From an optimization exercise on the open Yosys and OpenROAD flow, aimed at small area and a short achievable clock period; shortcuts taken in it are not production practice.
At most, simulation tests tie the RTL to the original design; equivalence was not proved.
Not every run is shown, and edits may drop behaviour that the tests do not exercise.
The RTL of runs 5 to 9 and 12 to 14 was laid out without a check of its function.
No activity file was given, so power comes from the tool's default toggle rates.

**Run 1: the metal 1 layer**

Supply wires on this layer in grey.
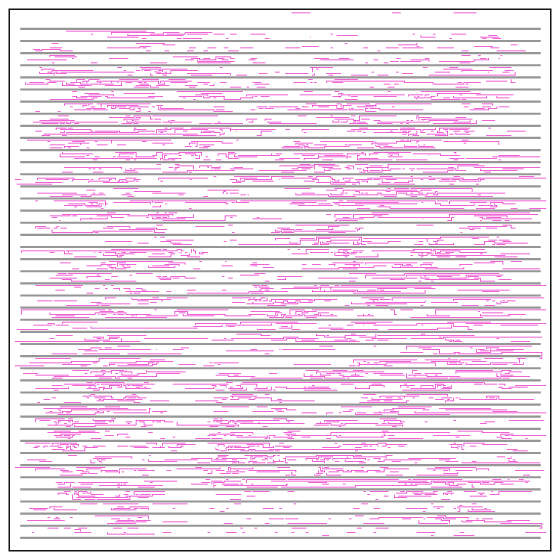
**Run 1: metal 2**

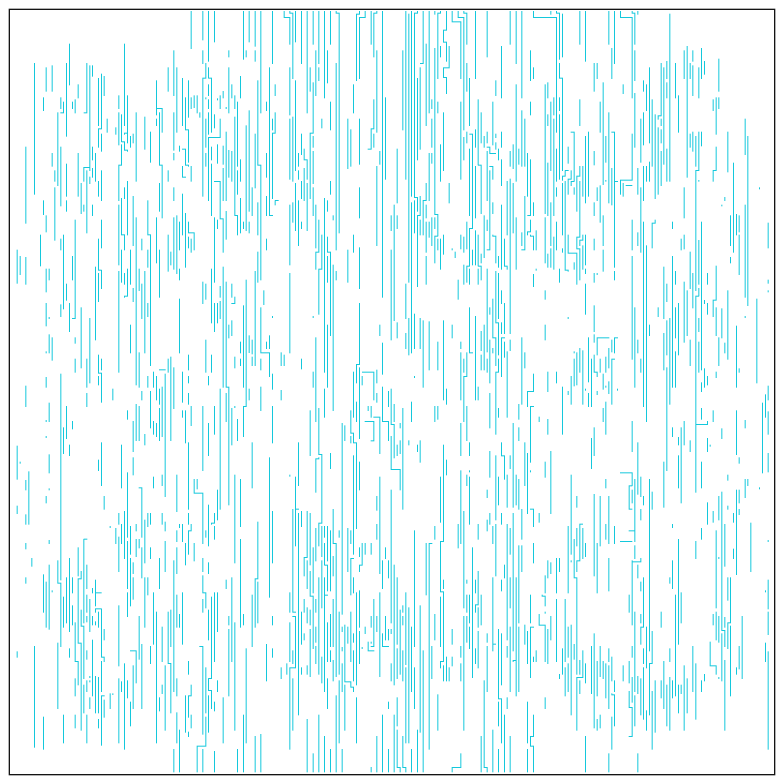
**Run 1: M3 wires**

Bar = 20 µm.
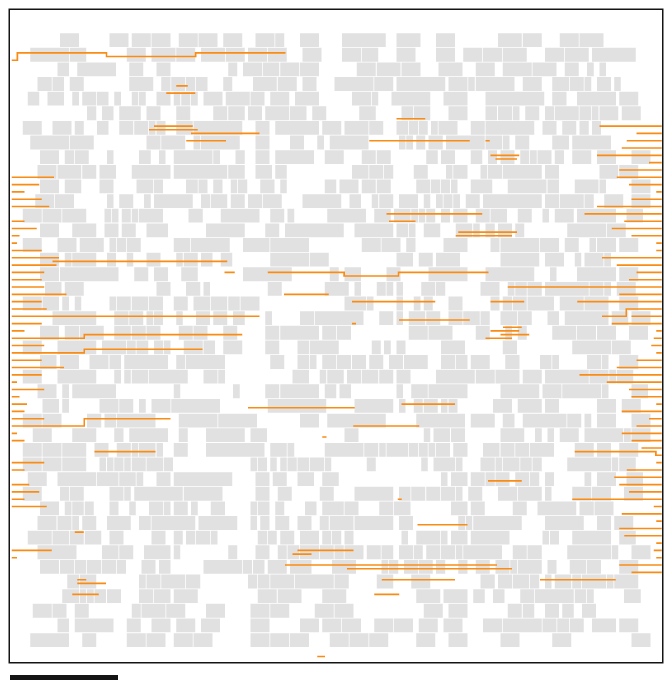
==> flow/config.mk <==
export PLATFORM = sky130hd
export DESIGN_NAME = ks_add
export DESIGN_NICKNAME = ks_add
export VERILOG_FILES = /design/flow/design.v
export SDC_FILE = /design/flow/constraint.sdc
export NUM_CORES = 4
export LEC_CHECK = 0
export CAP_MARGIN = 20
export CORE_MARGIN = 2
export CORE_UTILIZATION = 40
export SLEW_MARGIN = 20
==> flow/constraint.sdc <==
create_clock -name core_clock -period 2.0 [get_ports {clk}]
set_input_delay 0.4000 -clock core_clock [delete_from_list [all_inputs] [get_ports {clk}]]
set_output_delay 0.4000 -clock core_clock [all_outputs]
set_load 0.01 [all_outputs]
==> flow/design.v <==
module pg_0 (
    input logic a,
    input logic b,
    output logic p,
    output logic g
);
assign p = a ^ b;
assign g = a & b;
endmodule
module pg_1plus (
    input logic pi_cur,
    input logic gi_cur,
    input logic pi_prev,
    input logic gi_prev,
    output logic pout,
    output logic gout
);
assign pout = pi_cur & pi_prev;
assign gout = gi_cur | (pi_cur & gi_prev);
endmodule
module ks_add #(
    parameter N = 64
)
(
    input  logic         clk,
    input  logic         rstn_,
    input  logic         en,
    input  logic [N-1:0] a,
    input  logic [N-1:0] b,
    output logic [N-1:0] out
);
    localparam int K = 7;                  
    localparam int W = N / K;              
    localparam int R = N - W * K;          
    function automatic int lo_bit(input int k);
        lo_bit = k * W + ((k < R) ? k : R);
    endfunction
    logic [K-2:0] c_reg;                   
    logic [K-2:0] c_nxt;
    logic [N-1:0] s_nxt;
    genvar k;
    generate
        for (k = 0; k < K; k++) begin : chunk
            localparam int LO = lo_bit(k);
            localparam int HI = lo_bit(k + 1) - 1;
            logic [HI-LO+1:0] s;
            if (k == 0) begin : first
                assign s = a[HI:LO] + b[HI:LO];
            end else begin : rest
                assign s = a[HI:LO] + b[HI:LO] + c_reg[k-1];
            end
            assign s_nxt[HI:LO] = s[HI-LO:0];
            if (k < K - 1) begin : carry
                assign c_nxt[k] = s[HI-LO+1];
            end
        end
    endgenerate
    always_ff @(posedge clk) begin
        if (!rstn_) begin
            out <= '0;
        end else if (en) begin
            out <= s_nxt;
        end
    end
    always_ff @(posedge clk) begin
        if (en) begin
            c_reg <= c_nxt;
        end
    end
endmodule
==> flow/run.sh <==
#!/bin/bash
# synth_recipe.tcl (not shown) runs the flow's synth.tcl, then flattens the netlist and writes it again
# the make line also repeats each setting of config.mk as NAME=value (left out here)
make -C /OpenROAD-flow-scripts/flow DESIGN_CONFIG=/design/flow/config.mk WORK_HOME=/design/flow/orfs CLKGATE_MAP_FILE= SYNTH_SCRIPT=/design/flow/synth_recipe.tcl finish
==> impl_metrics.yaml, run 1 <==
placed_design:
  gp_congestion: 0.852
  io_buffers: 194
worst_hold_path:
  min_path_type: "input port to flip-flop"
  min_from: "rstn_"
floorplanning:
  die_w_um: 121
  core-area_um2: 13300
  core.rowCount: 42
  dieArea_um2: 14700
status:
  failed_checks: "setup timing"
  outcome: "finished with violations"
clock_tree:
  cts_sinks: 70
  max-clock-path-buffers: 2
  cts_buffers: 9
  insertion_delay_ps: 340
  root_buffer: "clkbuf_16"
grt:
  overflow: 0
  grt_pass1_vias: 5963
setup_path:
  startpoint_type: "flip-flop"
  worst-path-max-fanout: 3
  arrival_ps: 2410
power_and_ir_drop:
  ir_worst_vdd_v: 0.000449
  powerDensity_nw_per_um2: 615
timing:
  fin_ws_ps: -129
  fin_crit_sh_pct: 106
  finalMaxSlewViolations: 0
  fin_skew_ps: 4.47
  slew-limit-headroom_pct: 71.7
  setup_viol: 4
final_layout:
  seq_area_um2: 1460
  multi_input_area_um2: 3920
  final_cell_area_um2: 8780
  fillCellCount: 1153
  area_growth_pct: 59.8
routing:
  drc: 0
  wl_per_cell_um: 16.0
  finalWirelength_mm: 17.9
logic_synthesis:
  synthCells: 655
  yosysSeqAreaShare_pct: 26.6
Back to the opening pictures, 'the metal 1 layer':
The layer carries 8,180 µm of wire. The layer holds 46% of the routed length. The wires run mostly horizontal.

Back to the opening pictures, 'metal 2':
The layer carries 8,280 µm of wire. The longest straight run is 45.3 µm. The wires run mostly vertical.

Back to the opening pictures, 'M3 wires':
The longest straight run is 45.8 µm. 138 nets have wire on it. The layer holds 7.0% of the routed length. The layer carries 1,250 µm of wire. The wires run mostly horizontal.

[run 1: worst max-delay path, cell delays in order (launching register included)]
cell and delay, ps:
edfxtp_1 420, fa_2 390, fa_2 400, a211oi_4 270, o21bai_1 150, a2111o_1 380
nand3_1 70
[run 1: repair_timing]
| item | CTS | global route |
|---|---|---|
| setup endpoints to repair | 25 | 29 |
| pin swaps | 36 | 32 |
| gates cloned | 0 | 0 |
| setup buffers | 9 | 1 |
| gates resized for setup | 43 | 24 |
[run 1: metrics by stage]
| stage | setup WS, ps | utilization [%] | cells | setup TNS, ps |
|---|---|---|---|---|
| 3_3_place_gp | -612 | 61.9 | 1089 | -19850 |
| 2_1_floorplan | -41.1 | - | 655 | -41.1 |
| 6_report | -129 | 65.8 | 1115 | -315 |
| 4_1_cts | -118 | 65.0 | 1114 | -248 |
| 3_5_place_dp | -703 | 61.9 | 1089 | -21550 |
| 5_1_grt | -217 | 65.8 | 1115 | -984 |
[run 1: synthesized netlist by cell type, types with 9 or more instances]
| cell type | n |
|---|---|
| ha_1 | 57 |
| clkbuf_1 | 15 |
| a21oi_1 | 18 |
| o211ai_1 | 20 |
| and3_1 | 10 |
| nand4b_1 | 14 |
| nor3_1 | 24 |
| o2111ai_1 | 17 |
| o21ai_0 | 36 |
| fa_1 | 13 |
| a21o_1 | 9 |
| nand3_1 | 18 |
| a31oi_1 | 15 |
| nor2b_1 | 30 |
| nor2_1 | 80 |
| o31a_1 | 11 |
| inv_1 | 31 |
| a211oi_1 | 32 |
| o21a_1 | 40 |
| dfxtp_1 | 64 |
| nand2_1 | 26 |
[run 1: logic make-up (layout without fill, tap and decap cells)]
family          after synthesis  in the layout  synth area share [%]
fa+ha+maj                    70             70                  17.7
buf+inv                      63            347                  4.62
mux                           3              3                 0.547
flops                        70             70                  26.6
simple gates                217            217                  19.7
compound gates              230            230                  30.4
xor+xnor                      2              2                 0.319
[run 1: path summary, 6_finish.rpt]
kind                  end  slack, ps  depth (start not counted)
setup / recovery  out[61]       -130                          6
hold / removal    out[63]        410                          3
setup reg to reg  out[61]       -130                          6
hold reg to reg    out[1]        470                          2
[run 1: final cells by class]
type,instances,area share (%)
Inverter,32,1.37
Clock buffer,11,2.77
Multi-Input combinational cell,522,44.6
Sequential cell,70,16.6
Tap cell,176,2.51
Timing Repair Buffer,299,31.3
Clock inverter,5,0.827
[run 1: power by group]
part | leakage, nW | switching [mW] | internal (mW) | total (mW)
combinational | 2.93 | 0.902 | 1.11 | 2.01
clock | 0.155 | 0.621 | 1.12 | 1.74
sequential | 0.588 | 0.0805 | 1.57 | 1.65
[run 1: layer usage]
| layer | share of wire, % | up-vias | track usage, % | wire length (µm) |
|---|---|---|---|---|
| li1 | - | 3030 | - | - |
| met1 | 46 | 2877 | 33.7 | 8180 |
| met2 | 46 | 196 | 39.0 | 8280 |
| met3 | 7.0 | 15 | 5.31 | 1250 |
| met4 | 1.1 | 0 | 6.47 | 189 |
| met5 | 0 | - | 0 | 0 |
**Run 1: routing congestion**

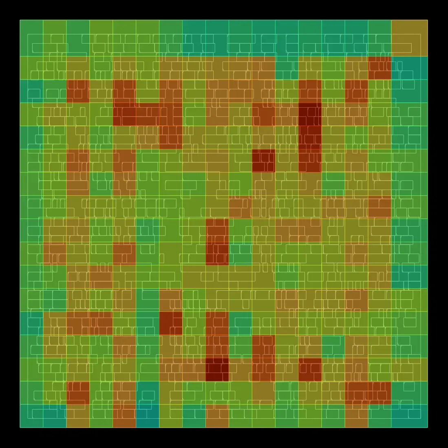

--- run 2 (diff from run 1) ---
--- a/flow/design.v
+++ b/flow/design.v
@@ -44,11 +44,15 @@
             localparam int LO = lo_bit(k);
             localparam int HI = lo_bit(k + 1) - 1;
             logic [HI-LO+1:0] s;
+            logic cin;
+            logic [HI-LO+2:0] t;
             if (k == 0) begin : first
-                assign s = a[HI:LO] + b[HI:LO];
+                assign cin = 1'b0;
             end else begin : rest
-                assign s = a[HI:LO] + b[HI:LO] + c_reg[k-1];
+                assign cin = c_reg[k-1];
             end
+            assign t = {1'b0, a[HI:LO], 1'b1} + {1'b0, b[HI:LO], cin};
+            assign s = t[HI-LO+2:1];
             assign s_nxt[HI:LO] = s[HI-LO:0];
             if (k < K - 1) begin : carry
                 assign c_nxt[k] = s[HI-LO+1];
--- a/flow/config.mk
+++ b/flow/config.mk
@@ -5,7 +5,9 @@
 export SDC_FILE = /design/flow/constraint.sdc
 export NUM_CORES = 4
 export LEC_CHECK = 0
+export ABC_CLOCK_PERIOD_IN_PS = 1400
 export CAP_MARGIN = 20
 export CORE_MARGIN = 2
 export CORE_UTILIZATION = 40
+export SETUP_SLACK_MARGIN = 0.5
 export SLEW_MARGIN = 20
**Run 2: routing congestion**

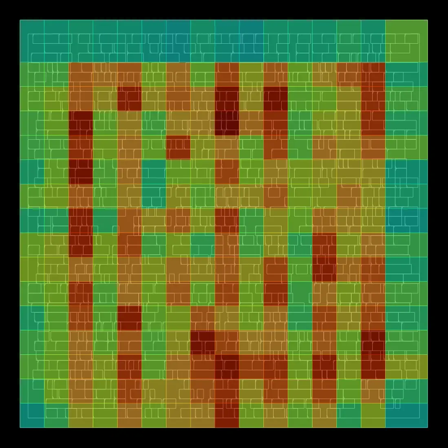
GR peak layer: met2
met2 Use GR: 41.9%

**Run 2: M3 wires**

Bar = 20 µm.
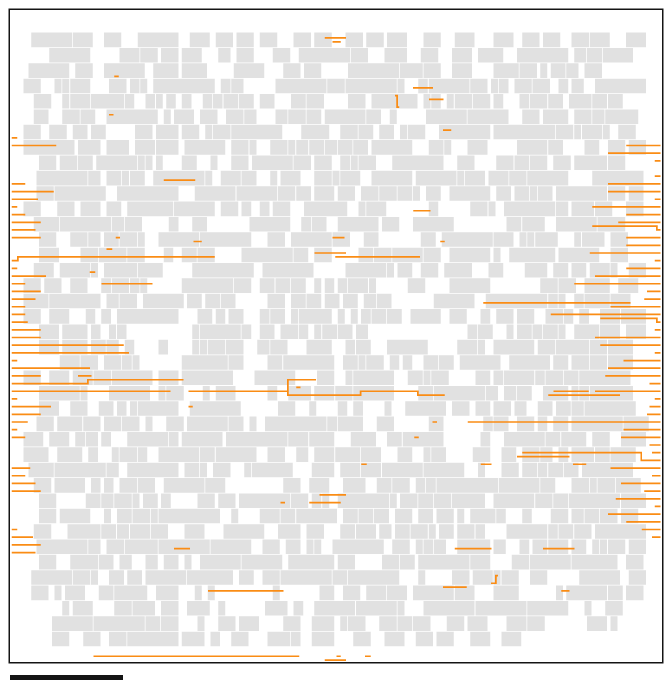
The longest straight run is 36.1 µm. The layer carries 884 µm of wire. The wires run mostly horizontal. 116 nets have wire on it.

==> impl_metrics.yaml, run 2 <==
clock_tree:
  insertion_delay_ps: 340
  cts_buffers: 9
  max-clock-path-buffers: 2
  root_buffer: "clkbuf_16"
  cts_sinks: 70
setup_path:
  worstSetupPathType: "flip-flop to flip-flop"
  regToRegSetupSlack_ps: 190
  startpoint_type: "flip-flop"
  worst-path-max-fanout: 3
  crit_path_end_kind: "flip-flop"
  arrival_ps: 2090
timing:
  setup_viol: 0
  slew-limit-headroom_pct: 73.2
  finalCriticalPeriod_ps: 1810
  finalMaxSlewViolations: 0
  fin_crit_sh_pct: 90.5
  rsz0062_at_grt: "true"
  fin_skew_ps: 8.22
power_and_ir_drop:
  p_seq_share_pct: 28.1
  ir_worst_vdd_v: 0.000330
  p_switching_mw: 1.74
  clkPwrFrac_pct: 33.5
  p_int_mw: 4.18
  pwr-share-comb_pct: 38.4
  switching_share_pct: 29.3
  powerDensity_nw_per_um2: 647
placed_design:
  gp_congestion: 0.895
  dp_cells: 993
  io_buffers: 194
grt:
  antenna_found_initial: 2
  grtUsageTotal_pct: 23.8
  grt_pass1_vias: 5340
  overflow: 0
worst_hold_path:
  min_path_type: "input port to flip-flop"
flow_run:
  cap_violations: 0
logic_synthesis:
  synthCells: 577
  yosysSeqAreaShare_pct: 29.4
  yosys_warnings: 1
  synthTopCellsByCount: "o21ai_0 (72), dfxtp_1 (64), ha_1 (63), nor2_1 (63), a21oi_1 (34)"
  ys.flop_type: "dfxtp_1"
  yosysMostFrequentCell: "o21ai_0"
final_layout:
  area_growth_pct: 84.2
  fin_nets: 1066
  post-route-util_pct: 75.9
  fin_cells: 1041
  fillCellCount: 899
routing:
  finalWirelength_mm: 16.4
  postRouteAntennaNets: 0
  num_vias: 5306
  drc: 0
  wl_per_cell_um: 15.8
floorplanning:
  dieArea_um2: 13300
  core.rowCount: 40
  core-area_um2: 12100
  die_w_um: 115
status:
  outcome: "finished clean"
-- run 2: changes by cell type after synthesis, sizes merged, moves of 17 or more --
cell,previous run,this run
xor2,0,19
nor2,80,63
o21a,41,6
o211ai,20,3
o2111ai,17,0
nor3,24,7
xnor2,2,30
mux2i,3,25
o21ai,36,75
-- run 2: power by group through the flow --
stage                     registers, mW  clock network [mW]  logic, mW
after floorplan                    1.75                   0      0.949
after global placement             1.70                   0       1.92
after detailed placement           1.70                   0       1.96
after CTS                          1.66                2.02       2.10
after global routing               1.68                2.09       2.47
final                              1.66                1.98       2.27
-- run 2: final timing paths --
path              cells past startpoint       to     start
hold reg to reg                       2  out[54]   out[54]
setup reg to reg                      8  out[15]  c_reg[0]
hold / removal                        4   out[0]      a[0]
setup / recovery                      8  out[15]  c_reg[0]
-- run 2: kinds of logic after synthesis --
family,Yosys count,share of synthesized area [%]
flops,70,29.4
xor+xnor,49,8.64
buf+inv,41,3.20
fa+ha+maj,70,18.7
compound gates,161,19.2
simple gates,161,15.8
mux,25,5.04
-- run 2: per-stage QoR --
step	setup TNS [ps]	setup slack (ps)	cell area (µm²)
finish	0	189	9150
global route	0	93.8	9150
CTS	0	173	8760
detailed placement	-9190	-373	7880
global placement	-7930	-306	7880
floorplan	0	303	5240
-- run 2: final cells by class --
type / count / area (µm²) / share of cell area (%)
Clock buffer: 10 / 239 / 2.61
Antenna cell: 3 / 7.51 / 0.0820
Sequential cell: 70 / 1460 / 16.0
Multi-Input combinational cell: 466 / 4370 / 47.7
Clock inverter: 6 / 133 / 1.45
Tap cell: 168 / 210 / 2.30
Inverter: 24 / 93.8 / 1.03
Timing Repair Buffer: 294 / 2640 / 28.8
-- run 2: per-layer routing --
layer	track usage (%)	up-vias	routed length, µm
met3	4.18	40	883
met5	0	-	0
li1	-	2630	-
met4	11.9	0	617
met1	27.7	2480	6780
met2	41.9	156	8150
-- run 2: what timing repair did --
item / in CTS / in global routing
pin swaps: 127 / 84
setup buffers: 20 / 9
hold buffers: 0 / 0
resized for setup: 293 / 81
setup endpoints to repair: 127 / 49
-- run 2: worst max-delay path: stages (launching register included) --
cell and delay, ps:
edfxtp_1 450, inv_2 90, fa_2 190, nor2b_1 50
o21a_1 180, o21ai_2 210, nand2b_1 120, a2111oi_2 300
nand4b_1 150
**Run 2: the metal 4 layer**

Supply wires on this layer in grey.
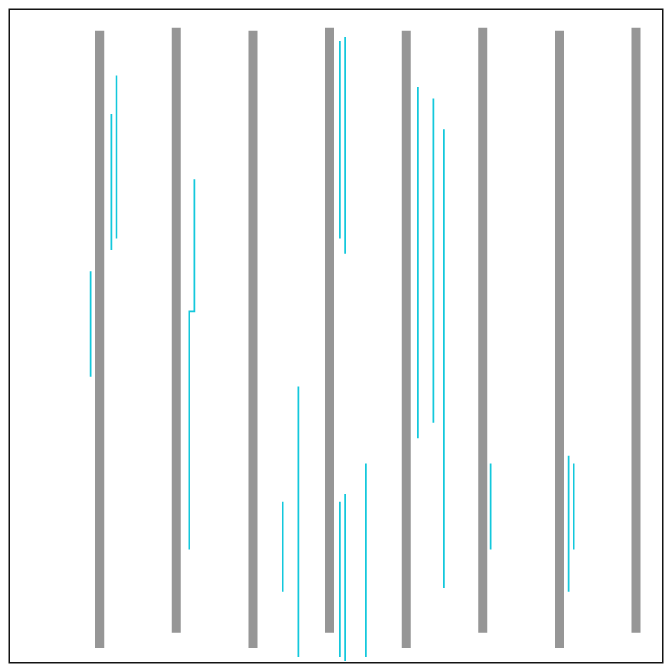

--- run 3 (diff from run 2) ---
==> flow/flow/run.sh (new file) <==
#!/bin/bash
# The standard layout, except that the input and output ports get the
# smallest buffer cell instead of the one buffer_ports picks by itself.
set -euo pipefail
export BUFFER_PORTS_ARGS="-buffer_cell sky130_fd_sc_hd__buf_1"
bash standard.sh finish > standard_flow.log 2>&1
==> flow/standard.sh (new file) <==
#!/bin/bash
# synth_recipe.tcl (not shown) runs the flow's synth.tcl, then flattens the netlist and writes it again
# the make line also repeats each setting of config.mk as NAME=value (left out here)
make -C /OpenROAD-flow-scripts/flow DESIGN_CONFIG=/design/flow/config.mk WORK_HOME=/design/flow/orfs CLKGATE_MAP_FILE= SYNTH_SCRIPT=/design/flow/synth_recipe.tcl "${@:-finish}"
==> flow/config.mk (replaced) <==
export PLATFORM = sky130hd
export DESIGN_NAME = ks_add
export DESIGN_NICKNAME = ks_add
export VERILOG_FILES = /design/flow/design.v
export SDC_FILE = /design/flow/constraint.sdc
export NUM_CORES = 4
export LEC_CHECK = 0
export CAP_MARGIN = 20
export CORE_MARGIN = 2
export CORE_UTILIZATION = 40
export SLEW_MARGIN = 20
removed: flow/run.sh
**Run 3: the metal 4 layer**

Supply wires on this layer in grey.
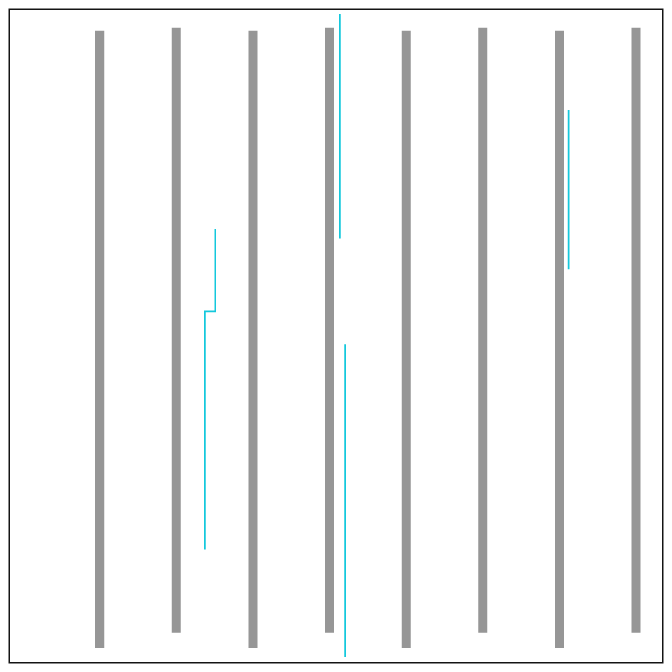
The layer carries 181 µm of wire. The wires run mostly vertical. The layer holds 1.4% of the routed length.

==> impl_metrics.yaml, run 3 <==
status:
  outcome: "finished clean"
setup_path:
  reg2reg_from: "c_reg[0]"
  r2r_end: "out[17]"
  cp-endpoint: "out[17]"
  worst-path-max-fanout: 3
  regToRegSetupSlack_ps: 150
  critical_path.cell_chain: "inv_2 > fa_1 > nor2b_1 > o21a_1 > o21ai_2 > a21oi_1 > xnor2_1 > a211oi_1"
logic_synthesis:
  yosys_warnings: 1
  yosysSeqAreaShare_pct: 29.4
  yosysMostFrequentCell: "o21ai_0"
  synthCells: 577
  synthTopCellsByCount: "o21ai_0 (72), dfxtp_1 (64), ha_1 (63), nor2_1 (63), a21oi_1 (34)"
timing:
  fin_ws_ps: 152
  rsz0062_at_grt: "false"
  finalCriticalPeriod_ps: 1850
  setup_viol: 0
  finalMaxSlewViolations: 0
  slew-limit-headroom_pct: 57.1
routing:
  wl_per_cell_um: 13.6
  postRouteAntennaNets: 0
floorplanning:
  core.rowCount: 40
  die_w_um: 115
clock_tree:
  cts_hold_buf: 0
  insertion_delay_ps: 330
  cts_buffers: 9
  root_buffer: "clkbuf_16"
power_and_ir_drop:
  p_int_mw: 3.07
  ir_worst_vdd_v: 0.000329
grt:
  grt_pass1_vias: 4492
  antenna_found_initial: 0
  overflow: 0
final_layout:
  area_growth_pct: 25.5
**Run 3: M3 wires**

Bar = 20 µm.
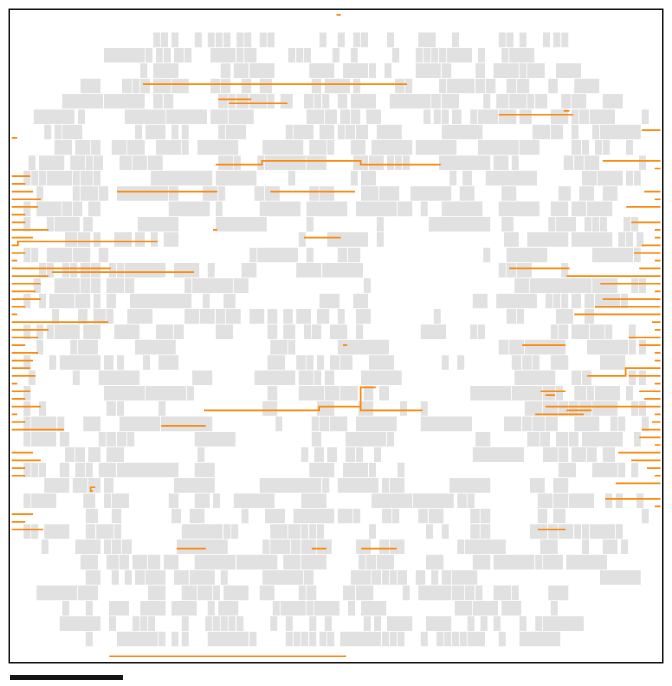
The layer carries 726 µm of wire. The longest straight run is 46.5 µm.

==> run 3: metrics by stage <==
step	total power [mW]	std cells	instance area, µm²	hold WS, ps	setup TNS, ps
5_1_grt	4.82	952	6240	422	0
3_5_place_dp	3.07	935	5950	444	-270
2_1_floorplan	2.62	577	4970	483	0
4_1_cts	4.55	951	6220	411	0
6_report	4.49	952	6240	413	0
3_3_place_gp	3.04	935	5950	441	-60.5
==> run 3: layer usage <==
metal | share of wire (%) | vias to the layer above | global-route usage (%)
met5 | 0 | - | 0
met4 | 1.4 | 0 | 5.62
met3 | 5.6 | 10 | 4.81
met2 | 47 | 131 | 32.7
met1 | 45 | 2171 | 25.2
li1 | - | 2459 | -
==> run 3: worst min-delay path by stage <==
stage | to | slack [ps] | depth (start not counted)
after floorplan | out[18] | 480 | 2
after global placement | out[26] | 440 | 2
after detailed placement | out[18] | 440 | 2
after CTS | out[0] | 410 | 4
after global routing | out[0] | 420 | 4
final | out[0] | 410 | 4
==> run 3: cell families after synthesis <==
group / after synthesis / synth area share (%)
adders and majority gates: 70 / 18.7
DFF: 70 / 29.4
AOI/OAI and AO/OA: 161 / 19.2
xor gates and xnor gates: 49 / 8.64
muxes: 25 / 5.04
and+or+nand+nor: 161 / 15.8
buffers and inverters: 41 / 3.20
==> run 3: cell type report <==
cell class,count,area [µm²]
clock buffer,14,254
clock inverter,2,10.0
fill,1210,5830
inverter,24,90.1
multi-input combinational,466,3360
sequential,70,1460
tap,168,210
timing repair buffer,208,850
==> run 3: timing repair <==
item,4_1_cts,5_1_grt
hold endpoints to repair,0,0
buffers inserted,0,1
resized for setup,0,7
setup endpoints to repair,0,6
==> run 3: power by group through the flow <==
| stage | clock, mW | combinational [mW] | sequential (mW) |
|---|---|---|---|
| 6_report | 1.45 | 1.38 | 1.66 |
| 3_5_place_dp | 0 | 1.37 | 1.70 |
| 2_1_floorplan | 0 | 0.873 | 1.75 |
| 3_3_place_gp | 0 | 1.35 | 1.69 |
| 4_1_cts | 1.50 | 1.38 | 1.67 |
| 5_1_grt | 1.57 | 1.56 | 1.68 |
==> run 3: worst max-delay path: cells and delay by family, from the launching register on <==
family | cells | cell delay [ps]
flops | 1 | 450
buf+inv | 1 | 60
simple gates | 1 | 130
fa+ha+maj | 1 | 380
xor+xnor | 1 | 90
compound gates | 4 | 670
**Run 3: the worst timing path**

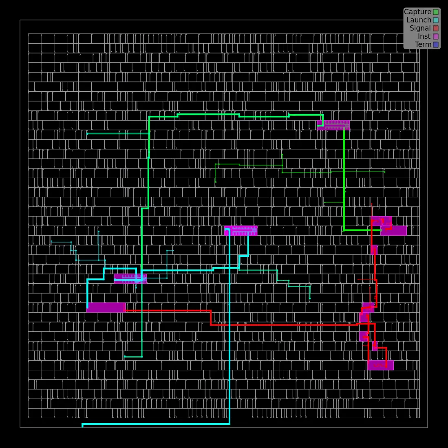

--- run 4 (diff from run 3) ---
--- a/flow/config.mk
+++ b/flow/config.mk
@@ -7,5 +7,6 @@
 export LEC_CHECK = 0
 export CAP_MARGIN = 20
 export CORE_MARGIN = 2
-export CORE_UTILIZATION = 40
+export CORE_UTILIZATION = 65
+export CTS_BUF_LIST = sky130_fd_sc_hd__clkbuf_4 sky130_fd_sc_hd__clkbuf_8
 export SLEW_MARGIN = 20
**Run 4: the worst timing path**

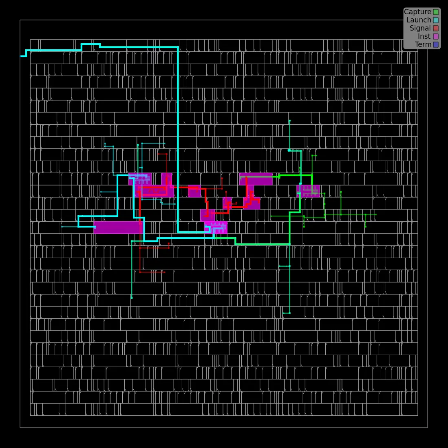
fin crit period: 1880 ps
Sum Neg Setup Slack: 0 ps
final core occ: 82.9%

**Run 4: the metal 1 layer**

Supply wires on this layer in grey.
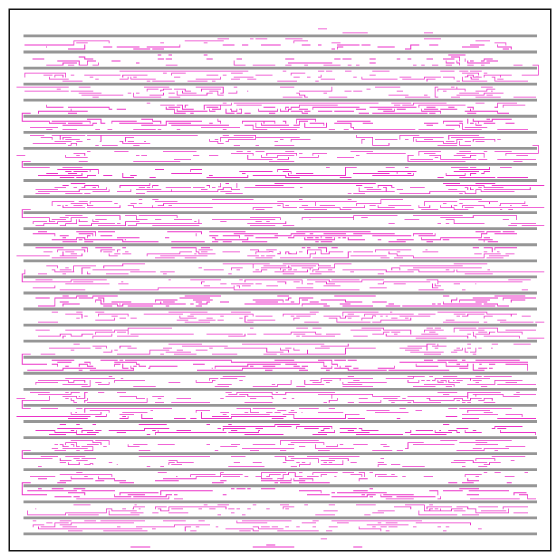
854 nets have wire on it. The layer holds 41% of the routed length.

==> impl_metrics.yaml, run 4 <==
status:
  outcome: "finished clean"
floorplanning:
  core-area_um2: 7330
  core.rowCount: 31
grt:
  overflow: 0
  grtUsageTotal_pct: 29.9
  antenna_found_initial: 0
timing:
  setup_viol: 0
  rsz0062_at_grt: "true"
  fin_skew_ps: 7.29
setup_path:
  worstSetupPathType: "flip-flop to flip-flop"
  crit_path_end_kind: "flip-flop"
  crit_path_start: "c_reg[4]"
  arrival_ps: 2100
  r2r_end: "out[51]"
  reg2reg_depth: 8
  regToRegSetupSlack_ps: 120
logic_synthesis:
  synth_compound_area_share_pct: 19.2
  yosysSeqAreaShare_pct: 29.4
  synthCells: 577
  muxShareOfSynthArea_pct: 5.04
  ys.flop_type: "dfxtp_1"
clock_tree:
  cts_sinks: 70
  post_cts_resized: 0
  post_cts_buffers: 0
  cts_hold_buf: 0
  root_buffer: "clkbuf_8"
power_and_ir_drop:
  powerDensity_nw_per_um2: 736
  finalPower_mw: 4.48
routing:
  wl_per_cell_um: 14.5
placed_design:
  dp_cells: 861
  io_buffers: 194
  preCtsSetupSlack_ps: -100
final_layout:
  fin_cells: 877
run 4: changes by cell type in the layout (fill, tap and decap cells not counted), sizes merged:
cell,before,now
bufinv,0,3
buf,207,201
clkinv,2,0
clkbuf,15,14
run 4: worst min-delay path by stage:
stage	startpoint	end	slack, ps	depth (start not counted)
after global placement	out[54]	out[54]	440	2
after floorplan	out[18]	out[18]	480	2
final	b[0]	out[0]	420	4
after detailed placement	out[27]	out[27]	450	2
after CTS	b[0]	out[0]	420	4
after global routing	b[0]	out[0]	450	4
run 4: area by class of cell:
class                      instances  area, µm²
inverter                          24       90.1
tap                               99        124
sequential                        70       1460
fill                             517       1250
clock inverter                     3       90.1
timing repair buffer             202        792
clock buffer                      13        166
multi-input combinational        466       3350
run 4: cells by family after synthesis:
group | Yosys count
adder cells (fa/ha/maj) | 70
XOR/XNOR | 49
flip-flops | 70
buffers and inverters | 41
multiplexers | 25
AND/OR/NAND/NOR | 161
AO/OA/AOI/OAI | 161
run 4: report_power, final:
group / leakage [nW] / total (mW) / switching [mW] / internal (mW)
clock: 0.131 / 1.43 / 0.505 / 0.926
sequential: 0.588 / 1.67 / 0.0924 / 1.58
combinational: 1.81 / 1.38 / 0.770 / 0.605
run 4: worst max-delay path: stages (launching register included):
cell	delay (ps)
edfxtp_1	390
inv_1	70
fa_1	390
nor2b_1	140
o21a_1	160
o21ai_2	80
a21oi_1	200
nor2_1	70
a311o_1	260
run 4: through the flow:
step | setup TNS (ps) | hold WS, ps
final | 0 | 423
after floorplan | 0 | 483
after global routing | -26.7 | 453
after detailed placement | -333 | 446
after CTS | 0 | 418
after global placement | 0 | 437
run 4: layer usage:
layer  share of wire [%]  vias up  track usage [%]  wire length, µm
li1                    -     2444                -                -
met1                  41     2326             35.3             5170
met2                  49      186             52.5             6280
met3                 7.5       28             6.14              949
met4                 2.4        0             12.5              310
met5                   0        -                0                0
**Run 4: routing congestion**

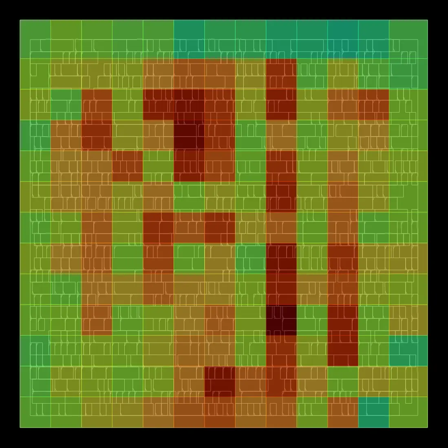

--- run 5 (diff from run 4) ---
--- a/flow/design.v
+++ b/flow/design.v
@@ -32,30 +32,51 @@
     localparam int K = 7;                  
     localparam int W = N / K;              
     localparam int R = N - W * K;          
+    localparam int L = 4;                  
     function automatic int lo_bit(input int k);
         lo_bit = k * W + ((k < R) ? k : R);
     endfunction
     logic [K-2:0] c_reg;                   
     logic [K-2:0] c_nxt;
     logic [N-1:0] s_nxt;
-    genvar k;
+    genvar k, l, i;
     generate
         for (k = 0; k < K; k++) begin : chunk
             localparam int LO = lo_bit(k);
-            localparam int HI = lo_bit(k + 1) - 1;
-            logic [HI-LO+1:0] s;
-            logic cin;
-            logic [HI-LO+2:0] t;
+            localparam int M = lo_bit(k + 1) - LO;    
+            logic [M-1:0] p, g;
+            logic [M-1:0] gp [0:L];                    
+            logic [M-1:0] pp [0:L];                    
+            logic [M-1:0] c;                           
+            logic         cin;
+            assign p = a[LO+M-1:LO] ^ b[LO+M-1:LO];
+            assign g = a[LO+M-1:LO] & b[LO+M-1:LO];
+            assign gp[0] = g;
+            assign pp[0] = p;
+            for (l = 0; l < L; l++) begin : lvl
+                for (i = 0; i < M; i++) begin : bit_
+                    if ((i >> l) & 1) begin : comb
+                        localparam int J = ((i >> l) << l) - 1;    
+                        assign gp[l+1][i] = gp[l][i] | (pp[l][i] & gp[l][J]);
+                        assign pp[l+1][i] = pp[l][i] & pp[l][J];
+                    end else begin : pass
+                        assign gp[l+1][i] = gp[l][i];
+                        assign pp[l+1][i] = pp[l][i];
+                    end
+                end
+            end
             if (k == 0) begin : first
                 assign cin = 1'b0;
             end else begin : rest
                 assign cin = c_reg[k-1];
             end
-            assign t = {1'b0, a[HI:LO], 1'b1} + {1'b0, b[HI:LO], cin};
-            assign s = t[HI-LO+2:1];
-            assign s_nxt[HI:LO] = s[HI-LO:0];
-            if (k < K - 1) begin : carry
-                assign c_nxt[k] = s[HI-LO+1];
+            assign c[0] = cin;
+            for (i = 1; i < M; i++) begin : carry
+                assign c[i] = gp[L][i-1] | (pp[L][i-1] & cin);
+            end
+            assign s_nxt[LO+M-1:LO] = p ^ c;
+            if (k < K - 1) begin : cout
+                assign c_nxt[k] = gp[L][M-1] | (pp[L][M-1] & cin);
             end
         end
     endgenerate
==> flow/run.sh (new file) <==
#!/bin/bash
# synth_recipe.tcl (not shown) runs the flow's synth.tcl, then flattens the netlist and writes it again
# the make line also repeats each setting of config.mk as NAME=value (left out here)
make -C /OpenROAD-flow-scripts/flow DESIGN_CONFIG=/design/flow/config.mk WORK_HOME=/design/flow/orfs CLKGATE_MAP_FILE= SYNTH_SCRIPT=/design/flow/synth_recipe.tcl finish
--- a/flow/config.mk
+++ b/flow/config.mk
@@ -7,6 +7,5 @@
 export LEC_CHECK = 0
 export CAP_MARGIN = 20
 export CORE_MARGIN = 2
-export CORE_UTILIZATION = 65
-export CTS_BUF_LIST = sky130_fd_sc_hd__clkbuf_4 sky130_fd_sc_hd__clkbuf_8
+export CORE_UTILIZATION = 40
 export SLEW_MARGIN = 20
removed: flow/flow/run.sh
removed: flow/standard.sh
**Run 5: routing congestion**

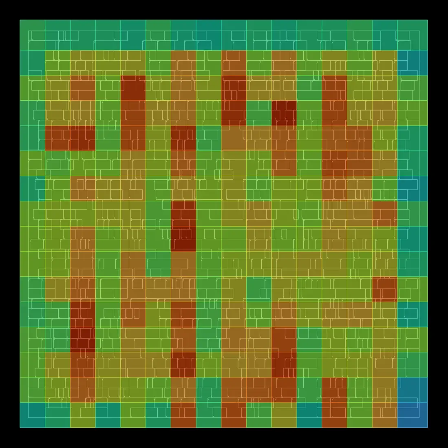
All-Layer GR Usage: 22.0%
grt met3 use: 6.59%

**Run 5: M3 wires**

Bar = 20 µm.
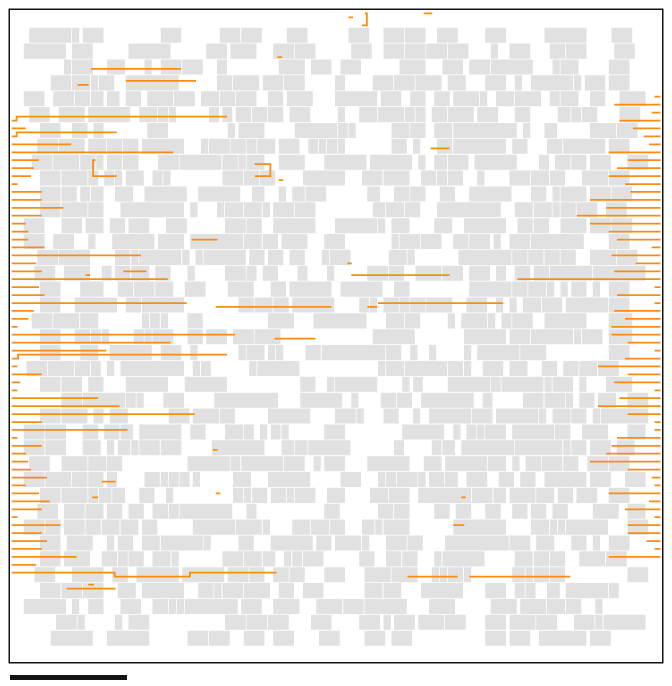
The layer holds 7.8% of the routed length. The wires run mostly horizontal. The longest straight run is 37.9 µm. 132 nets have wire on it.

==> impl_metrics.yaml, run 5 <==
routing:
  num_vias: 4697
  wl_per_cell_um: 15.1
  postRouteAntennaNets: 0
logic_synthesis:
  ys.flop_type: "dfxtp_1"
  yosysSeqAreaShare_pct: 31.5
  synthTopCellsByCount: "dfxtp_1 (64), nor2_1 (63), ha_1 (62)"
  yosys_warnings: 15
setup_path:
  crit_path_top_delay_cell: "fa_2"
  startpoint_type: "input port"
  crit_path_end_kind: "flip-flop"
power_and_ir_drop:
  ir_worst_vdd_v: 0.000478
  pwr-share-comb_pct: 37.1
  switching_share_pct: 29.3
  powerDensity_nw_per_um2: 659
  clkPwrFrac_pct: 30.6
placed_design:
  io_buffers: 194
  dp_cells: 905
status:
  failed_checks: "setup timing"
  outcome: "finished with violations"
clock_tree:
  max-clock-path-buffers: 2
  cts_sinks: 70
  insertion_delay_ps: 340
  cts_hold_buf: 0
  root_buffer: "clkbuf_16"
timing:
  setup_viol: 2
  finalCriticalPeriod_ps: 2130
  fin_ws_ps: -130
  fin_crit_sh_pct: 106
final_layout:
  fillCellCount: 947
worst_hold_path:
  min_path_type: "input port to flip-flop"
floorplanning:
  dieArea_um2: 12500
  core.rowCount: 39
[run 5: cell types whose count changed after synthesis, sizes merged, moves of 7 or more]
| cell | previous run | this run |
|---|---|---|
| nand2b | 14 | 1 |
| nor2b | 14 | 6 |
| a21o | 11 | 24 |
| nand3b | 16 | 0 |
| a31oi | 5 | 12 |
| o21ai | 75 | 29 |
| o21bai | 3 | 12 |
| a211o | 0 | 10 |
[run 5: area by class of cell]
type	count	area, µm²	area share, %
Sequential cell	70	1460	18.7
Clock inverter	7	65.1	0.832
Clock buffer	9	225	2.88
Multi-Input combinational cell	397	3200	40.8
Inverter	24	90.1	1.15
Timing Repair Buffer	281	2610	33.3
Tap cell	143	179	2.29
[run 5: path summary, 6_finish.rpt]
check	end	depth (start not counted)	slack (ps)	startpoint
hold / removal	out[19]	2	380	en
setup / recovery	out[8]	12	-130	b[0]
setup reg to reg	out[62]	6	390	c_reg[5]
hold reg to reg	out[17]	2	450	out[17]
[run 5: logic make-up (layout without fill, tap and decap cells)]
group | count (synthesis) | in the layout | synth area share [%]
adder cells (fa/ha/maj) | 72 | 72 | 21.0
buffers and inverters | 40 | 321 | 3.37
AO/OA/AOI/OAI | 148 | 148 | 21.3
flip-flops | 70 | 70 | 31.5
XOR/XNOR | 41 | 41 | 7.73
AND/OR/NAND/NOR | 112 | 112 | 9.97
multiplexers | 24 | 24 | 5.17
[run 5: power by group through the flow]
stage	combinational (mW)	clock (mW)	sequential, mW
2_1_floorplan	0.813	0	1.74
5_1_grt	2.09	1.68	1.68
4_1_cts	1.84	1.62	1.66
3_5_place_dp	1.81	0	1.69
3_3_place_gp	1.78	0	1.68
6_report	1.91	1.58	1.66
[run 5: metal layers]
layer	track usage, %	wire length (µm)	vias up
met4	8.40	267	0
met2	39.2	7050	157
li1	-	-	2351
met3	6.59	1100	22
met1	24.7	5690	2167
met5	0	0	-
[run 5: repair_timing]
action | 4_1_cts | 5_1_grt
endpoints found under the setup margin | 13 | 34
gates cloned | 0 | 0
resized for setup | 22 | 32
endpoints found under the hold margin | 0 | 0
setup buffers | 7 | 5
pin swaps | 13 | 22
[run 5: through the flow]
step	instance area [µm²]	power (mW)	utilization [%]
after detailed placement	7310	3.50	64.3
after CTS	7650	5.13	67.3
after global placement	7310	3.46	64.3
after global routing	7820	5.46	68.8
after floorplan	4670	2.56	-
final	7820	5.15	68.8
**Run 5: metal 2**

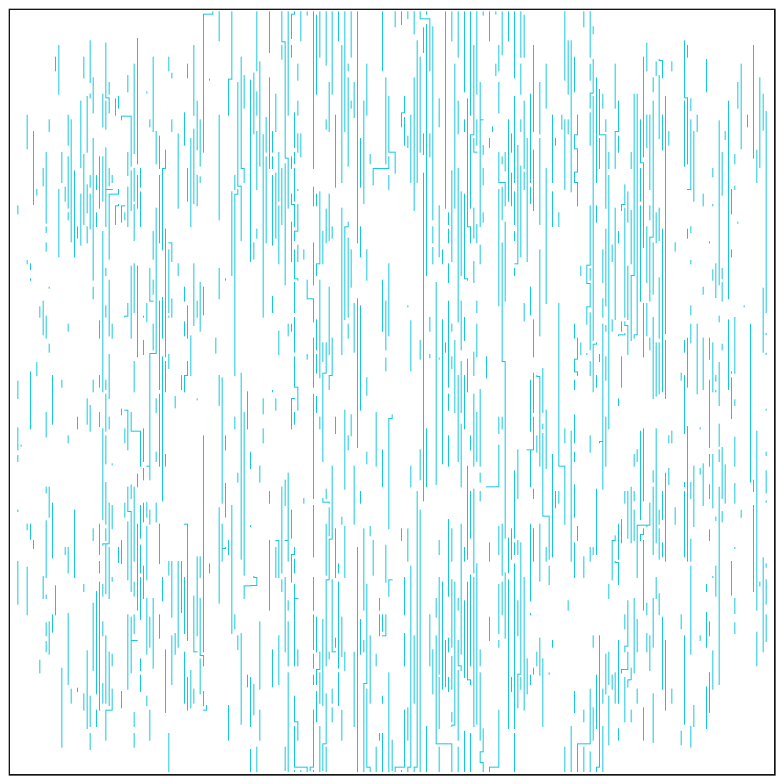

--- run 6 (diff from run 5) ---
==> flow/flow/run.sh (new file) <==
#!/bin/bash
# The standard layout, except that the input and output ports get the
# smallest buffer cell instead of the one buffer_ports picks by itself.
set -euo pipefail
export BUFFER_PORTS_ARGS="-buffer_cell sky130_fd_sc_hd__buf_1"
bash standard.sh finish > standard_flow.log 2>&1
==> flow/standard.sh (new file) <==
#!/bin/bash
# synth_recipe.tcl (not shown) runs the flow's synth.tcl, then flattens the netlist and writes it again
# the make line also repeats each setting of config.mk as NAME=value (left out here)
make -C /OpenROAD-flow-scripts/flow DESIGN_CONFIG=/design/flow/config.mk WORK_HOME=/design/flow/orfs CLKGATE_MAP_FILE= SYNTH_SCRIPT=/design/flow/synth_recipe.tcl "${@:-finish}"
removed: flow/run.sh
**Run 6: metal 2**

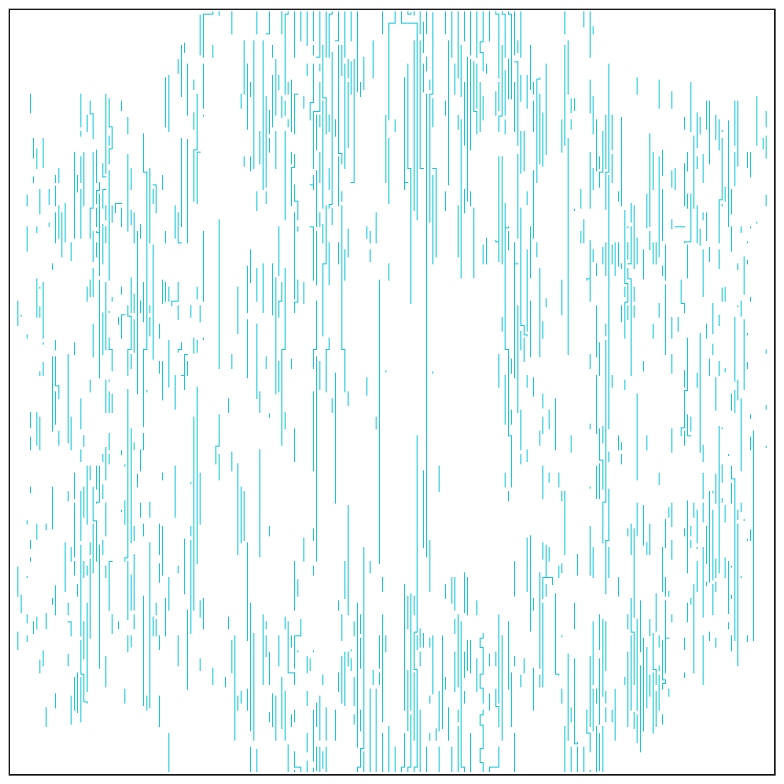
The wires run mostly vertical. The layer holds 46% of the routed length.

==> impl_metrics.yaml, run 6 <==
routing:
  drc: 0
  num_vias: 4430
  finalWirelength_mm: 12.2
logic_synthesis:
  synth_xor_area_share_pct: 7.73
  synthCells: 507
  yosysSeqAreaShare_pct: 31.5
  yosysMostFrequentCell: "dfxtp_1"
  synth_compound_area_share_pct: 21.3
  ys.flop_type: "dfxtp_1"
  synthTopCellsByCount: "dfxtp_1 (64), nor2_1 (63), ha_1 (62)"
floorplanning:
  core.rowCount: 39
  core-area_um2: 11400
worst_hold_path:
  min_from: "a[0]"
  min_to: "out[0]"
  min_path_type: "input port to flip-flop"
grt:
  antenna_found_initial: 0
timing:
  setup_viol: 3
  fin_skew_ps: 7.05
  fin_crit_sh_pct: 107
  finalCriticalPeriod_ps: 2140
  fin_ws_ps: -141
power_and_ir_drop:
  switching_share_pct: 30.6
  powerDensity_nw_per_um2: 748
  pwr-share-comb_pct: 29.9
  p_switching_mw: 1.40
  finalPower_mw: 4.57
  clkPwrFrac_pct: 33.8
final_layout:
  fin_cells: 882
  seq_area_um2: 1460
  diodes: 0
  area_growth_pct: 31.6
  post-route-util_pct: 53.8
  fillCellCount: 1113
setup_path:
  crit_path_end_kind: "flip-flop"
  startpoint_type: "input port"
  worst-path-max-fanout: 2
  worstSetupPathType: "input port to flip-flop"
  crit_path_top_delay_cell: "fa_2"
  cp_slowest_stage_delay_ps: 340
  reg2reg_depth: 6
placed_design:
  io_buffers: 194
status:
  failed_checks: "setup timing"
  outcome: "finished with violations"
flow_run:
  cap_violations: 0
**Run 6: routing congestion**

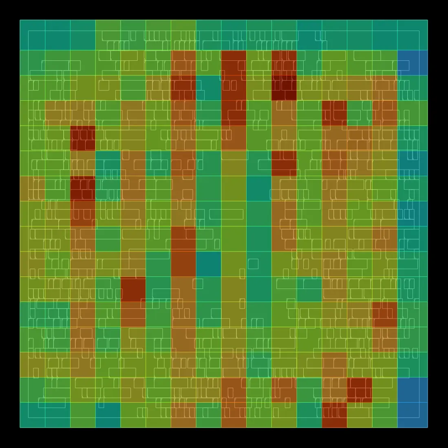
grt met3 use: 5.66%
met1 Usage GRT: 24.0%

## run 6: how the worst max path moves through the flow
stage,startpoint,end,slack [ps],depth (start not counted)
floorplan,a[0],out[9],-340,11
global placement,a[0],out[9],-530,12
detailed placement,a[0],out[8],-590,12
CTS,b[0],out[9],-180,12
global route,b[0],out[9],-260,12
finish,b[0],out[9],-140,12
## run 6: stage by stage
| step | hold slack, ps | cell area (µm²) |
|---|---|---|
| 4_1_cts | 398 | 6110 |
| 6_report | 413 | 6120 |
| 2_1_floorplan | 483 | 4670 |
| 5_1_grt | 428 | 6120 |
| 3_5_place_dp | 440 | 5760 |
| 3_3_place_gp | 439 | 5760 |
## run 6: power groups by stage
stage / combinational [mW] / clock (mW) / sequential [mW]
floorplan: 0.813 / 0 / 1.74
global placement: 1.31 / 0 / 1.68
detailed placement: 1.34 / 0 / 1.69
CTS: 1.37 / 1.59 / 1.66
global route: 1.54 / 1.66 / 1.67
finish: 1.37 / 1.55 / 1.66
## run 6: routing by layer
metal	GRT usage [%]	routed length [µm]	vias to the layer above
met5	0	0	-
met4	7.16	186	0
met3	5.66	919	13
met2	33.2	5650	136
met1	24.0	5450	2015
li1	-	-	2266
## run 6: cell families after synthesis
logic type	Yosys count
buffers and inverters	40
AND/OR/NAND/NOR	112
flip-flops	70
XOR/XNOR	41
multiplexers	24
AO/OA/AOI/OAI	148
adder cells (fa/ha/maj)	72
## run 6: cell type report
type                            count  area share [%]
Tap cell                          143            2.93
Clock inverter                      6           0.859
Inverter                           24            1.47
Clock buffer                       10            3.74
Sequential cell                    70            23.9
Timing Repair Buffer              232            17.1
Multi-Input combinational cell    397            50.0
## run 6: critical path, delay by kind of cell
| family | cells | cell delay [ps] |
|---|---|---|
| fa+ha+maj | 3 | 820 |
| xor+xnor | 1 | 130 |
| compound gates | 5 | 780 |
| buf+inv | 1 | 100 |
| simple gates | 2 | 160 |
## run 6: repair_timing
item                                    in CTS  in global routing
resized for setup                            9                  0
setup buffers                                5                  1
pin swaps                                   10                  5
endpoints found under the setup margin       2                  4
hold endpoints to repair                     0                  0
gates cloned                                 0                  0
--- run 7 (diff from run 6) ---
--- a/flow/config.mk
+++ b/flow/config.mk
@@ -5,6 +5,7 @@
 export SDC_FILE = /design/flow/constraint.sdc
 export NUM_CORES = 4
 export LEC_CHECK = 0
+export ABC_CLOCK_PERIOD_IN_PS = 1000
 export CAP_MARGIN = 20
 export CORE_MARGIN = 2
 export CORE_UTILIZATION = 40
**Run 7: the metal 4 layer**

Supply wires on this layer in grey.
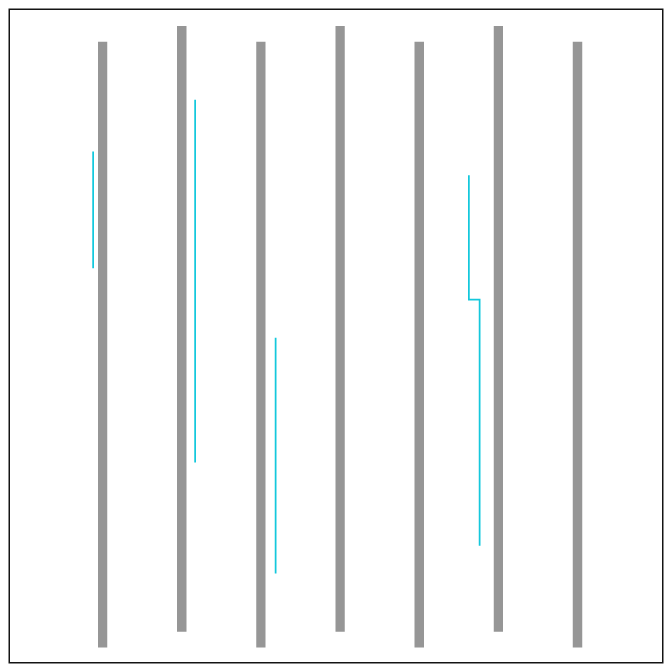
The layer holds 1.5% of the routed length. 3 nets have wire on it. The layer carries 187 µm of wire. The longest straight run is 61.9 µm. The wires run mostly vertical.

==> impl_metrics.yaml, run 7 <==
status:
  outcome: "finished with violations"
  failed_checks: "setup timing"
placed_design:
  io_buffers: 194
  gp_congestion: 0.787
  postPlaceCellArea_um2: 5760
setup_path:
  worst-path-max-fanout: 2
  reg2reg_from: "c_reg[5]"
  startpoint_type: "input port"
  arrival_ps: 2380
  crit_path_end_kind: "flip-flop"
  crit_path_start: "b[0]"
  worstSetupPathType: "input port to flip-flop"
power_and_ir_drop:
  finalPower_mw: 4.57
  ir_worst_vdd_v: 0.000439
logic_synthesis:
  yosys_warnings: 15
  yosys.area_share.simple_pct: 9.96
  yosysSeqAreaShare_pct: 31.5
  synth_compound_area_share_pct: 21.3
  yosysMostFrequentCell: "dfxtp_1"
  synth_xor_area_share_pct: 7.73
  synth_fa_ha_area_share_pct: 21.0
  synthCells: 507
timing:
  fin_skew_ps: 7.05
  fin_hold_ws_ps: 413
  fin_ws_ps: -141
  fin_crit_sh_pct: 107
  tns_ps: -307
  rsz0062_at_grt: "true"
  slew-limit-headroom_pct: 68.4
  setup_viol: 3
floorplanning:
  die_w_um: 112
  core.rowCount: 39
  core-area_um2: 11400
  dieArea_um2: 12500
final_layout:
  fin_nets: 937
  fillCellCount: 1113
  diodes: 0
  final_cell_area_um2: 6120
  multi_input_area_um2: 3060
  post-route-util_pct: 53.8
grt:
  grtUsageTotal_pct: 19.7
  antenna_found_initial: 0
  overflow: 0
  grt_pass1_vias: 4370
clock_tree:
  cts_sinks: 70
  insertion_delay_ps: 330
  cts_hold_buf: 0
  max-clock-path-buffers: 2
  cts_buffers: 9
routing:
  num_vias: 4430
  drc: 0
  finalWirelength_mm: 12.2
  wl_per_cell_um: 13.8
worst_hold_path:
  min_path_type: "input port to flip-flop"
  min_from: "a[0]"
flow_run:
  cap_violations: 0
**Run 7: M3 wires**

Bar = 20 µm.
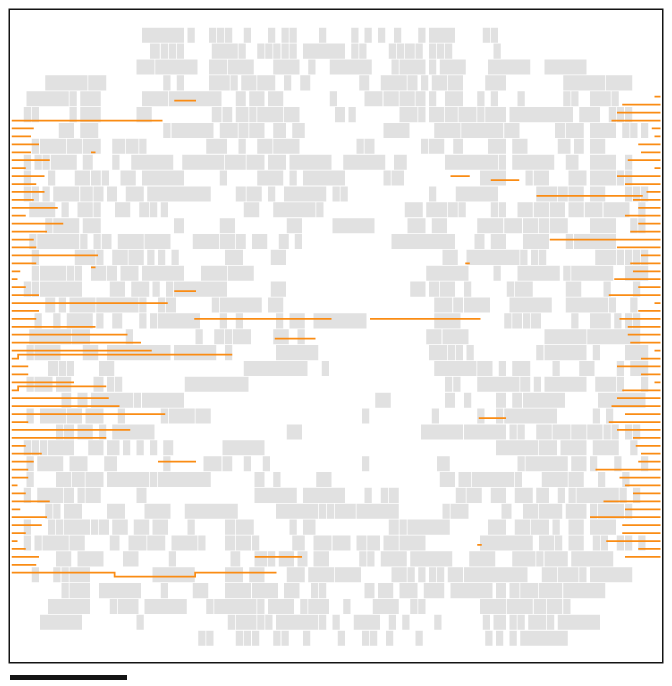
The longest straight run is 36.6 µm. 122 nets have wire on it.

-- run 7: cell families (layout without fill, tap and decap cells) --
| kind of cell | after synthesis | in the layout |
|---|---|---|
| adders and majority gates | 72 | 72 |
| muxes | 24 | 24 |
| buffers and inverters | 40 | 272 |
| DFF | 70 | 70 |
| and+or+nand+nor | 112 | 112 |
| AOI/OAI and AO/OA | 148 | 148 |
| xor gates and xnor gates | 41 | 41 |
-- run 7: power by group --
part	total, mW	internal, mW	switching, mW
Combinational	1.37	0.650	0.720
Clock	1.55	0.950	0.596
Sequential	1.66	1.57	0.0845
Total	4.57	3.17	1.40
-- run 7: timing repair --
action,CTS,global route
buffers inserted,5,1
pin swaps,10,5
endpoints found under the setup margin,2,4
resized for setup,9,0
-- run 7: worst max-delay path, cell delays in order --
cell and delay, ps:
buf_6 100, ha_4 150, fa_2 330, a21o_1 160, a21o_1 170, a21oi_2 170, a21oi_2 80, nand2_1 80
nand2b_1 80, fa_2 340, xnor2_1 130, a211oi_1 200
-- run 7: metal layers --
layer  up-vias  global-route usage (%)  share of wire [%]
met1      2015                    24.0                 45
met2       136                    33.2                 46
met3        13                    5.66                7.5
met4         0                    7.16                1.5
met5         -                       0                  0
li1       2266                       -                  -
-- run 7: path summary, 6_finish.rpt --
kind                                end  slack, ps  cells after the start
worst max-delay path             out[9]       -140                     12
worst min-delay path             out[0]        410                      4
worst max register to register  out[62]        340                      6
worst min register to register  out[18]        450                      2
-- run 7: per-stage QoR --
stage	worst slack (ps)	cells
finish	-141	882
global route	-257	882
CTS	-184	881
detailed placement	-593	860
global placement	-532	860
floorplan	-340	507
-- run 7: final cells by class --
type	count	area share (%)
repair buffers	232	17.1
inverters	24	1.47
clock inverters	6	0.859
multi-input cells	397	50.0
clock buffers	10	3.74
flip-flops and latches	70	23.9
well taps	143	2.93
--- run 8 (diff from run 7) ---
--- a/flow/config.mk
+++ b/flow/config.mk
@@ -5,7 +5,7 @@
 export SDC_FILE = /design/flow/constraint.sdc
 export NUM_CORES = 4
 export LEC_CHECK = 0
-export ABC_CLOCK_PERIOD_IN_PS = 1000
+export ABC_CLOCK_PERIOD_IN_PS = 700
 export CAP_MARGIN = 20
 export CORE_MARGIN = 2
 export CORE_UTILIZATION = 40
**Run 8: the worst timing path**

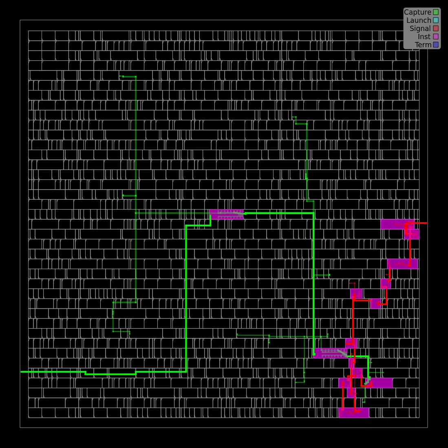
fin crit period: 2140 ps
final core occ: 53.8%
Sum Neg Setup Slack: -307 ps

==> impl_metrics.yaml, run 8 <==
setup_path:
  arrival_ps: 2380
  startpoint_type: "input port"
  required_ps: 2240
  crit_path_end_kind: "flip-flop"
  worst-path-max-fanout: 2
  worstSetupPathType: "input port to flip-flop"
clock_tree:
  cts_hold_buf: 0
  cts_sinks: 70
  root_buffer: "clkbuf_16"
  insertion_delay_ps: 330
  cts_buffers: 9
timing:
  fin_skew_ps: 7.05
  rsz0062_at_grt: "true"
  setup_viol: 3
  fin_hold_ws_ps: 413
  fin_ws_ps: -141
  slew-limit-headroom_pct: 68.4
  fin_crit_sh_pct: 107
flow_run:
  cap_violations: 0
grt:
  antenna_found_initial: 0
  overflow: 0
  grt_pass1_wl_mm: 19.9
  grt_pass1_vias: 4370
floorplanning:
  core-area_um2: 11400
  core.rowCount: 39
  die_w_um: 112
  start_util_pct: 40.9
  dieArea_um2: 12500
routing:
  wl_per_cell_um: 13.8
  met3_length_um: 919
  num_vias: 4430
  top_layer: "met4"
  wl_met2_mm: 5.65
  drc: 0
final_layout:
  fin_cells: 882
  fin_nets: 937
  area_growth_pct: 31.6
  final_cell_area_um2: 6120
power_and_ir_drop:
  powerDensity_nw_per_um2: 748
  finalPower_mw: 4.57
  ir_worst_vdd_v: 0.000439
placed_design:
  postPlaceCellArea_um2: 5760
  dp_cells: 860
  gp_congestion: 0.787
  io_buffers: 194
  preCtsSetupSlack_ps: -593
status:
  outcome: "finished with violations"
  failed_checks: "setup timing"
logic_synthesis:
  synth_nets: 710
  synthCells: 507
  yosysSeqAreaShare_pct: 31.5
  synthTopCellsByCount: "dfxtp_1 (64), nor2_1 (63), ha_1 (62)"
  yosys_warnings: 15
  ys.flop_type: "dfxtp_1"
  yosysMostFrequentCell: "dfxtp_1"
worst_hold_path:
  min_path_type: "input port to flip-flop"
**Run 8: the metal 1 layer**

Supply wires on this layer in grey.
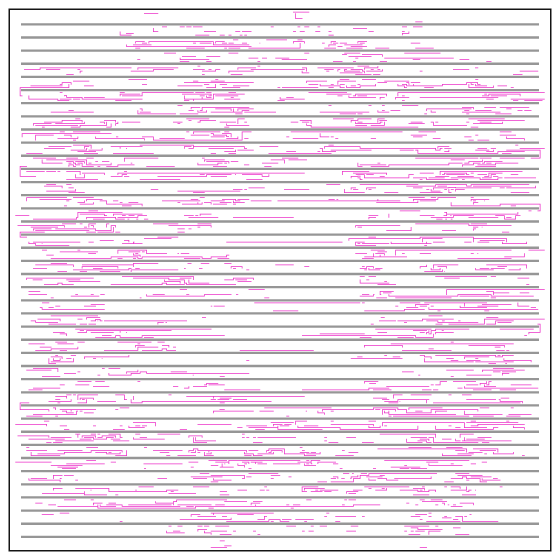
The layer carries 5,450 µm of wire. The layer holds 45% of the routed length. 811 nets have wire on it. The wires run mostly horizontal.

run 8: cell counts after synthesis:
Identical to the previous run, type by type.
run 8: metal layers:
metal,up-vias,GRT usage (%)
li1,2266,-
met1,2015,24.0
met2,136,33.2
met3,13,5.66
met4,0,7.16
met5,-,0
run 8: repair_timing:
item / 4_1_cts / 5_1_grt
buffers inserted: 5 / 1
gates resized for setup: 9 / 0
pin swaps: 10 / 5
endpoints found under the setup margin: 2 / 4
run 8: path summary, 6_finish.rpt:
| check | startpoint | to | slack [ps] | depth (start not counted) |
|---|---|---|---|---|
| max | b[0] | out[9] | -140 | 12 |
| min | a[0] | out[0] | 410 | 4 |
| max reg2reg | c_reg[5] | out[62] | 340 | 6 |
| min reg2reg | out[18] | out[18] | 450 | 2 |
run 8: layout make-up:
class / instances / area (µm²)
Fill cell: 1113 / 5250
Multi-Input combinational cell: 397 / 3060
Sequential cell: 70 / 1460
Timing Repair Buffer: 232 / 1050
Clock buffer: 10 / 229
Tap cell: 143 / 179
Inverter: 24 / 90.1
Clock inverter: 6 / 52.6
run 8: power by group:
group / internal, mW / switching, mW
sequential: 1.57 / 0.0845
clock: 0.950 / 0.596
combinational: 0.650 / 0.720
run 8: cells by family after synthesis:
group           Yosys count  share of synthesized area, %
simple gates            112                          9.97
mux                      24                          5.17
xor+xnor                 41                          7.73
buf+inv                  40                          3.37
fa+ha+maj                72                          21.0
flops                    70                          31.5
compound gates          148                          21.3
run 8: critical path, stage by stage:
cell and delay (ps):
buf_6 100, ha_4 150, fa_2 330, a21o_1 160, a21o_1 170, a21oi_2 170
a21oi_2 80, nand2_1 80, nand2b_1 80, fa_2 340, xnor2_1 130, a211oi_1 200
--- run 9 (diff from run 8) ---
==> flow/design.v (replaced) <==
module pg_0 (
    input logic a,
    input logic b,
    output logic p,
    output logic g
);
assign p = a ^ b;
assign g = a & b;
endmodule
module pg_1plus (
    input logic pi_cur,
    input logic gi_cur,
    input logic pi_prev,
    input logic gi_prev,
    output logic pout,
    output logic gout
);
assign pout = pi_cur & pi_prev;
assign gout = gi_cur | (pi_cur & gi_prev);
endmodule
module ks_add #(
    parameter N = 64
)
(
    input  logic         clk,
    input  logic         rstn_,
    input  logic         en,
    input  logic [N-1:0] a,
    input  logic [N-1:0] b,
    output logic [N-1:0] out
);
    localparam int K = 7;                  
    localparam int W = N / K;              
    localparam int R = N - W * K;          
    function automatic int lo_bit(input int k);
        lo_bit = k * W + ((k < R) ? k : R);
    endfunction
    logic [K-2:0] c_reg;                   
    logic [K-1:0] c_nxt;
    logic [N-1:0] s_nxt;
    logic [N-1:0] p;
    ks_xor #(.W(N)) u_p (.a(a), .b(b), .p(p));
    genvar k;
    generate
        for (k = 0; k < K; k++) begin : chunk
            localparam int LO = lo_bit(k);
            localparam int M = lo_bit(k + 1) - LO;
            ks_chunk #(.W(M), .CIN(k > 0)) u_chunk (
                .a   (a[LO+M-1:LO]),
                .b   (b[LO+M-1:LO]),
                .p   (p[LO+M-1:LO]),
                .cin ((k > 0) ? c_reg[(k > 0) ? k-1 : 0] : 1'b0),
                .s   (s_nxt[LO+M-1:LO]),
                .cout(c_nxt[k])
            );
        end
    endgenerate
    always_ff @(posedge clk) begin
        if (!rstn_) begin
            out <= '0;
        end else if (en) begin
            out <= s_nxt;
        end
    end
    always_ff @(posedge clk) begin
        if (en) begin
            c_reg <= c_nxt[K-2:0];
        end
    end
endmodule
module ks_xor #(
    parameter W = 64
)
(
    input  logic [W-1:0] a,
    input  logic [W-1:0] b,
    output logic [W-1:0] p
);
    assign p = a ^ b;
endmodule
module ks_chunk #(
    parameter W   = 9,
    parameter CIN = 1
)
(
    input  logic [W-1:0] a,
    input  logic [W-1:0] b,
    input  logic [W-1:0] p,                
    input  logic         cin,
    output logic [W-1:0] s,
    output logic         cout
);
    localparam int L = $clog2(W);
    logic [W-1:0] gp [0:L];                
    logic [W-1:0] pp [0:L];                
    logic [W:0]   c;                       
    assign gp[0] = a & b;
    assign pp[0] = p;
    genvar l, i;
    generate
        for (l = 0; l < L; l++) begin : lvl
            for (i = 0; i < W; i++) begin : bit_
                if ((i >> l) & 1) begin : comb
                    localparam int J = ((i >> l) << l) - 1;    
                    assign gp[l+1][i] = gp[l][i] | (pp[l][i] & gp[l][J]);
                    assign pp[l+1][i] = pp[l][i] & pp[l][J];
                end else begin : pass
                    assign gp[l+1][i] = gp[l][i];
                    assign pp[l+1][i] = pp[l][i];
                end
            end
        end
        if (CIN) begin : with_cin
            assign c[0] = cin;
            for (i = 1; i <= W; i++) begin : carry
                assign c[i] = gp[L][i-1] | (pp[L][i-1] & cin);
            end
        end else begin : no_cin
            assign c[0] = 1'b0;
            for (i = 1; i <= W; i++) begin : carry
                assign c[i] = gp[L][i-1];
            end
        end
    endgenerate
    assign s    = p ^ c[W-1:0];
    assign cout = c[W];
endmodule
--- a/flow/config.mk
+++ b/flow/config.mk
@@ -5,8 +5,9 @@
 export SDC_FILE = /design/flow/constraint.sdc
 export NUM_CORES = 4
 export LEC_CHECK = 0
-export ABC_CLOCK_PERIOD_IN_PS = 700
 export CAP_MARGIN = 20
 export CORE_MARGIN = 2
 export CORE_UTILIZATION = 40
 export SLEW_MARGIN = 20
+export SYNTH_HIERARCHICAL = 1
+export SYNTH_MINIMUM_KEEP_SIZE = 0
**Run 9: the metal 4 layer**

Supply wires on this layer in grey.
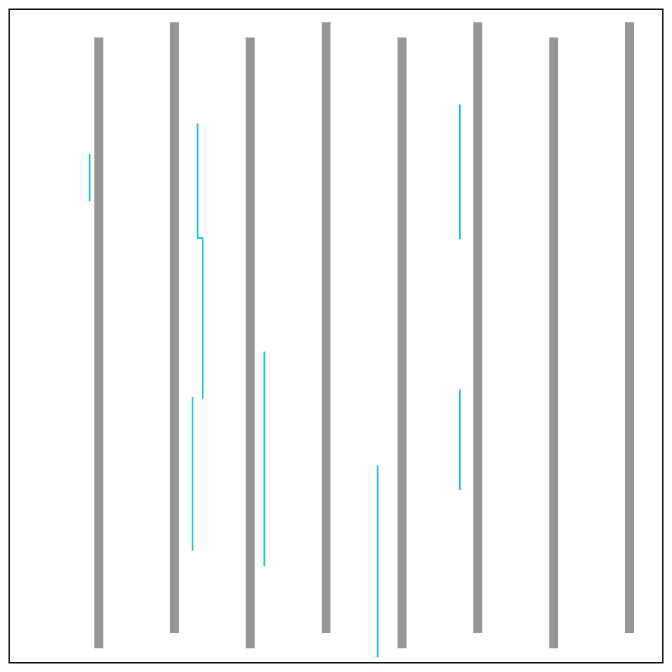
4 nets have wire on it. The wires run mostly vertical. The layer carries 199 µm of wire. The longest straight run is 38.1 µm.

==> impl_metrics.yaml, run 9 <==
status:
  outcome: "finished clean"
timing:
  slew-limit-headroom_pct: 64.7
  finalCriticalPeriod_ps: 1840
  fin_skew_ps: 7.83
  fin_crit_sh_pct: 92.2
  finalMaxSlewViolations: 0
  setup_viol: 0
logic_synthesis:
  yosys_warnings: 13
  synthCells: 547
  synth_nets: 688
routing:
  num_vias: 4787
  finalWirelength_mm: 12.4
  met3_length_mm: 1.11
  drc: 0
  postRouteAntennaNets: 0
  wl_met2_mm: 5.95
  wl_per_cell_um: 12.8
  top_layer: "met4"
clock_tree:
  root_buffer: "clkbuf_16"
  max-clock-path-buffers: 2
  cts_buffers: 9
  cts_sinks: 70
  cts_hold_buf: 0
final_layout:
  post-route-util_pct: 52.9
  fin_nets: 931
  final_cell_area_um2: 6630
  fillCellCount: 1258
setup_path:
  cpMostUsedCell: "ha_1"
  startpoint_type: "input port"
  regToRegSetupSlack_ps: 250
  reg2reg_from: "c_reg[3]"
  arrival_ps: 2110
  path_buf_inv: 2
  crit_path_start: "b[1]"
  worstSetupPathType: "input port to flip-flop"
  critical_path.cell_chain: "buf_1 > xor2_1 > ha_1 > a21o_1 > a31o_4 > a21oi_2 > inv_1 > ha_1 > a21oi_1 > xnor2_1 > mux2i_1 > nor2b_1"
  crit_path_top_delay_cell: "a31o_4"
  worst-path-max-fanout: 2
  crit_path_end_kind: "flip-flop"
floorplanning:
  dieArea_um2: 13600
  die_w_um: 117
  core-area_um2: 12500
  start_util_pct: 40.6
  core.rowCount: 41
placed_design:
  io_buffers: 194
power_and_ir_drop:
  powerDensity_nw_per_um2: 732
flow_run:
  cap_violations: 0
worst_hold_path:
  min_from: "b[27]"
  min_path_type: "input port to flip-flop"
grt:
  antenna_found_initial: 2
  grt_pass1_vias: 4636
  grt_pass1_wl_mm: 20.0
**Run 9: the worst timing path**

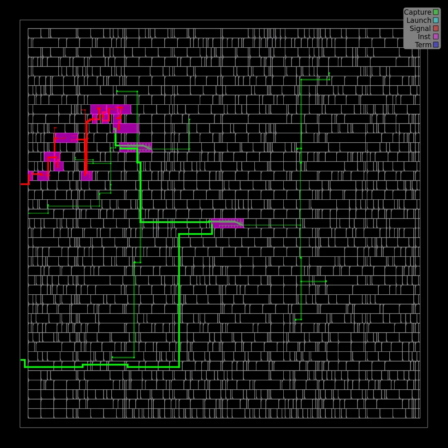
Sum Neg Setup Slack: 0 ps
fin cells: 969

-- run 9: path summary, 6_finish.rpt --
| check | cells past startpoint | to |
|---|---|---|
| setup / recovery | 12 | out[9] |
| hold / removal | 2 | c_reg[2] |
| setup reg to reg | 7 | out[45] |
| hold reg to reg | 2 | out[20] |
-- run 9: final cells by class --
type	count	area [µm²]	area share [%]
timing repair buffer	247	1160	17.5
tap	172	215	3.25
clock inverter	4	45.0	0.680
antenna	2	5.00	0.0755
inverter	13	48.8	0.737
sequential	70	1460	22.1
clock buffer	12	256	3.87
multi-input combinational	449	3440	51.9
-- run 9: through the flow --
stage	setup WS, ps	total power [mW]	hold slack, ps	cells
2_1_floorplan	2.80	2.69	512	547
3_3_place_gp	-152	3.23	497	951
3_5_place_dp	-211	3.27	502	951
4_1_cts	151	4.93	406	967
5_1_grt	6.32	5.18	437	967
6_report	157	4.85	425	969
-- run 9: what timing repair did --
action                                  CTS  global route
endpoints found under the setup margin    0             1
buffers inserted                          0             0
resized for setup                         0             1
hold endpoints to repair                  0             0
-- run 9: routing by layer --
layer,global-route usage (%),vias up
met5,0,-
met1,19.9,2181
met3,6.38,18
li1,-,2441
met2,32.6,147
met4,6.98,0
-- run 9: power breakdown --
part           internal, mW  total, mW  switching, mW
Combinational         0.737       1.56          0.826
Clock                  1.03       1.61          0.585
Sequential             1.59       1.67         0.0871
**Run 9: metal 2**

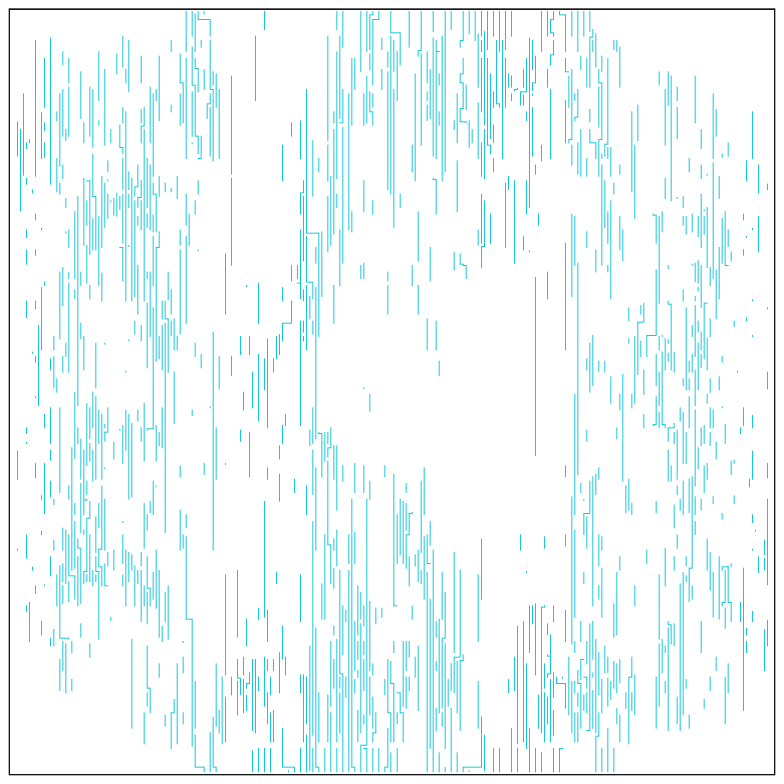

--- run 10 (diff from run 9) ---
--- a/flow/design.v
+++ b/flow/design.v
@@ -37,7 +37,7 @@
     endfunction
     logic [K-2:0] c_reg;                   
     logic [K-1:0] c_nxt;
-    logic [N-1:0] s_nxt;
+    logic [N-1:0] d;                       
     logic [N-1:0] p;
     ks_xor #(.W(N)) u_p (.a(a), .b(b), .p(p));
     genvar k;
@@ -46,21 +46,20 @@
             localparam int LO = lo_bit(k);
             localparam int M = lo_bit(k + 1) - LO;
             ks_chunk #(.W(M), .CIN(k > 0)) u_chunk (
-                .a   (a[LO+M-1:LO]),
-                .b   (b[LO+M-1:LO]),
-                .p   (p[LO+M-1:LO]),
-                .cin ((k > 0) ? c_reg[(k > 0) ? k-1 : 0] : 1'b0),
-                .s   (s_nxt[LO+M-1:LO]),
-                .cout(c_nxt[k])
+                .a    (a[LO+M-1:LO]),
+                .b    (b[LO+M-1:LO]),
+                .p    (p[LO+M-1:LO]),
+                .cin  ((k > 0) ? c_reg[(k > 0) ? k-1 : 0] : 1'b0),
+                .q    (out[LO+M-1:LO]),
+                .en   (en),
+                .rstn (rstn_),
+                .d    (d[LO+M-1:LO]),
+                .cout (c_nxt[k])
             );
         end
     endgenerate
     always_ff @(posedge clk) begin
-        if (!rstn_) begin
-            out <= '0;
-        end else if (en) begin
-            out <= s_nxt;
-        end
+        out <= d;
     end
     always_ff @(posedge clk) begin
         if (en) begin
@@ -87,33 +86,37 @@
     input  logic [W-1:0] b,
     input  logic [W-1:0] p,                
     input  logic         cin,
-    output logic [W-1:0] s,
+    input  logic [W-1:0] q,
+    input  logic         en,
+    input  logic         rstn,
+    output logic [W-1:0] d,
     output logic         cout
 );
     localparam int L = $clog2(W);
     logic [W-1:0] gp [0:L];                
-    logic [W-1:0] pp [0:L];                
+    logic [W-1:0] tp [0:L];                
     logic [W:0]   c;                       
+    logic [W-1:0] s;
     assign gp[0] = a & b;
-    assign pp[0] = p;
+    assign tp[0] = a | b;
     genvar l, i;
     generate
         for (l = 0; l < L; l++) begin : lvl
             for (i = 0; i < W; i++) begin : bit_
                 if ((i >> l) & 1) begin : comb
                     localparam int J = ((i >> l) << l) - 1;    
-                    assign gp[l+1][i] = gp[l][i] | (pp[l][i] & gp[l][J]);
-                    assign pp[l+1][i] = pp[l][i] & pp[l][J];
+                    assign gp[l+1][i] = gp[l][i] | (tp[l][i] & gp[l][J]);
+                    assign tp[l+1][i] = tp[l][i] & tp[l][J];
                 end else begin : pass
                     assign gp[l+1][i] = gp[l][i];
-                    assign pp[l+1][i] = pp[l][i];
+                    assign tp[l+1][i] = tp[l][i];
                 end
             end
         end
         if (CIN) begin : with_cin
             assign c[0] = cin;
             for (i = 1; i <= W; i++) begin : carry
-                assign c[i] = gp[L][i-1] | (pp[L][i-1] & cin);
+                assign c[i] = gp[L][i-1] | (tp[L][i-1] & cin);
             end
         end else begin : no_cin
             assign c[0] = 1'b0;
@@ -124,4 +127,5 @@
     endgenerate
     assign s    = p ^ c[W-1:0];
     assign cout = c[W];
+    assign d    = !rstn ? '0 : (en ? s : q);
 endmodule
**Run 10: metal 2**

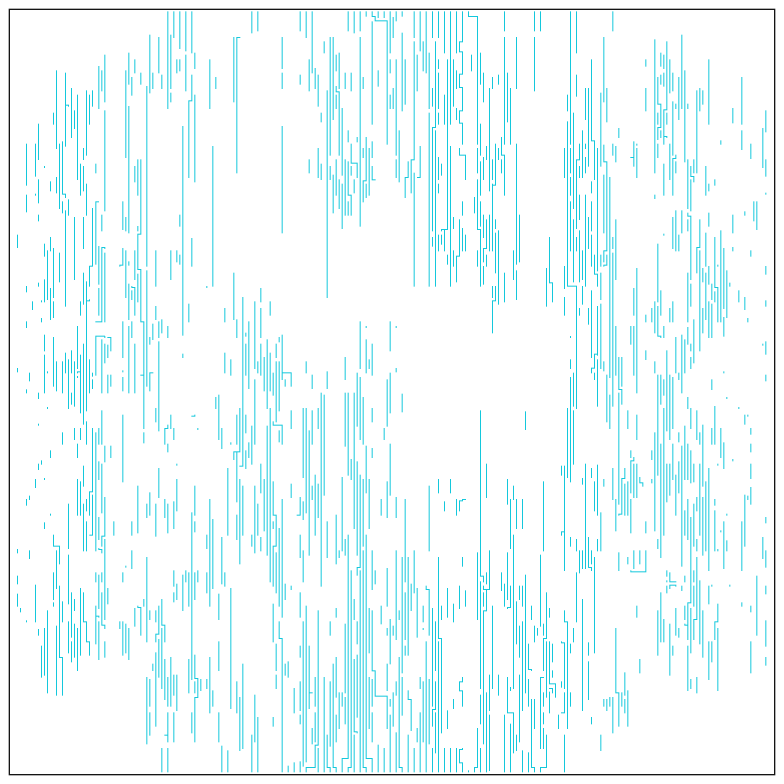
The wires run mostly vertical. 852 nets have wire on it. The layer holds 46% of the routed length. The layer carries 6,490 µm of wire. The longest straight run is 34.2 µm.

==> impl_metrics.yaml, run 10 <==
status:
  outcome: "finished clean"
final_layout:
  diodes: 0
  area_growth_pct: 31.1
  fillCellCount: 1270
  seq_area_um2: 1460
  fin_nets: 954
clock_tree:
  max-clock-path-buffers: 2
  cts_buffers: 9
  insertion_delay_ps: 340
  cts_sinks: 70
  root_buffer: "clkbuf_16"
grt:
  gr-usage-met3_pct: 5.05
  grt_pass1_vias: 4895
  overflow: 0
  grtUsageTotal_pct: 20.0
  antenna_found_initial: 0
  use_met1_pct: 23.8
routing:
  postRouteAntennaNets: 0
  num_vias: 5267
  wl_per_cell_um: 14.0
power_and_ir_drop:
  clkPwrFrac_pct: 34.2
  ir_worst_vdd_v: 0.000301
  p_seq_share_pct: 35.7
  p_int_mw: 3.17
floorplanning:
  start_util_pct: 40.7
  core.rowCount: 41
  dieArea_um2: 13700
  die_w_um: 117
placed_design:
  dp_cells: 981
  gp_congestion: 0.847
timing:
  rsz0062_at_grt: "true"
  finalMaxSlewViolations: 0
  setup_viol: 0
  fin_skew_ps: 5.22
  fin_crit_sh_pct: 97.8
setup_path:
  reg2reg_depth: 6
  crit_path_end_kind: "flip-flop"
  worst-path-max-fanout: 5
  required_ps: 2230
  arrival_ps: 2180
worst_hold_path:
  min_path_type: "flip-flop to flip-flop"
logic_synthesis:
  yosys_warnings: 13
**Run 10: the worst timing path**

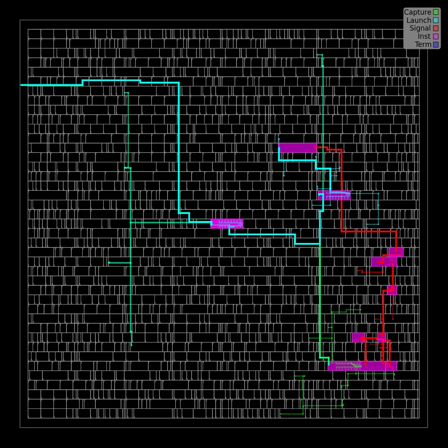
final core occ: 53.4%
fin crit period: 1960 ps
fin cells: 1,000

## run 10: worst max-delay path, cell delays in order (launching register included)
cell and delay, ps:
edfxtp_1 430, maj3_2 350, o221a_4 240, buf_4 150
or3_1 370, o221ai_1 240, nor3_2 60
## run 10: repair_timing
action,in CTS,in global routing
gates resized for setup,0,5
setup endpoints to repair,0,5
setup buffers,0,3
## run 10: final timing paths
kind	start	to	slack, ps
max	c_reg[4]	out[51]	40
min	out[40]	out[40]	440
max reg2reg	c_reg[4]	out[51]	40
min reg2reg	out[40]	out[40]	440
## run 10: stage by stage
step           util [%]  cell area, µm²  hold slack [ps]  setup TNS (ps)
2_1_floorplan         -            5100              470               0
4_1_cts            52.8            6610              447               0
6_report           53.4            6690              443               0
3_3_place_gp       50.5            6320              435           -15.2
5_1_grt            53.4            6690              470           -11.7
3_5_place_dp       50.5            6320              440           -30.5
## run 10: final cells by class
cell class,instances,area share (%)
Clock buffer,16,4.36
Inverter,8,0.449
Multi-Input combinational cell,500,54.3
Sequential cell,70,21.9
Tap cell,172,3.22
Timing Repair Buffer,234,15.8
## run 10: layer usage
metal / share of wire, % / up-vias / routed length (µm)
met5: 0 / - / 0
met4: 2.6 / 0 / 368
met3: 7.0 / 20 / 978
met2: 46 / 156 / 6490
met1: 44 / 2420 / 6170
li1: - / 2671 / -
## run 10: power groups by stage
stage	registers, mW	clock network, mW	logic [mW]
finish	1.65	1.58	1.39
global route	1.66	1.67	1.54
CTS	1.65	1.62	1.36
detailed placement	1.68	0	1.36
global placement	1.67	0	1.32
floorplan	1.73	0	0.758
**Run 10: the metal 1 layer**

Supply wires on this layer in grey.
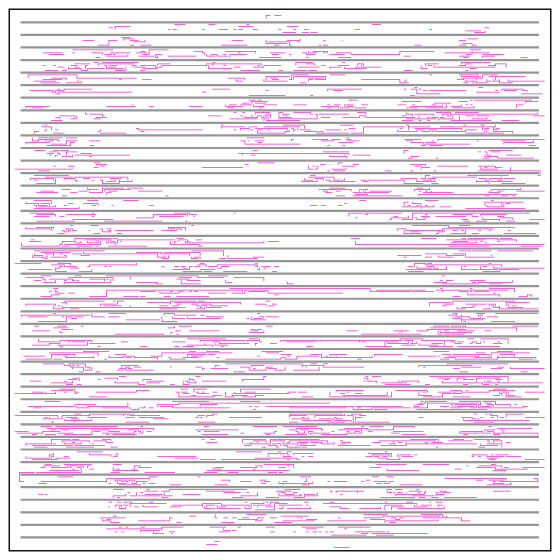

--- run 11 (diff from run 10) ---
--- a/flow/config.mk
+++ b/flow/config.mk
@@ -5,6 +5,7 @@
 export SDC_FILE = /design/flow/constraint.sdc
 export NUM_CORES = 4
 export LEC_CHECK = 0
+export ABC_AREA = 1
 export CAP_MARGIN = 20
 export CORE_MARGIN = 2
 export CORE_UTILIZATION = 40
**Run 11: the metal 1 layer**

Supply wires on this layer in grey.
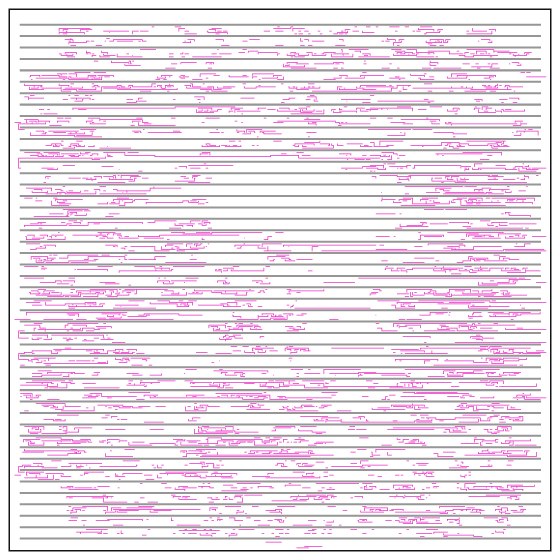
1,365 nets have wire on it. The layer carries 6,910 µm of wire. The layer holds 48% of the routed length. The wires run mostly horizontal. The longest straight run is 43.2 µm.

==> impl_metrics.yaml, run 11 <==
status:
  outcome: "finished clean"
power_and_ir_drop:
  p_seq_share_pct: 34.8
  p_int_mw: 3.12
  powerDensity_nw_per_um2: 624
  pwr-share-comb_pct: 29.6
  clkPwrFrac_pct: 35.6
  switching_share_pct: 33.0
final_layout:
  diodes: 0
  seq_area_um2: 1460
  fin_nets: 1498
  fin_cells: 1560
  multi_input_area_um2: 3680
clock_tree:
  max-clock-path-buffers: 2
  root_buffer: "clkbuf_16"
  cts_hold_buf: 0
  cts_buffers: 9
  cts_sinks: 70
  insertion_delay_ps: 340
setup_path:
  reg2reg_depth: 8
  arrival_ps: 1470
  crit_path_start: "c_reg[2]"
  cp-endpoint: "c_reg[3]"
  startpoint_type: "flip-flop"
  worstSetupPathType: "flip-flop to flip-flop"
grt:
  grt_pass1_vias: 5712
  overflow: 0
  grt_pass1_wl_mm: 24.2
  grtUsageTotal_pct: 17.9
  antenna_found_initial: 0
timing:
  finalMaxSlewViolations: 0
  fin_ws_ps: 632
  tns_ps: 0
  fin_crit_sh_pct: 68.4
  fin_skew_ps: 4.70
  fin_hold_ws_ps: 424
  finalCriticalPeriod_ps: 1370
placed_design:
  dp_cells: 1544
  io_buffers: 194
routing:
  drc: 0
floorplanning:
  start_util_pct: 40.9
  core-area_um2: 15200
  die_w_um: 129
logic_synthesis:
  synth_nets: 1297
  yosys_warnings: 13
  synthCells: 1166
flow_run:
  cap_violations: 0
worst_hold_path:
  min_path_type: "input port to flip-flop"
**Run 11: clock wires, drivers and flops**

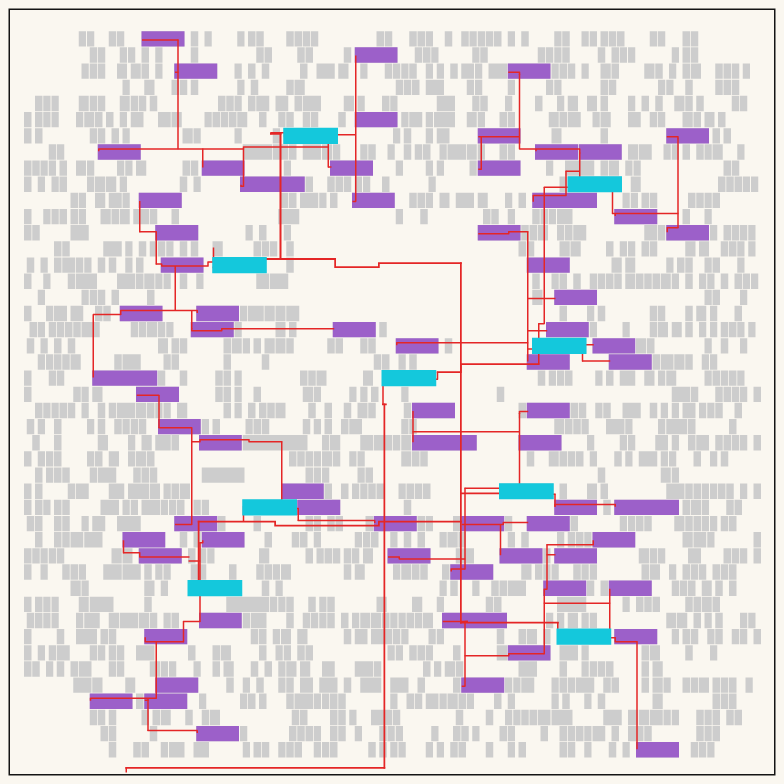
Key: red = clock wires [length 1,130 µm]; purple = flip-flops [count 70]; cyan = clock drivers [count 9]
Position of the flops: all over the die.

## run 11: metal layers
metal	up-vias	track usage, %	wire length, µm
met4	0	4.80	154
met2	126	31.4	6450
met5	-	0	0
met1	2680	21.1	6910
met3	11	5.78	1010
li1	3852	-	-
## run 11: cell type report
class / count / area share [%]
clock buffer: 12 / 3.58
clock inverter: 4 / 0.588
inverter: 261 / 13.1
multi-input combinational: 827 / 49.4
sequential: 70 / 19.6
tap: 188 / 3.16
timing repair buffer: 198 / 10.6
## run 11: per-stage QoR
step / cell area (µm²) / power (mW)
final: 7450 / 4.65
after global routing: 7450 / 5.02
after CTS: 7450 / 4.73
after detailed placement: 7140 / 3.04
after global placement: 7140 / 3.02
after floorplan: 6210 / 2.59
## run 11: how the worst min path moves through the flow
stage                          end  slack (ps)
after floorplan           c_reg[0]         510
after global placement     out[50]         460
after detailed placement   out[41]         460
after CTS                 c_reg[5]         410
after global routing      c_reg[4]         430
final                     c_reg[5]         420
## run 11: power by group through the flow
stage / Clock [mW] / Sequential, mW / Combinational [mW]
2_1_floorplan: 0 / 1.69 / 0.894
3_3_place_gp: 0 / 1.65 / 1.37
3_5_place_dp: 0 / 1.65 / 1.39
4_1_cts: 1.72 / 1.62 / 1.39
5_1_grt: 1.77 / 1.64 / 1.61
6_report: 1.66 / 1.62 / 1.38
## run 11: critical path, stage by stage, from the launching register on
cell and delay, ps:
edfxtp_1 430, o21ai_1 160, nand2_2 100, nand3_2 90
nand2_2 90, nand2_2 80, nand2_2 50, o21ai_1 70
nand2_1 60
**Run 11: metal 2**

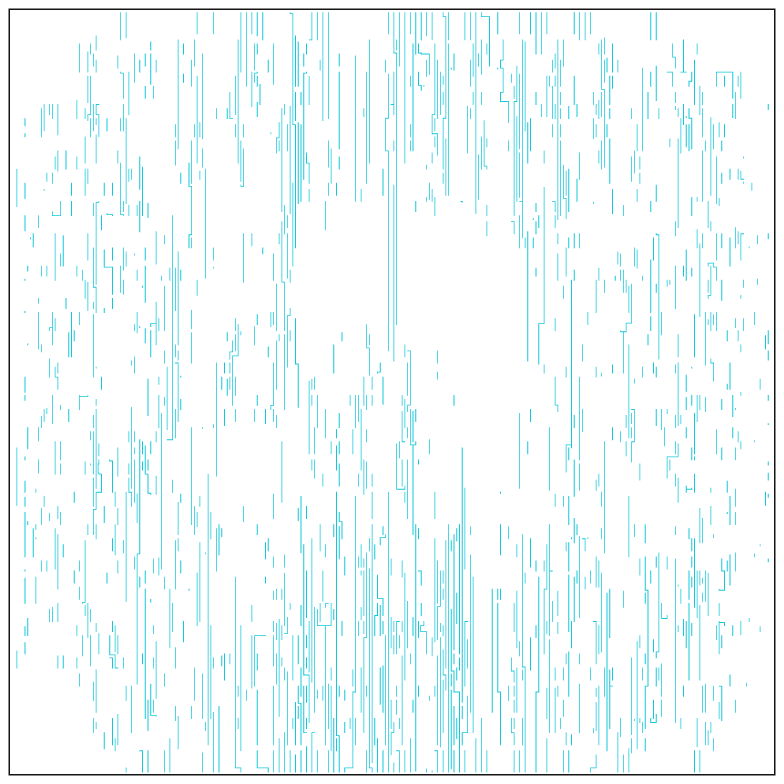

--- run 12 (diff from run 11) ---
--- a/flow/design.v
+++ b/flow/design.v
@@ -38,17 +38,25 @@
     logic [K-2:0] c_reg;                   
     logic [K-1:0] c_nxt;
     logic [N-1:0] d;                       
-    logic [N-1:0] p;
+    logic [N-1:0] p;                       
+    logic [N-1:0] gg;                      
+    logic [N-1:0] tt;                      
     ks_xor #(.W(N)) u_p (.a(a), .b(b), .p(p));
     genvar k;
     generate
         for (k = 0; k < K; k++) begin : chunk
             localparam int LO = lo_bit(k);
             localparam int M = lo_bit(k + 1) - LO;
-            ks_chunk #(.W(M), .CIN(k > 0)) u_chunk (
-                .a    (a[LO+M-1:LO]),
-                .b    (b[LO+M-1:LO]),
+            ks_prefix #(.W(M)) u_prefix (
+                .a (a[LO+M-1:LO]),
+                .b (b[LO+M-1:LO]),
+                .g (gg[LO+M-1:LO]),
+                .t (tt[LO+M-1:LO])
+            );
+            ks_sum #(.W(M), .CIN(k > 0)) u_sum (
                 .p    (p[LO+M-1:LO]),
+                .g    (gg[LO+M-1:LO]),
+                .t    (tt[LO+M-1:LO]),
                 .cin  ((k > 0) ? c_reg[(k > 0) ? k-1 : 0] : 1'b0),
                 .q    (out[LO+M-1:LO]),
                 .en   (en),
@@ -77,26 +85,18 @@
 );
     assign p = a ^ b;
 endmodule
-module ks_chunk #(
-    parameter W   = 9,
-    parameter CIN = 1
+module ks_prefix #(
+    parameter W = 9
 )
 (
     input  logic [W-1:0] a,
     input  logic [W-1:0] b,
-    input  logic [W-1:0] p,                
-    input  logic         cin,
-    input  logic [W-1:0] q,
-    input  logic         en,
-    input  logic         rstn,
-    output logic [W-1:0] d,
-    output logic         cout
+    output logic [W-1:0] g,
+    output logic [W-1:0] t
 );
     localparam int L = $clog2(W);
-    logic [W-1:0] gp [0:L];                
-    logic [W-1:0] tp [0:L];                
-    logic [W:0]   c;                       
-    logic [W-1:0] s;
+    logic [W-1:0] gp [0:L];
+    logic [W-1:0] tp [0:L];
     assign gp[0] = a & b;
     assign tp[0] = a | b;
     genvar l, i;
@@ -113,18 +113,29 @@
                 end
             end
         end
-        if (CIN) begin : with_cin
-            assign c[0] = cin;
-            for (i = 1; i <= W; i++) begin : carry
-                assign c[i] = gp[L][i-1] | (tp[L][i-1] & cin);
-            end
-        end else begin : no_cin
-            assign c[0] = 1'b0;
-            for (i = 1; i <= W; i++) begin : carry
-                assign c[i] = gp[L][i-1];
-            end
-        end
     endgenerate
+    assign g = gp[L];
+    assign t = tp[L];
+endmodule
+module ks_sum #(
+    parameter W   = 9,
+    parameter CIN = 1
+)
+(
+    input  logic [W-1:0] p,
+    input  logic [W-1:0] g,
+    input  logic [W-1:0] t,
+    input  logic         cin,
+    input  logic [W-1:0] q,
+    input  logic         en,
+    input  logic         rstn,
+    output logic [W-1:0] d,
+    output logic         cout
+);
+    logic [W:0]   c;                       
+    logic [W-1:0] s;
+    assign c[0] = CIN ? cin : 1'b0;
+    assign c[W:1] = CIN ? (g | (t & {W{cin}})) : g;
     assign s    = p ^ c[W-1:0];
     assign cout = c[W];
     assign d    = !rstn ? '0 : (en ? s : q);
**Run 12: metal 2**

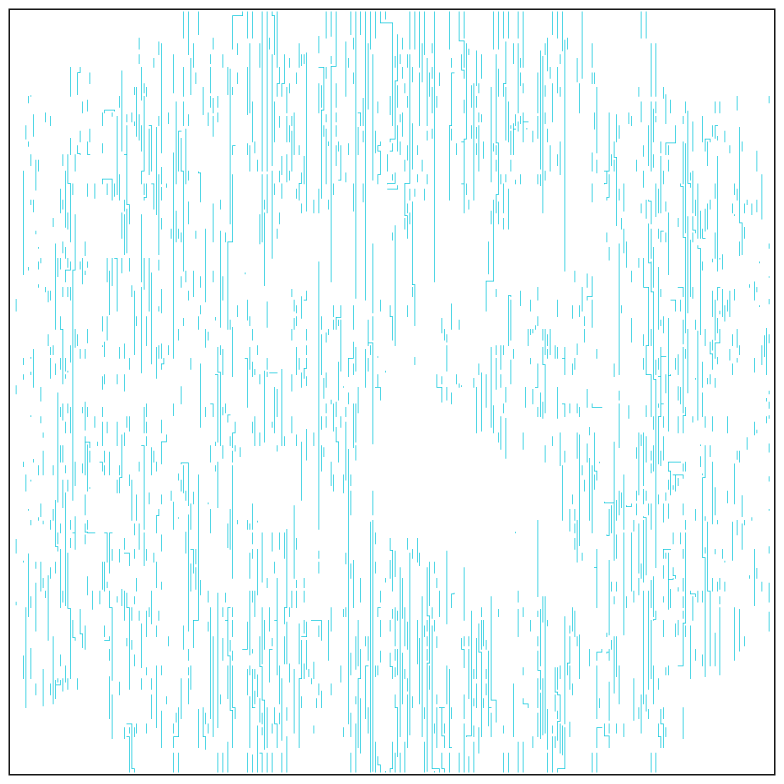
The longest straight run is 53.9 µm. The layer holds 45% of the routed length.

==> impl_metrics.yaml, run 12 <==
setup_path:
  cp_slowest_stage_delay_ps: 420
  regToRegSetupSlack_ps: 860
  critical_path.cell_chain: "buf_1"
  crit_path_end_kind: "output port"
  worstSetupPathType: "flip-flop to output port"
floorplanning:
  start_util_pct: 40.9
  core-area_um2: 18800
  dieArea_um2: 20400
grt:
  grtUsageTotal_pct: 17.5
  overflow: 0
  gr-usage-met3_pct: 4.69
clock_tree:
  root_buffer: "clkbuf_16"
  max-clock-path-buffers: 2
  cts_buffers: 9
placed_design:
  io_buffers: 194
final_layout:
  diodes: 0
  fin_nets: 1769
timing:
  fin_ws_ps: 669
  fin_crit_sh_pct: 66.5
  rsz0062_at_grt: "false"
status:
  outcome: "finished clean"
routing:
  drc: 0
power_and_ir_drop:
  ir_worst_vdd_v: 0.000387
  p_int_mw: 3.17
logic_synthesis:
  synthCells: 1451
**Run 12: the metal 1 layer**

Supply wires on this layer in grey.
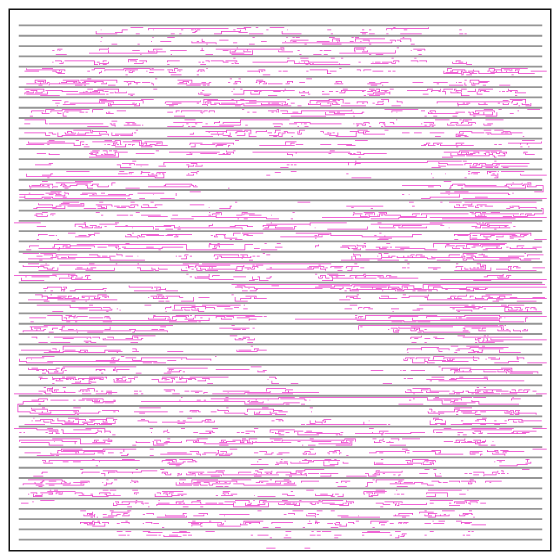
The wires run mostly horizontal. The layer holds 48% of the routed length. The layer carries 8,640 µm of wire.

## run 12: cell count changes in the layout (fill, tap and decap cells not counted), sizes merged, moves of 12 or more
cell / change
nand2: +129
inv: +91
nand3: +52
o21ai: -49
nor2: +31
xor2: -16
a21o: +12
## run 12: worst paths after layout
path / startpoint / endpoint / cells after the start
setup reg to reg: c_reg[4] / out[53] / 6
hold reg to reg: out[0] / out[0] / 2
setup / recovery: out[35] / out[35] / 1
hold / removal: a[0] / out[0] / 5
## run 12: power by group through the flow
stage / Clock, mW / Combinational [mW] / Sequential, mW
finish: 1.64 / 1.70 / 1.65
global route: 1.75 / 1.99 / 1.67
CTS: 1.71 / 1.72 / 1.66
detailed placement: 0 / 1.71 / 1.69
global placement: 0 / 1.68 / 1.69
floorplan: 0 / 1.27 / 1.69
## run 12: through the flow
| step | instances | area (µm²) |
|---|---|---|
| after detailed placement | 1887 | 8540 |
| after global routing | 1903 | 8830 |
| final | 1903 | 8830 |
| after floorplan | 1451 | 7710 |
| after global placement | 1887 | 8540 |
| after CTS | 1903 | 8830 |
## run 12: layer usage
| layer | routed length (µm) | share of wire (%) |
|---|---|---|
| met5 | 0 | 0 |
| met4 | 191 | 1.1 |
| met2 | 8020 | 45 |
| met1 | 8640 | 48 |
| met3 | 1130 | 6.3 |
## run 12: final cells by class
| cell class | instances | area [µm²] |
|---|---|---|
| fillers | 2145 | 10000 |
| multi-input cells | 1002 | 4630 |
| flip-flops and latches | 70 | 1460 |
| inverters | 358 | 1340 |
| repair buffers | 197 | 779 |
| well taps | 260 | 325 |
| clock buffers | 13 | 282 |
| clock inverters | 3 | 15.0 |
**Run 12: the worst timing path**

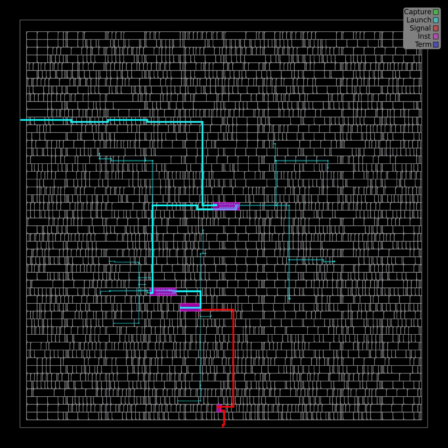

==> run 13: a larger rewrite; changed files in full <==
==> flow/design.v <==
module pg_0 (
    input logic a,
    input logic b,
    output logic p,
    output logic g
);
assign p = a ^ b;
assign g = a & b;
endmodule
module pg_1plus (
    input logic pi_cur,
    input logic gi_cur,
    input logic pi_prev,
    input logic gi_prev,
    output logic pout,
    output logic gout
);
assign pout = pi_cur & pi_prev;
assign gout = gi_cur | (pi_cur & gi_prev);
endmodule
module ks_add #(
    parameter N = 64
)
(
    input  logic         clk,
    input  logic         rstn_,
    input  logic         en,
    input  logic [N-1:0] a,
    input  logic [N-1:0] b,
    output logic [N-1:0] out
);
    logic [5:0] c_reg;                   
    logic [5:0] c_nxt;                   
    logic [N-1:0] d;                       
    logic [N-1:0] p;                       
    logic [N-1:0] gx, tx;                  
    ks_xor #(.W(N)) u_p (.a(a), .b(b), .p(p));
    ks_gt #(.W(N)) u_gt (.a(a), .b(b), .g(gx), .t(tx));
    ks_chunk10_first u_chunk0 (
        .g(gx[9:0]),
        .t(tx[9:0]),
        .p(p[9:0]),
        .q(out[9:0]),
        .en(en),
        .rstn(rstn_),
        .d(d[9:0]),
        .cd(c_nxt[0])
    );
    ks_chunk9 u_chunk1 (
        .g(gx[18:10]),
        .t(tx[18:10]),
        .p(p[18:10]),
        .cin(c_reg[0]),
        .q(out[18:10]),
        .en(en),
        .rstn(rstn_),
        .d(d[18:10]),
        .cd(c_nxt[1])
    );
    ks_chunk9 u_chunk2 (
        .g(gx[27:19]),
        .t(tx[27:19]),
        .p(p[27:19]),
        .cin(c_reg[1]),
        .q(out[27:19]),
        .en(en),
        .rstn(rstn_),
        .d(d[27:19]),
        .cd(c_nxt[2])
    );
    ks_chunk9 u_chunk3 (
        .g(gx[36:28]),
        .t(tx[36:28]),
        .p(p[36:28]),
        .cin(c_reg[2]),
        .q(out[36:28]),
        .en(en),
        .rstn(rstn_),
        .d(d[36:28]),
        .cd(c_nxt[3])
    );
    ks_chunk9 u_chunk4 (
        .g(gx[45:37]),
        .t(tx[45:37]),
        .p(p[45:37]),
        .cin(c_reg[3]),
        .q(out[45:37]),
        .en(en),
        .rstn(rstn_),
        .d(d[45:37]),
        .cd(c_nxt[4])
    );
    ks_chunk9 u_chunk5 (
        .g(gx[54:46]),
        .t(tx[54:46]),
        .p(p[54:46]),
        .cin(c_reg[4]),
        .q(out[54:46]),
        .en(en),
        .rstn(rstn_),
        .d(d[54:46]),
        .cd(c_nxt[5])
    );
    ks_chunk9_last u_chunk6 (
        .g(gx[63:55]),
        .t(tx[63:55]),
        .p(p[63:55]),
        .cin(c_reg[5]),
        .q(out[63:55]),
        .en(en),
        .rstn(rstn_),
        .d(d[63:55])
    );
    always_ff @(posedge clk) begin
        out <= d;
    end
    always_ff @(posedge clk) begin
        if (en) begin
            c_reg <= c_nxt;
        end
    end
endmodule
module ks_xor #(
    parameter W = 64
)
(
    input  logic [W-1:0] a,
    input  logic [W-1:0] b,
    output logic [W-1:0] p
);
    assign p = a ^ b;
endmodule
module ks_gt #(
    parameter W = 64
)
(
    input  logic [W-1:0] a,
    input  logic [W-1:0] b,
    output logic [W-1:0] g,
    output logic [W-1:0] t
);
    assign g = ~(a & b);
    assign t = ~(a | b);
endmodule
module ks_chunk10_first #(
    parameter W = 10
)
(
    input  logic [W-1:0] g,  
    input  logic [W-1:0] t,  
    input  logic [W-1:0] p,  
    input  logic [W-1:0] q,  
    input  logic         en,
    input  logic         rstn,
    output logic [W-1:0] d,  
    output logic         cd  
);
    logic [W-1:0] g0, t0;
    assign g0 = ~g;
    assign t0 = ~t;
    logic [W-1:0] g1, t1;
    assign g1[0] = g0[0];
    assign t1[0] = t0[0];
    assign g1[1] = g0[1] | (t0[1] & g0[0]);
    assign t1[1] = t0[1] & t0[0];
    assign g1[2] = g0[2];
    assign t1[2] = t0[2];
    assign g1[3] = g0[3] | (t0[3] & g0[2]);
    assign t1[3] = t0[3] & t0[2];
    assign g1[4] = g0[4];
    assign t1[4] = t0[4];
    assign g1[5] = g0[5] | (t0[5] & g0[4]);
    assign t1[5] = t0[5] & t0[4];
    assign g1[6] = g0[6];
    assign t1[6] = t0[6];
    assign g1[7] = g0[7] | (t0[7] & g0[6]);
    assign t1[7] = t0[7] & t0[6];
    assign g1[8] = g0[8];
    assign t1[8] = t0[8];
    assign g1[9] = g0[9] | (t0[9] & g0[8]);
    assign t1[9] = t0[9] & t0[8];
    logic [W-1:0] g2, t2;
    assign g2[0] = g1[0];
    assign t2[0] = t1[0];
    assign g2[1] = g1[1];
    assign t2[1] = t1[1];
    assign g2[2] = g1[2] | (t1[2] & g1[1]);
    assign t2[2] = t1[2] & t1[1];
    assign g2[3] = g1[3] | (t1[3] & g1[1]);
    assign t2[3] = t1[3] & t1[1];
    assign g2[4] = g1[4];
    assign t2[4] = t1[4];
    assign g2[5] = g1[5];
    assign t2[5] = t1[5];
    assign g2[6] = g1[6] | (t1[6] & g1[5]);
    assign t2[6] = t1[6] & t1[5];
    assign g2[7] = g1[7] | (t1[7] & g1[5]);
    assign t2[7] = t1[7] & t1[5];
    assign g2[8] = g1[8];
    assign t2[8] = t1[8];
    assign g2[9] = g1[9];
    assign t2[9] = t1[9];
    logic [W-1:0] g3, t3;
    assign g3[0] = g2[0];
    assign t3[0] = t2[0];
    assign g3[1] = g2[1];
    assign t3[1] = t2[1];
    assign g3[2] = g2[2];
    assign t3[2] = t2[2];
    assign g3[3] = g2[3];
    assign t3[3] = t2[3];
    assign g3[4] = g2[4] | (t2[4] & g2[3]);
    assign t3[4] = t2[4] & t2[3];
    assign g3[5] = g2[5] | (t2[5] & g2[3]);
    assign t3[5] = t2[5] & t2[3];
    assign g3[6] = g2[6] | (t2[6] & g2[3]);
    assign t3[6] = t2[6] & t2[3];
    assign g3[7] = g2[7] | (t2[7] & g2[3]);
    assign t3[7] = t2[7] & t2[3];
    assign g3[8] = g2[8];
    assign t3[8] = t2[8];
    assign g3[9] = g2[9];
    assign t3[9] = t2[9];
    logic [W-1:0] g4, t4;
    assign g4[0] = g3[0];
    assign t4[0] = t3[0];
    assign g4[1] = g3[1];
    assign t4[1] = t3[1];
    assign g4[2] = g3[2];
    assign t4[2] = t3[2];
    assign g4[3] = g3[3];
    assign t4[3] = t3[3];
    assign g4[4] = g3[4];
    assign t4[4] = t3[4];
    assign g4[5] = g3[5];
    assign t4[5] = t3[5];
    assign g4[6] = g3[6];
    assign t4[6] = t3[6];
    assign g4[7] = g3[7];
    assign t4[7] = t3[7];
    assign g4[8] = g3[8] | (t3[8] & g3[7]);
    assign t4[8] = t3[8] & t3[7];
    assign g4[9] = g3[9] | (t3[9] & g3[7]);
    assign t4[9] = t3[9] & t3[7];
    logic [W:0]   c;                       
    logic [W-1:0] s;
    assign c[0] = 1'b0;
    assign c[W:1] = g4;
    assign s = p ^ c[W-1:0];
    assign d = !rstn ? '0 : (en ? s : q);
    assign cd = c[W];
endmodule
module ks_chunk9 #(
    parameter W = 9
)
(
    input  logic [W-1:0] g,  
    input  logic [W-1:0] t,  
    input  logic [W-1:0] p,  
    input  logic         cin,  
    input  logic [W-1:0] q,  
    input  logic         en,
    input  logic         rstn,
    output logic [W-1:0] d,  
    output logic         cd  
);
    logic [W-1:0] g0, t0;
    assign g0 = ~g;
    assign t0 = ~t;
    logic [W-1:0] g1, t1;
    assign g1[0] = g0[0];
    assign t1[0] = t0[0];
    assign g1[1] = g0[1] | (t0[1] & g0[0]);
    assign t1[1] = t0[1] & t0[0];
    assign g1[2] = g0[2];
    assign t1[2] = t0[2];
    assign g1[3] = g0[3] | (t0[3] & g0[2]);
    assign t1[3] = t0[3] & t0[2];
    assign g1[4] = g0[4];
    assign t1[4] = t0[4];
    assign g1[5] = g0[5] | (t0[5] & g0[4]);
    assign t1[5] = t0[5] & t0[4];
    assign g1[6] = g0[6];
    assign t1[6] = t0[6];
    assign g1[7] = g0[7] | (t0[7] & g0[6]);
    assign t1[7] = t0[7] & t0[6];
    assign g1[8] = g0[8];
    assign t1[8] = t0[8];
    logic [W-1:0] g2, t2;
    assign g2[0] = g1[0];
    assign t2[0] = t1[0];
    assign g2[1] = g1[1];
    assign t2[1] = t1[1];
    assign g2[2] = g1[2] | (t1[2] & g1[1]);
    assign t2[2] = t1[2] & t1[1];
    assign g2[3] = g1[3] | (t1[3] & g1[1]);
    assign t2[3] = t1[3] & t1[1];
    assign g2[4] = g1[4];
    assign t2[4] = t1[4];
    assign g2[5] = g1[5];
    assign t2[5] = t1[5];
    assign g2[6] = g1[6] | (t1[6] & g1[5]);
    assign t2[6] = t1[6] & t1[5];
    assign g2[7] = g1[7] | (t1[7] & g1[5]);
    assign t2[7] = t1[7] & t1[5];
    assign g2[8] = g1[8];
    assign t2[8] = t1[8];
    logic [W-1:0] g3, t3;
    assign g3[0] = g2[0];
    assign t3[0] = t2[0];
    assign g3[1] = g2[1];
    assign t3[1] = t2[1];
    assign g3[2] = g2[2];
    assign t3[2] = t2[2];
    assign g3[3] = g2[3];
    assign t3[3] = t2[3];
    assign g3[4] = g2[4] | (t2[4] & g2[3]);
    assign t3[4] = t2[4] & t2[3];
    assign g3[5] = g2[5] | (t2[5] & g2[3]);
    assign t3[5] = t2[5] & t2[3];
    assign g3[6] = g2[6] | (t2[6] & g2[3]);
    assign t3[6] = t2[6] & t2[3];
    assign g3[7] = g2[7] | (t2[7] & g2[3]);
    assign t3[7] = t2[7] & t2[3];
    assign g3[8] = g2[8];
    assign t3[8] = t2[8];
    logic [W-1:0] g4, t4;
    assign g4[0] = g3[0];
    assign t4[0] = t3[0];
    assign g4[1] = g3[1];
    assign t4[1] = t3[1];
    assign g4[2] = g3[2];
    assign t4[2] = t3[2];
    assign g4[3] = g3[3];
    assign t4[3] = t3[3];
    assign g4[4] = g3[4];
    assign t4[4] = t3[4];
    assign g4[5] = g3[5];
    assign t4[5] = t3[5];
    assign g4[6] = g3[6];
    assign t4[6] = t3[6];
    assign g4[7] = g3[7];
    assign t4[7] = t3[7];
    assign g4[8] = g3[8] | (t3[8] & g3[7]);
    assign t4[8] = t3[8] & t3[7];
    logic [W:0]   c;                       
    logic [W-1:0] s;
    assign c[0] = cin;
    assign c[W:1] = g4 | (t4 & {W{cin}});
    assign s = p ^ c[W-1:0];
    assign d = !rstn ? '0 : (en ? s : q);
    assign cd = c[W];
endmodule
module ks_chunk9_last #(
    parameter W = 9
)
(
    input  logic [W-1:0] g,  
    input  logic [W-1:0] t,  
    input  logic [W-1:0] p,  
    input  logic         cin,  
    input  logic [W-1:0] q,  
    input  logic         en,
    input  logic         rstn,
    output logic [W-1:0] d  
);
    logic [W-1:0] g0, t0;
    assign g0 = ~g;
    assign t0 = ~t;
    logic [W-1:0] g1, t1;
    assign g1[0] = g0[0];
    assign t1[0] = t0[0];
    assign g1[1] = g0[1] | (t0[1] & g0[0]);
    assign t1[1] = t0[1] & t0[0];
    assign g1[2] = g0[2];
    assign t1[2] = t0[2];
    assign g1[3] = g0[3] | (t0[3] & g0[2]);
    assign t1[3] = t0[3] & t0[2];
    assign g1[4] = g0[4];
    assign t1[4] = t0[4];
    assign g1[5] = g0[5] | (t0[5] & g0[4]);
    assign t1[5] = t0[5] & t0[4];
    assign g1[6] = g0[6];
    assign t1[6] = t0[6];
    assign g1[7] = g0[7] | (t0[7] & g0[6]);
    assign t1[7] = t0[7] & t0[6];
    assign g1[8] = g0[8];
    assign t1[8] = t0[8];
    logic [W-1:0] g2, t2;
    assign g2[0] = g1[0];
    assign t2[0] = t1[0];
    assign g2[1] = g1[1];
    assign t2[1] = t1[1];
    assign g2[2] = g1[2] | (t1[2] & g1[1]);
    assign t2[2] = t1[2] & t1[1];
    assign g2[3] = g1[3] | (t1[3] & g1[1]);
    assign t2[3] = t1[3] & t1[1];
    assign g2[4] = g1[4];
    assign t2[4] = t1[4];
    assign g2[5] = g1[5];
    assign t2[5] = t1[5];
    assign g2[6] = g1[6] | (t1[6] & g1[5]);
    assign t2[6] = t1[6] & t1[5];
    assign g2[7] = g1[7] | (t1[7] & g1[5]);
    assign t2[7] = t1[7] & t1[5];
    assign g2[8] = g1[8];
    assign t2[8] = t1[8];
    logic [W-1:0] g3, t3;
    assign g3[0] = g2[0];
    assign t3[0] = t2[0];
    assign g3[1] = g2[1];
    assign t3[1] = t2[1];
    assign g3[2] = g2[2];
    assign t3[2] = t2[2];
    assign g3[3] = g2[3];
    assign t3[3] = t2[3];
    assign g3[4] = g2[4] | (t2[4] & g2[3]);
    assign t3[4] = t2[4] & t2[3];
    assign g3[5] = g2[5] | (t2[5] & g2[3]);
    assign t3[5] = t2[5] & t2[3];
    assign g3[6] = g2[6] | (t2[6] & g2[3]);
    assign t3[6] = t2[6] & t2[3];
    assign g3[7] = g2[7] | (t2[7] & g2[3]);
    assign t3[7] = t2[7] & t2[3];
    assign g3[8] = g2[8];
    assign t3[8] = t2[8];
    logic [W-1:0] g4, t4;
    assign g4[0] = g3[0];
    assign t4[0] = t3[0];
    assign g4[1] = g3[1];
    assign t4[1] = t3[1];
    assign g4[2] = g3[2];
    assign t4[2] = t3[2];
    assign g4[3] = g3[3];
    assign t4[3] = t3[3];
    assign g4[4] = g3[4];
    assign t4[4] = t3[4];
    assign g4[5] = g3[5];
    assign t4[5] = t3[5];
    assign g4[6] = g3[6];
    assign t4[6] = t3[6];
    assign g4[7] = g3[7];
    assign t4[7] = t3[7];
    assign g4[8] = g3[8] | (t3[8] & g3[7]);
    assign t4[8] = t3[8] & t3[7];
    logic [W:0]   c;                       
    logic [W-1:0] s;
    assign c[0] = cin;
    assign c[W:1] = g4 | (t4 & {W{cin}});
    assign s = p ^ c[W-1:0];
    assign d = !rstn ? '0 : (en ? s : q);
endmodule
**Run 13: the worst timing path**

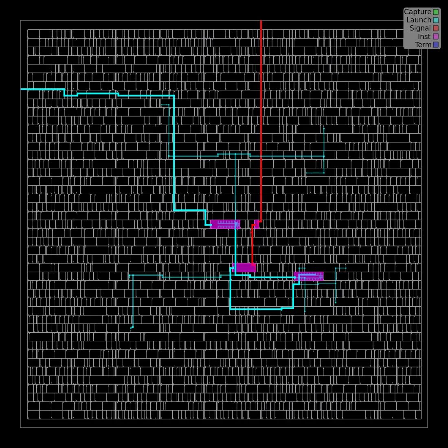
fin cells: 1,576
worst setup margin: 728 ps
final core occ: 49.6%

**Run 13: the metal 4 layer**

Supply wires on this layer in grey.
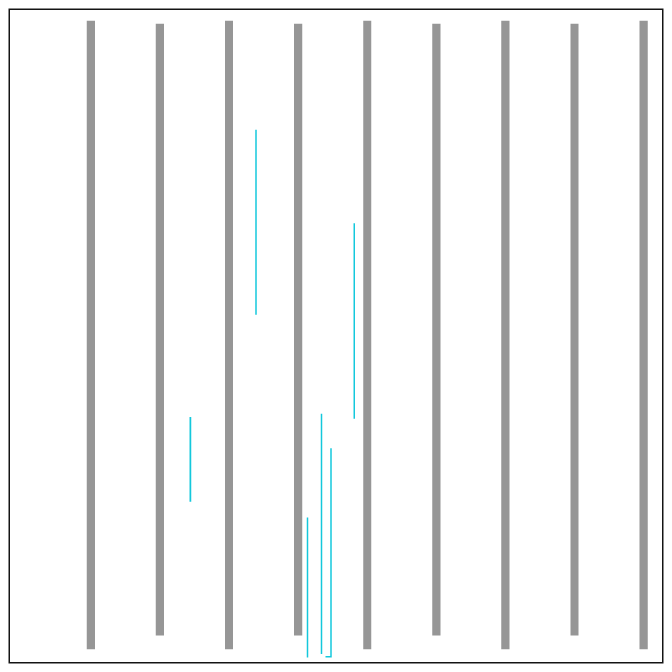
The layer carries 206 µm of wire. The wires run mostly vertical. The layer holds 1.4% of the routed length.

==> impl_metrics.yaml, run 13 <==
status:
  outcome: "finished clean"
timing:
  fin_crit_sh_pct: 63.6
  slew-limit-headroom_pct: 82.7
  fin_skew_ps: 4.45
  finalMaxSlewViolations: 0
  setup_viol: 0
  tns_ps: 0
setup_path:
  worstSetupPathType: "flip-flop to output port"
  regToRegSetupSlack_ps: 750
  path_buf_inv: 1
  arrival_ps: 870
  critical_path.cell_chain: "buf_1"
  startpoint_type: "flip-flop"
  required_ps: 1600
  cp.depth: 1
  cp_top_family: "flip-flops"
placed_design:
  io_buffers: 194
  gp_congestion: 0.833
  postPlaceCellArea_um2: 7180
grt:
  antenna_found_initial: 0
  overflow: 0
  grtUsageTotal_pct: 18.6
  grt_pass1_wl_mm: 25.1
routing:
  drc: 0
  num_vias: 6752
final_layout:
  area_growth_pct: 22.1
  final_cell_area_um2: 7510
clock_tree:
  post_cts_buffers: 0
  cts_hold_buf: 0
  post_cts_resized: 0
  root_buffer: "clkbuf_16"
  cts_buffers: 9
  max-clock-path-buffers: 2
  cts_sinks: 70
power_and_ir_drop:
  p_int_mw: 3.17
  clkPwrFrac_pct: 36.7
  p_seq_share_pct: 34.5
  switching_share_pct: 32.9
  ir_worst_vdd_v: 0.000339
  p_switching_mw: 1.55
floorplanning:
  core-area_um2: 15100
  start_util_pct: 40.6
  die_w_um: 128
  dieArea_um2: 16400
worst_hold_path:
  min_path_type: "input port to flip-flop"
-- run 13: path summary, 6_finish.rpt --
| path | start | end |
|---|---|---|
| worst max-delay path | out[32] | out[32] |
| worst min-delay path | b[45] | c_reg[4] |
| worst max register to register | c_reg[1] | c_reg[2] |
| worst min register to register | out[0] | out[0] |
-- run 13: layout make-up --
type | instances | area, µm²
clock inverter | 4 | 50.0
tap | 188 | 235
fill | 1709 | 7630
timing repair buffer | 204 | 832
sequential | 70 | 1460
inverter | 270 | 1010
multi-input combinational | 828 | 3640
clock buffer | 12 | 278
-- run 13: power groups by stage --
stage / logic (mW) / registers, mW / clock network (mW)
finish: 1.36 / 1.63 / 1.74
floorplan: 0.867 / 1.70 / 0
detailed placement: 1.37 / 1.66 / 0
global route: 1.60 / 1.64 / 1.86
CTS: 1.38 / 1.63 / 1.80
global placement: 1.36 / 1.66 / 0
-- run 13: stage by stage --
| step | total power, mW | hold slack [ps] | utilization (%) | std cells | worst slack, ps |
|---|---|---|---|---|---|
| 2_1_floorplan | 2.57 | 512 | - | 1175 | 672 |
| 3_3_place_gp | 3.01 | 466 | 47.4 | 1560 | 397 |
| 3_5_place_dp | 3.03 | 481 | 47.4 | 1560 | 380 |
| 4_1_cts | 4.81 | 412 | 49.6 | 1576 | 685 |
| 5_1_grt | 5.10 | 436 | 49.6 | 1576 | 594 |
| 6_report | 4.72 | 426 | 49.6 | 1576 | 728 |
-- run 13: worst reg2reg max path, delay by kind of cell, from the launching register on --
family	cells	cell delay [ps]
flip-flops	1	440
AND/OR/NAND/NOR	6	560
-- run 13: routing by layer --
metal	up-vias	global-route usage, %	share of wire, %	wire length (µm)
met5	-	0	0	0
met4	0	4.85	1.4	206
met2	123	32.1	45	6810
li1	3883	-	-	-
met1	2733	22.8	47	7050
met3	13	5.26	6.1	921
**Run 13: M3 wires**

Bar = 50 µm.
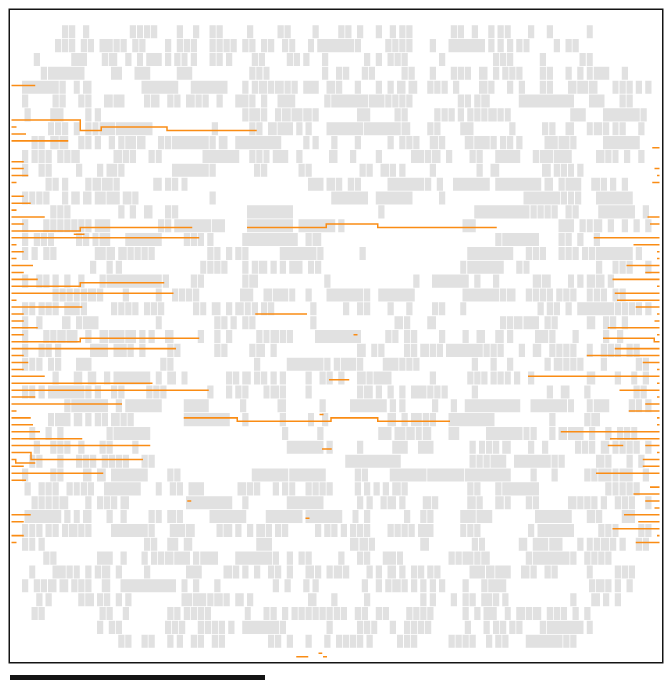

--- run 14 (diff from run 13) ---
--- a/flow/design.v
+++ b/flow/design.v
@@ -32,14 +32,11 @@
     logic [5:0] c_reg;                   
     logic [5:0] c_nxt;                   
     logic [N-1:0] d;                       
-    logic [N-1:0] p;                       
     logic [N-1:0] gx, tx;                  
-    ks_xor #(.W(N)) u_p (.a(a), .b(b), .p(p));
     ks_gt #(.W(N)) u_gt (.a(a), .b(b), .g(gx), .t(tx));
     ks_chunk10_first u_chunk0 (
         .g(gx[9:0]),
         .t(tx[9:0]),
-        .p(p[9:0]),
         .q(out[9:0]),
         .en(en),
         .rstn(rstn_),
@@ -49,7 +46,6 @@
     ks_chunk9 u_chunk1 (
         .g(gx[18:10]),
         .t(tx[18:10]),
-        .p(p[18:10]),
         .cin(c_reg[0]),
         .q(out[18:10]),
         .en(en),
@@ -60,7 +56,6 @@
     ks_chunk9 u_chunk2 (
         .g(gx[27:19]),
         .t(tx[27:19]),
-        .p(p[27:19]),
         .cin(c_reg[1]),
         .q(out[27:19]),
         .en(en),
@@ -71,7 +66,6 @@
     ks_chunk9 u_chunk3 (
         .g(gx[36:28]),
         .t(tx[36:28]),
-        .p(p[36:28]),
         .cin(c_reg[2]),
         .q(out[36:28]),
         .en(en),
@@ -82,7 +76,6 @@
     ks_chunk9 u_chunk4 (
         .g(gx[45:37]),
         .t(tx[45:37]),
-        .p(p[45:37]),
         .cin(c_reg[3]),
         .q(out[45:37]),
         .en(en),
@@ -93,7 +86,6 @@
     ks_chunk9 u_chunk5 (
         .g(gx[54:46]),
         .t(tx[54:46]),
-        .p(p[54:46]),
         .cin(c_reg[4]),
         .q(out[54:46]),
         .en(en),
@@ -104,7 +96,6 @@
     ks_chunk9_last u_chunk6 (
         .g(gx[63:55]),
         .t(tx[63:55]),
-        .p(p[63:55]),
         .cin(c_reg[5]),
         .q(out[63:55]),
         .en(en),
@@ -120,16 +111,6 @@
         end
     end
 endmodule
-module ks_xor #(
-    parameter W = 64
-)
-(
-    input  logic [W-1:0] a,
-    input  logic [W-1:0] b,
-    output logic [W-1:0] p
-);
-    assign p = a ^ b;
-endmodule
 module ks_gt #(
     parameter W = 64
 )
@@ -148,7 +129,6 @@
 (
     input  logic [W-1:0] g,  
     input  logic [W-1:0] t,  
-    input  logic [W-1:0] p,  
     input  logic [W-1:0] q,  
     input  logic         en,
     input  logic         rstn,
@@ -242,6 +222,8 @@
     assign t4[8] = t3[8] & t3[7];
     assign g4[9] = g3[9] | (t3[9] & g3[7]);
     assign t4[9] = t3[9] & t3[7];
+    logic [W-1:0] p;                       
+    assign p = t0 & ~g0;
     logic [W:0]   c;                       
     logic [W-1:0] s;
     assign c[0] = 1'b0;
@@ -256,7 +238,6 @@
 (
     input  logic [W-1:0] g,  
     input  logic [W-1:0] t,  
-    input  logic [W-1:0] p,  
     input  logic         cin,  
     input  logic [W-1:0] q,  
     input  logic         en,
@@ -343,6 +324,8 @@
     assign t4[7] = t3[7];
     assign g4[8] = g3[8] | (t3[8] & g3[7]);
     assign t4[8] = t3[8] & t3[7];
+    logic [W-1:0] p;                       
+    assign p = t0 & ~g0;
     logic [W:0]   c;                       
     logic [W-1:0] s;
     assign c[0] = cin;
@@ -357,7 +340,6 @@
 (
     input  logic [W-1:0] g,  
     input  logic [W-1:0] t,  
-    input  logic [W-1:0] p,  
     input  logic         cin,  
     input  logic [W-1:0] q,  
     input  logic         en,
@@ -443,6 +425,8 @@
     assign t4[7] = t3[7];
     assign g4[8] = g3[8] | (t3[8] & g3[7]);
     assign t4[8] = t3[8] & t3[7];
+    logic [W-1:0] p;                       
+    assign p = t0 & ~g0;
     logic [W:0]   c;                       
     logic [W-1:0] s;
     assign c[0] = cin;
**Run 14: M3 wires**

Bar = 20 µm.
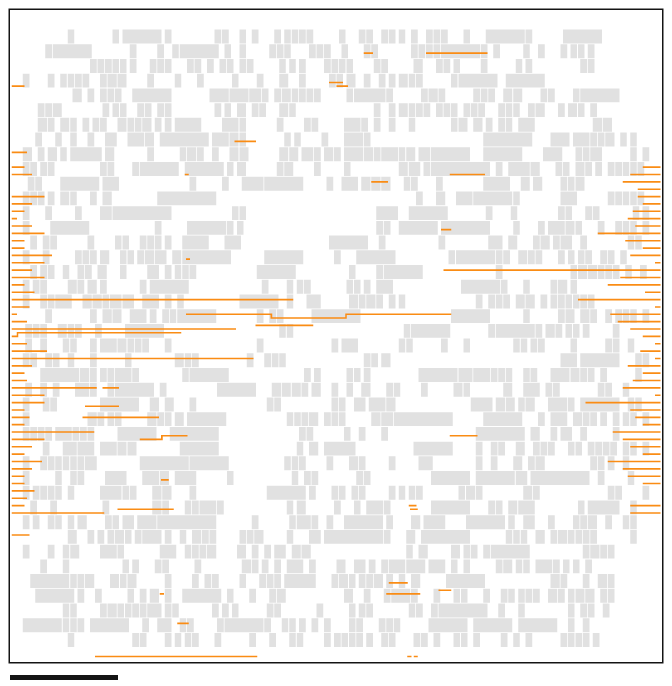
The wires run mostly horizontal. 112 nets have wire on it. The layer holds 6.1% of the routed length. The longest straight run is 51.8 µm. The layer carries 820 µm of wire.

**Run 14: the metal 4 layer**

Supply wires on this layer in grey.
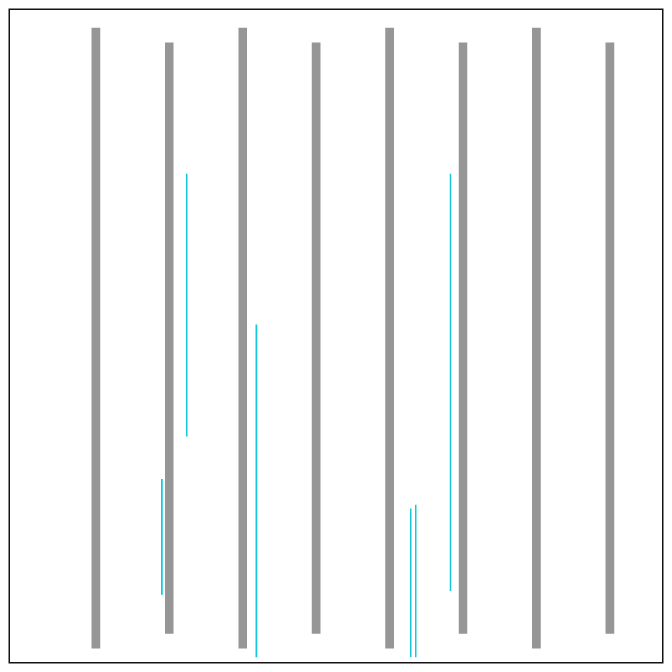
5 nets have wire on it. The layer carries 263 µm of wire. The longest straight run is 76.8 µm.

==> impl_metrics.yaml, run 14 <==
power_and_ir_drop:
  ir_worst_vdd_v: 0.000328
  powerDensity_nw_per_um2: 689
logic_synthesis:
  synthCells: 952
  yosysMostFrequentCell: "nor2_1"
  synthTopCellsByCount: "nor2_1 (247), nand2_1 (217), inv_1 (164)"
  synth_nets: 1083
routing:
  wl_per_cell_um: 10.2
  met3_length_um: 819
  num_vias: 5954
  wl_met2_mm: 5.85
  postRouteAntennaNets: 0
  top_layer: "met4"
grt:
  antenna_found_initial: 0
  grt_pass1_wl_mm: 22.1
  overflow: 0
  grtUsageTotal_pct: 18.6
clock_tree:
  post_cts_resized: 0
  cts_hold_buf: 0
  post_cts_buffers: 0
  insertion_delay_ps: 330
  cts_buffers: 9
floorplanning:
  dieArea_um2: 14500
  die_w_um: 121
  core-area_um2: 13200
placed_design:
  gp_congestion: 0.917
  preCtsSetupSlack_ps: 264
setup_path:
  r2r_end: "c_reg[4]"
  arrival_ps: 1470
  worst-path-max-fanout: 5
  reg2reg_from: "c_reg[3]"
timing:
  fin_ws_ps: 610
  finalMaxSlewViolations: 0
  fin_skew_ps: 2.37
  finalCriticalPeriod_ps: 1390
  slew-limit-headroom_pct: 60.7
final_layout:
  area_growth_pct: 23.9
  fin_cells: 1332
  fillCellCount: 1468
worst_hold_path:
  min_to: "c_reg[0]"
  min_from: "b[9]"
flow_run:
  cap_violations: 0
status:
  outcome: "finished clean"
[run 14: final cells by class]
class | count | area share [%]
multi-input combinational | 703 | 48.7
inverter | 165 | 9.20
timing repair buffer | 202 | 12.2
sequential | 70 | 21.7
tap | 176 | 3.27
clock inverter | 2 | 0.521
clock buffer | 14 | 4.39
[run 14: critical path, stage by stage]
cell     delay (ps)
buf_1            80
nor2_1          280
nor2_1          110
nand3_2          90
nand3_2         140
nand2_2         110
a21oi_1          60
or2_1           200
[run 14: logic make-up after synthesis]
family / Yosys count / share of synthesized area [%]
buffers and inverters: 179 / 12.7
AND/OR/NAND/NOR: 569 / 43.7
AO/OA/AOI/OAI: 117 / 14.0
XOR/XNOR: 17 / 2.74
flip-flops: 70 / 26.9
[run 14: per-layer routing]
| layer | vias to the layer above | track usage [%] |
|---|---|---|
| met5 | - | 0 |
| met4 | 0 | 7.05 |
| met3 | 17 | 4.06 |
| met2 | 141 | 30.0 |
| met1 | 2470 | 24.3 |
| li1 | 3326 | - |
[run 14: worst max-delay path by stage]
stage | to | slack [ps]
finish | c_reg[2] | 610
global route | c_reg[1] | 470
CTS | c_reg[2] | 620
detailed placement | c_reg[2] | 260
global placement | c_reg[5] | 280
floorplan | c_reg[1] | 510
[run 14: modules after synthesis, one instance, submodules excluded, excerpt]
module | cell area (µm²) | flops+latches | times used | cells inside
ks_add | 1460 | 70 | 1 | 70
ks_chunk10_first | 484 | 0 | 1 | 102
ks_chunk9 | 504 | 0 | 5 | 109
ks_chunk9_last | 482 | 0 | 1 | 107
[run 14: per-stage QoR]
step | instance area (µm²) | hold slack, ps | utilization [%]
after global placement | 6400 | 464 | 48.3
after CTS | 6730 | 393 | 50.8
after floorplan | 5430 | 490 | -
after detailed placement | 6400 | 460 | 48.3
final | 6730 | 408 | 50.8
after global routing | 6730 | 448 | 50.8
[run 14: power by group]
| part | leakage [nW] | internal, mW | switching [mW] |
|---|---|---|---|
| Sequential | 0.589 | 1.55 | 0.0728 |
| Combinational | 2.87 | 0.484 | 0.801 |
| Clock | 0.164 | 1.14 | 0.587 |
| Total | 3.62 | 3.17 | 1.46 |

[re-timing with driven ports]
In the flow no input, the clock included, has a driving cell. The finished layouts below were timed again as built, in two steps.
Step 1 sets driving cells, clkbuf_16 on the clock port and buf_2 on the other inputs (assumed; they add their load-dependent delay and slew).
Step 2, shift: input delay + t, output delay - t, t = (earliest + latest rising clock arrival at the registers) / 2. This alone moves slack from input paths to output paths.
a / b / c = no drivers / after step 1 / after step 2; a / b = the first two.
run	t, ns	setup WS [ns]
run 1	0.380	-0.129 / -0.129 / -0.429
run 2	0.372	0.189 / 0.189 / -0.086
run 3	0.369	0.152 / 0.152 / -0.087
run 4	0.359	0.120 / 0.120 / -0.083
run 5	0.372	-0.130 / -0.123 / -0.495
run 6	0.366	-0.141 / -0.137 / -0.504
run 7	0.366	-0.141 / -0.137 / -0.504
run 8	0.366	-0.141 / -0.137 / -0.504
run 9	0.368	0.157 / 0.176 / -0.192
run 10	0.375	0.044 / 0.044 / -0.027
run 11	0.379	0.632 / 0.632 / 0.471
run 12	0.376	0.669 / 0.631 / 0.338
run 13	0.368	0.728 / 0.689 / 0.393
run 14	0.368	0.610 / 0.628 / 0.259
Met with ideal ports but missed after step 2: setup timing in 5 of these runs.
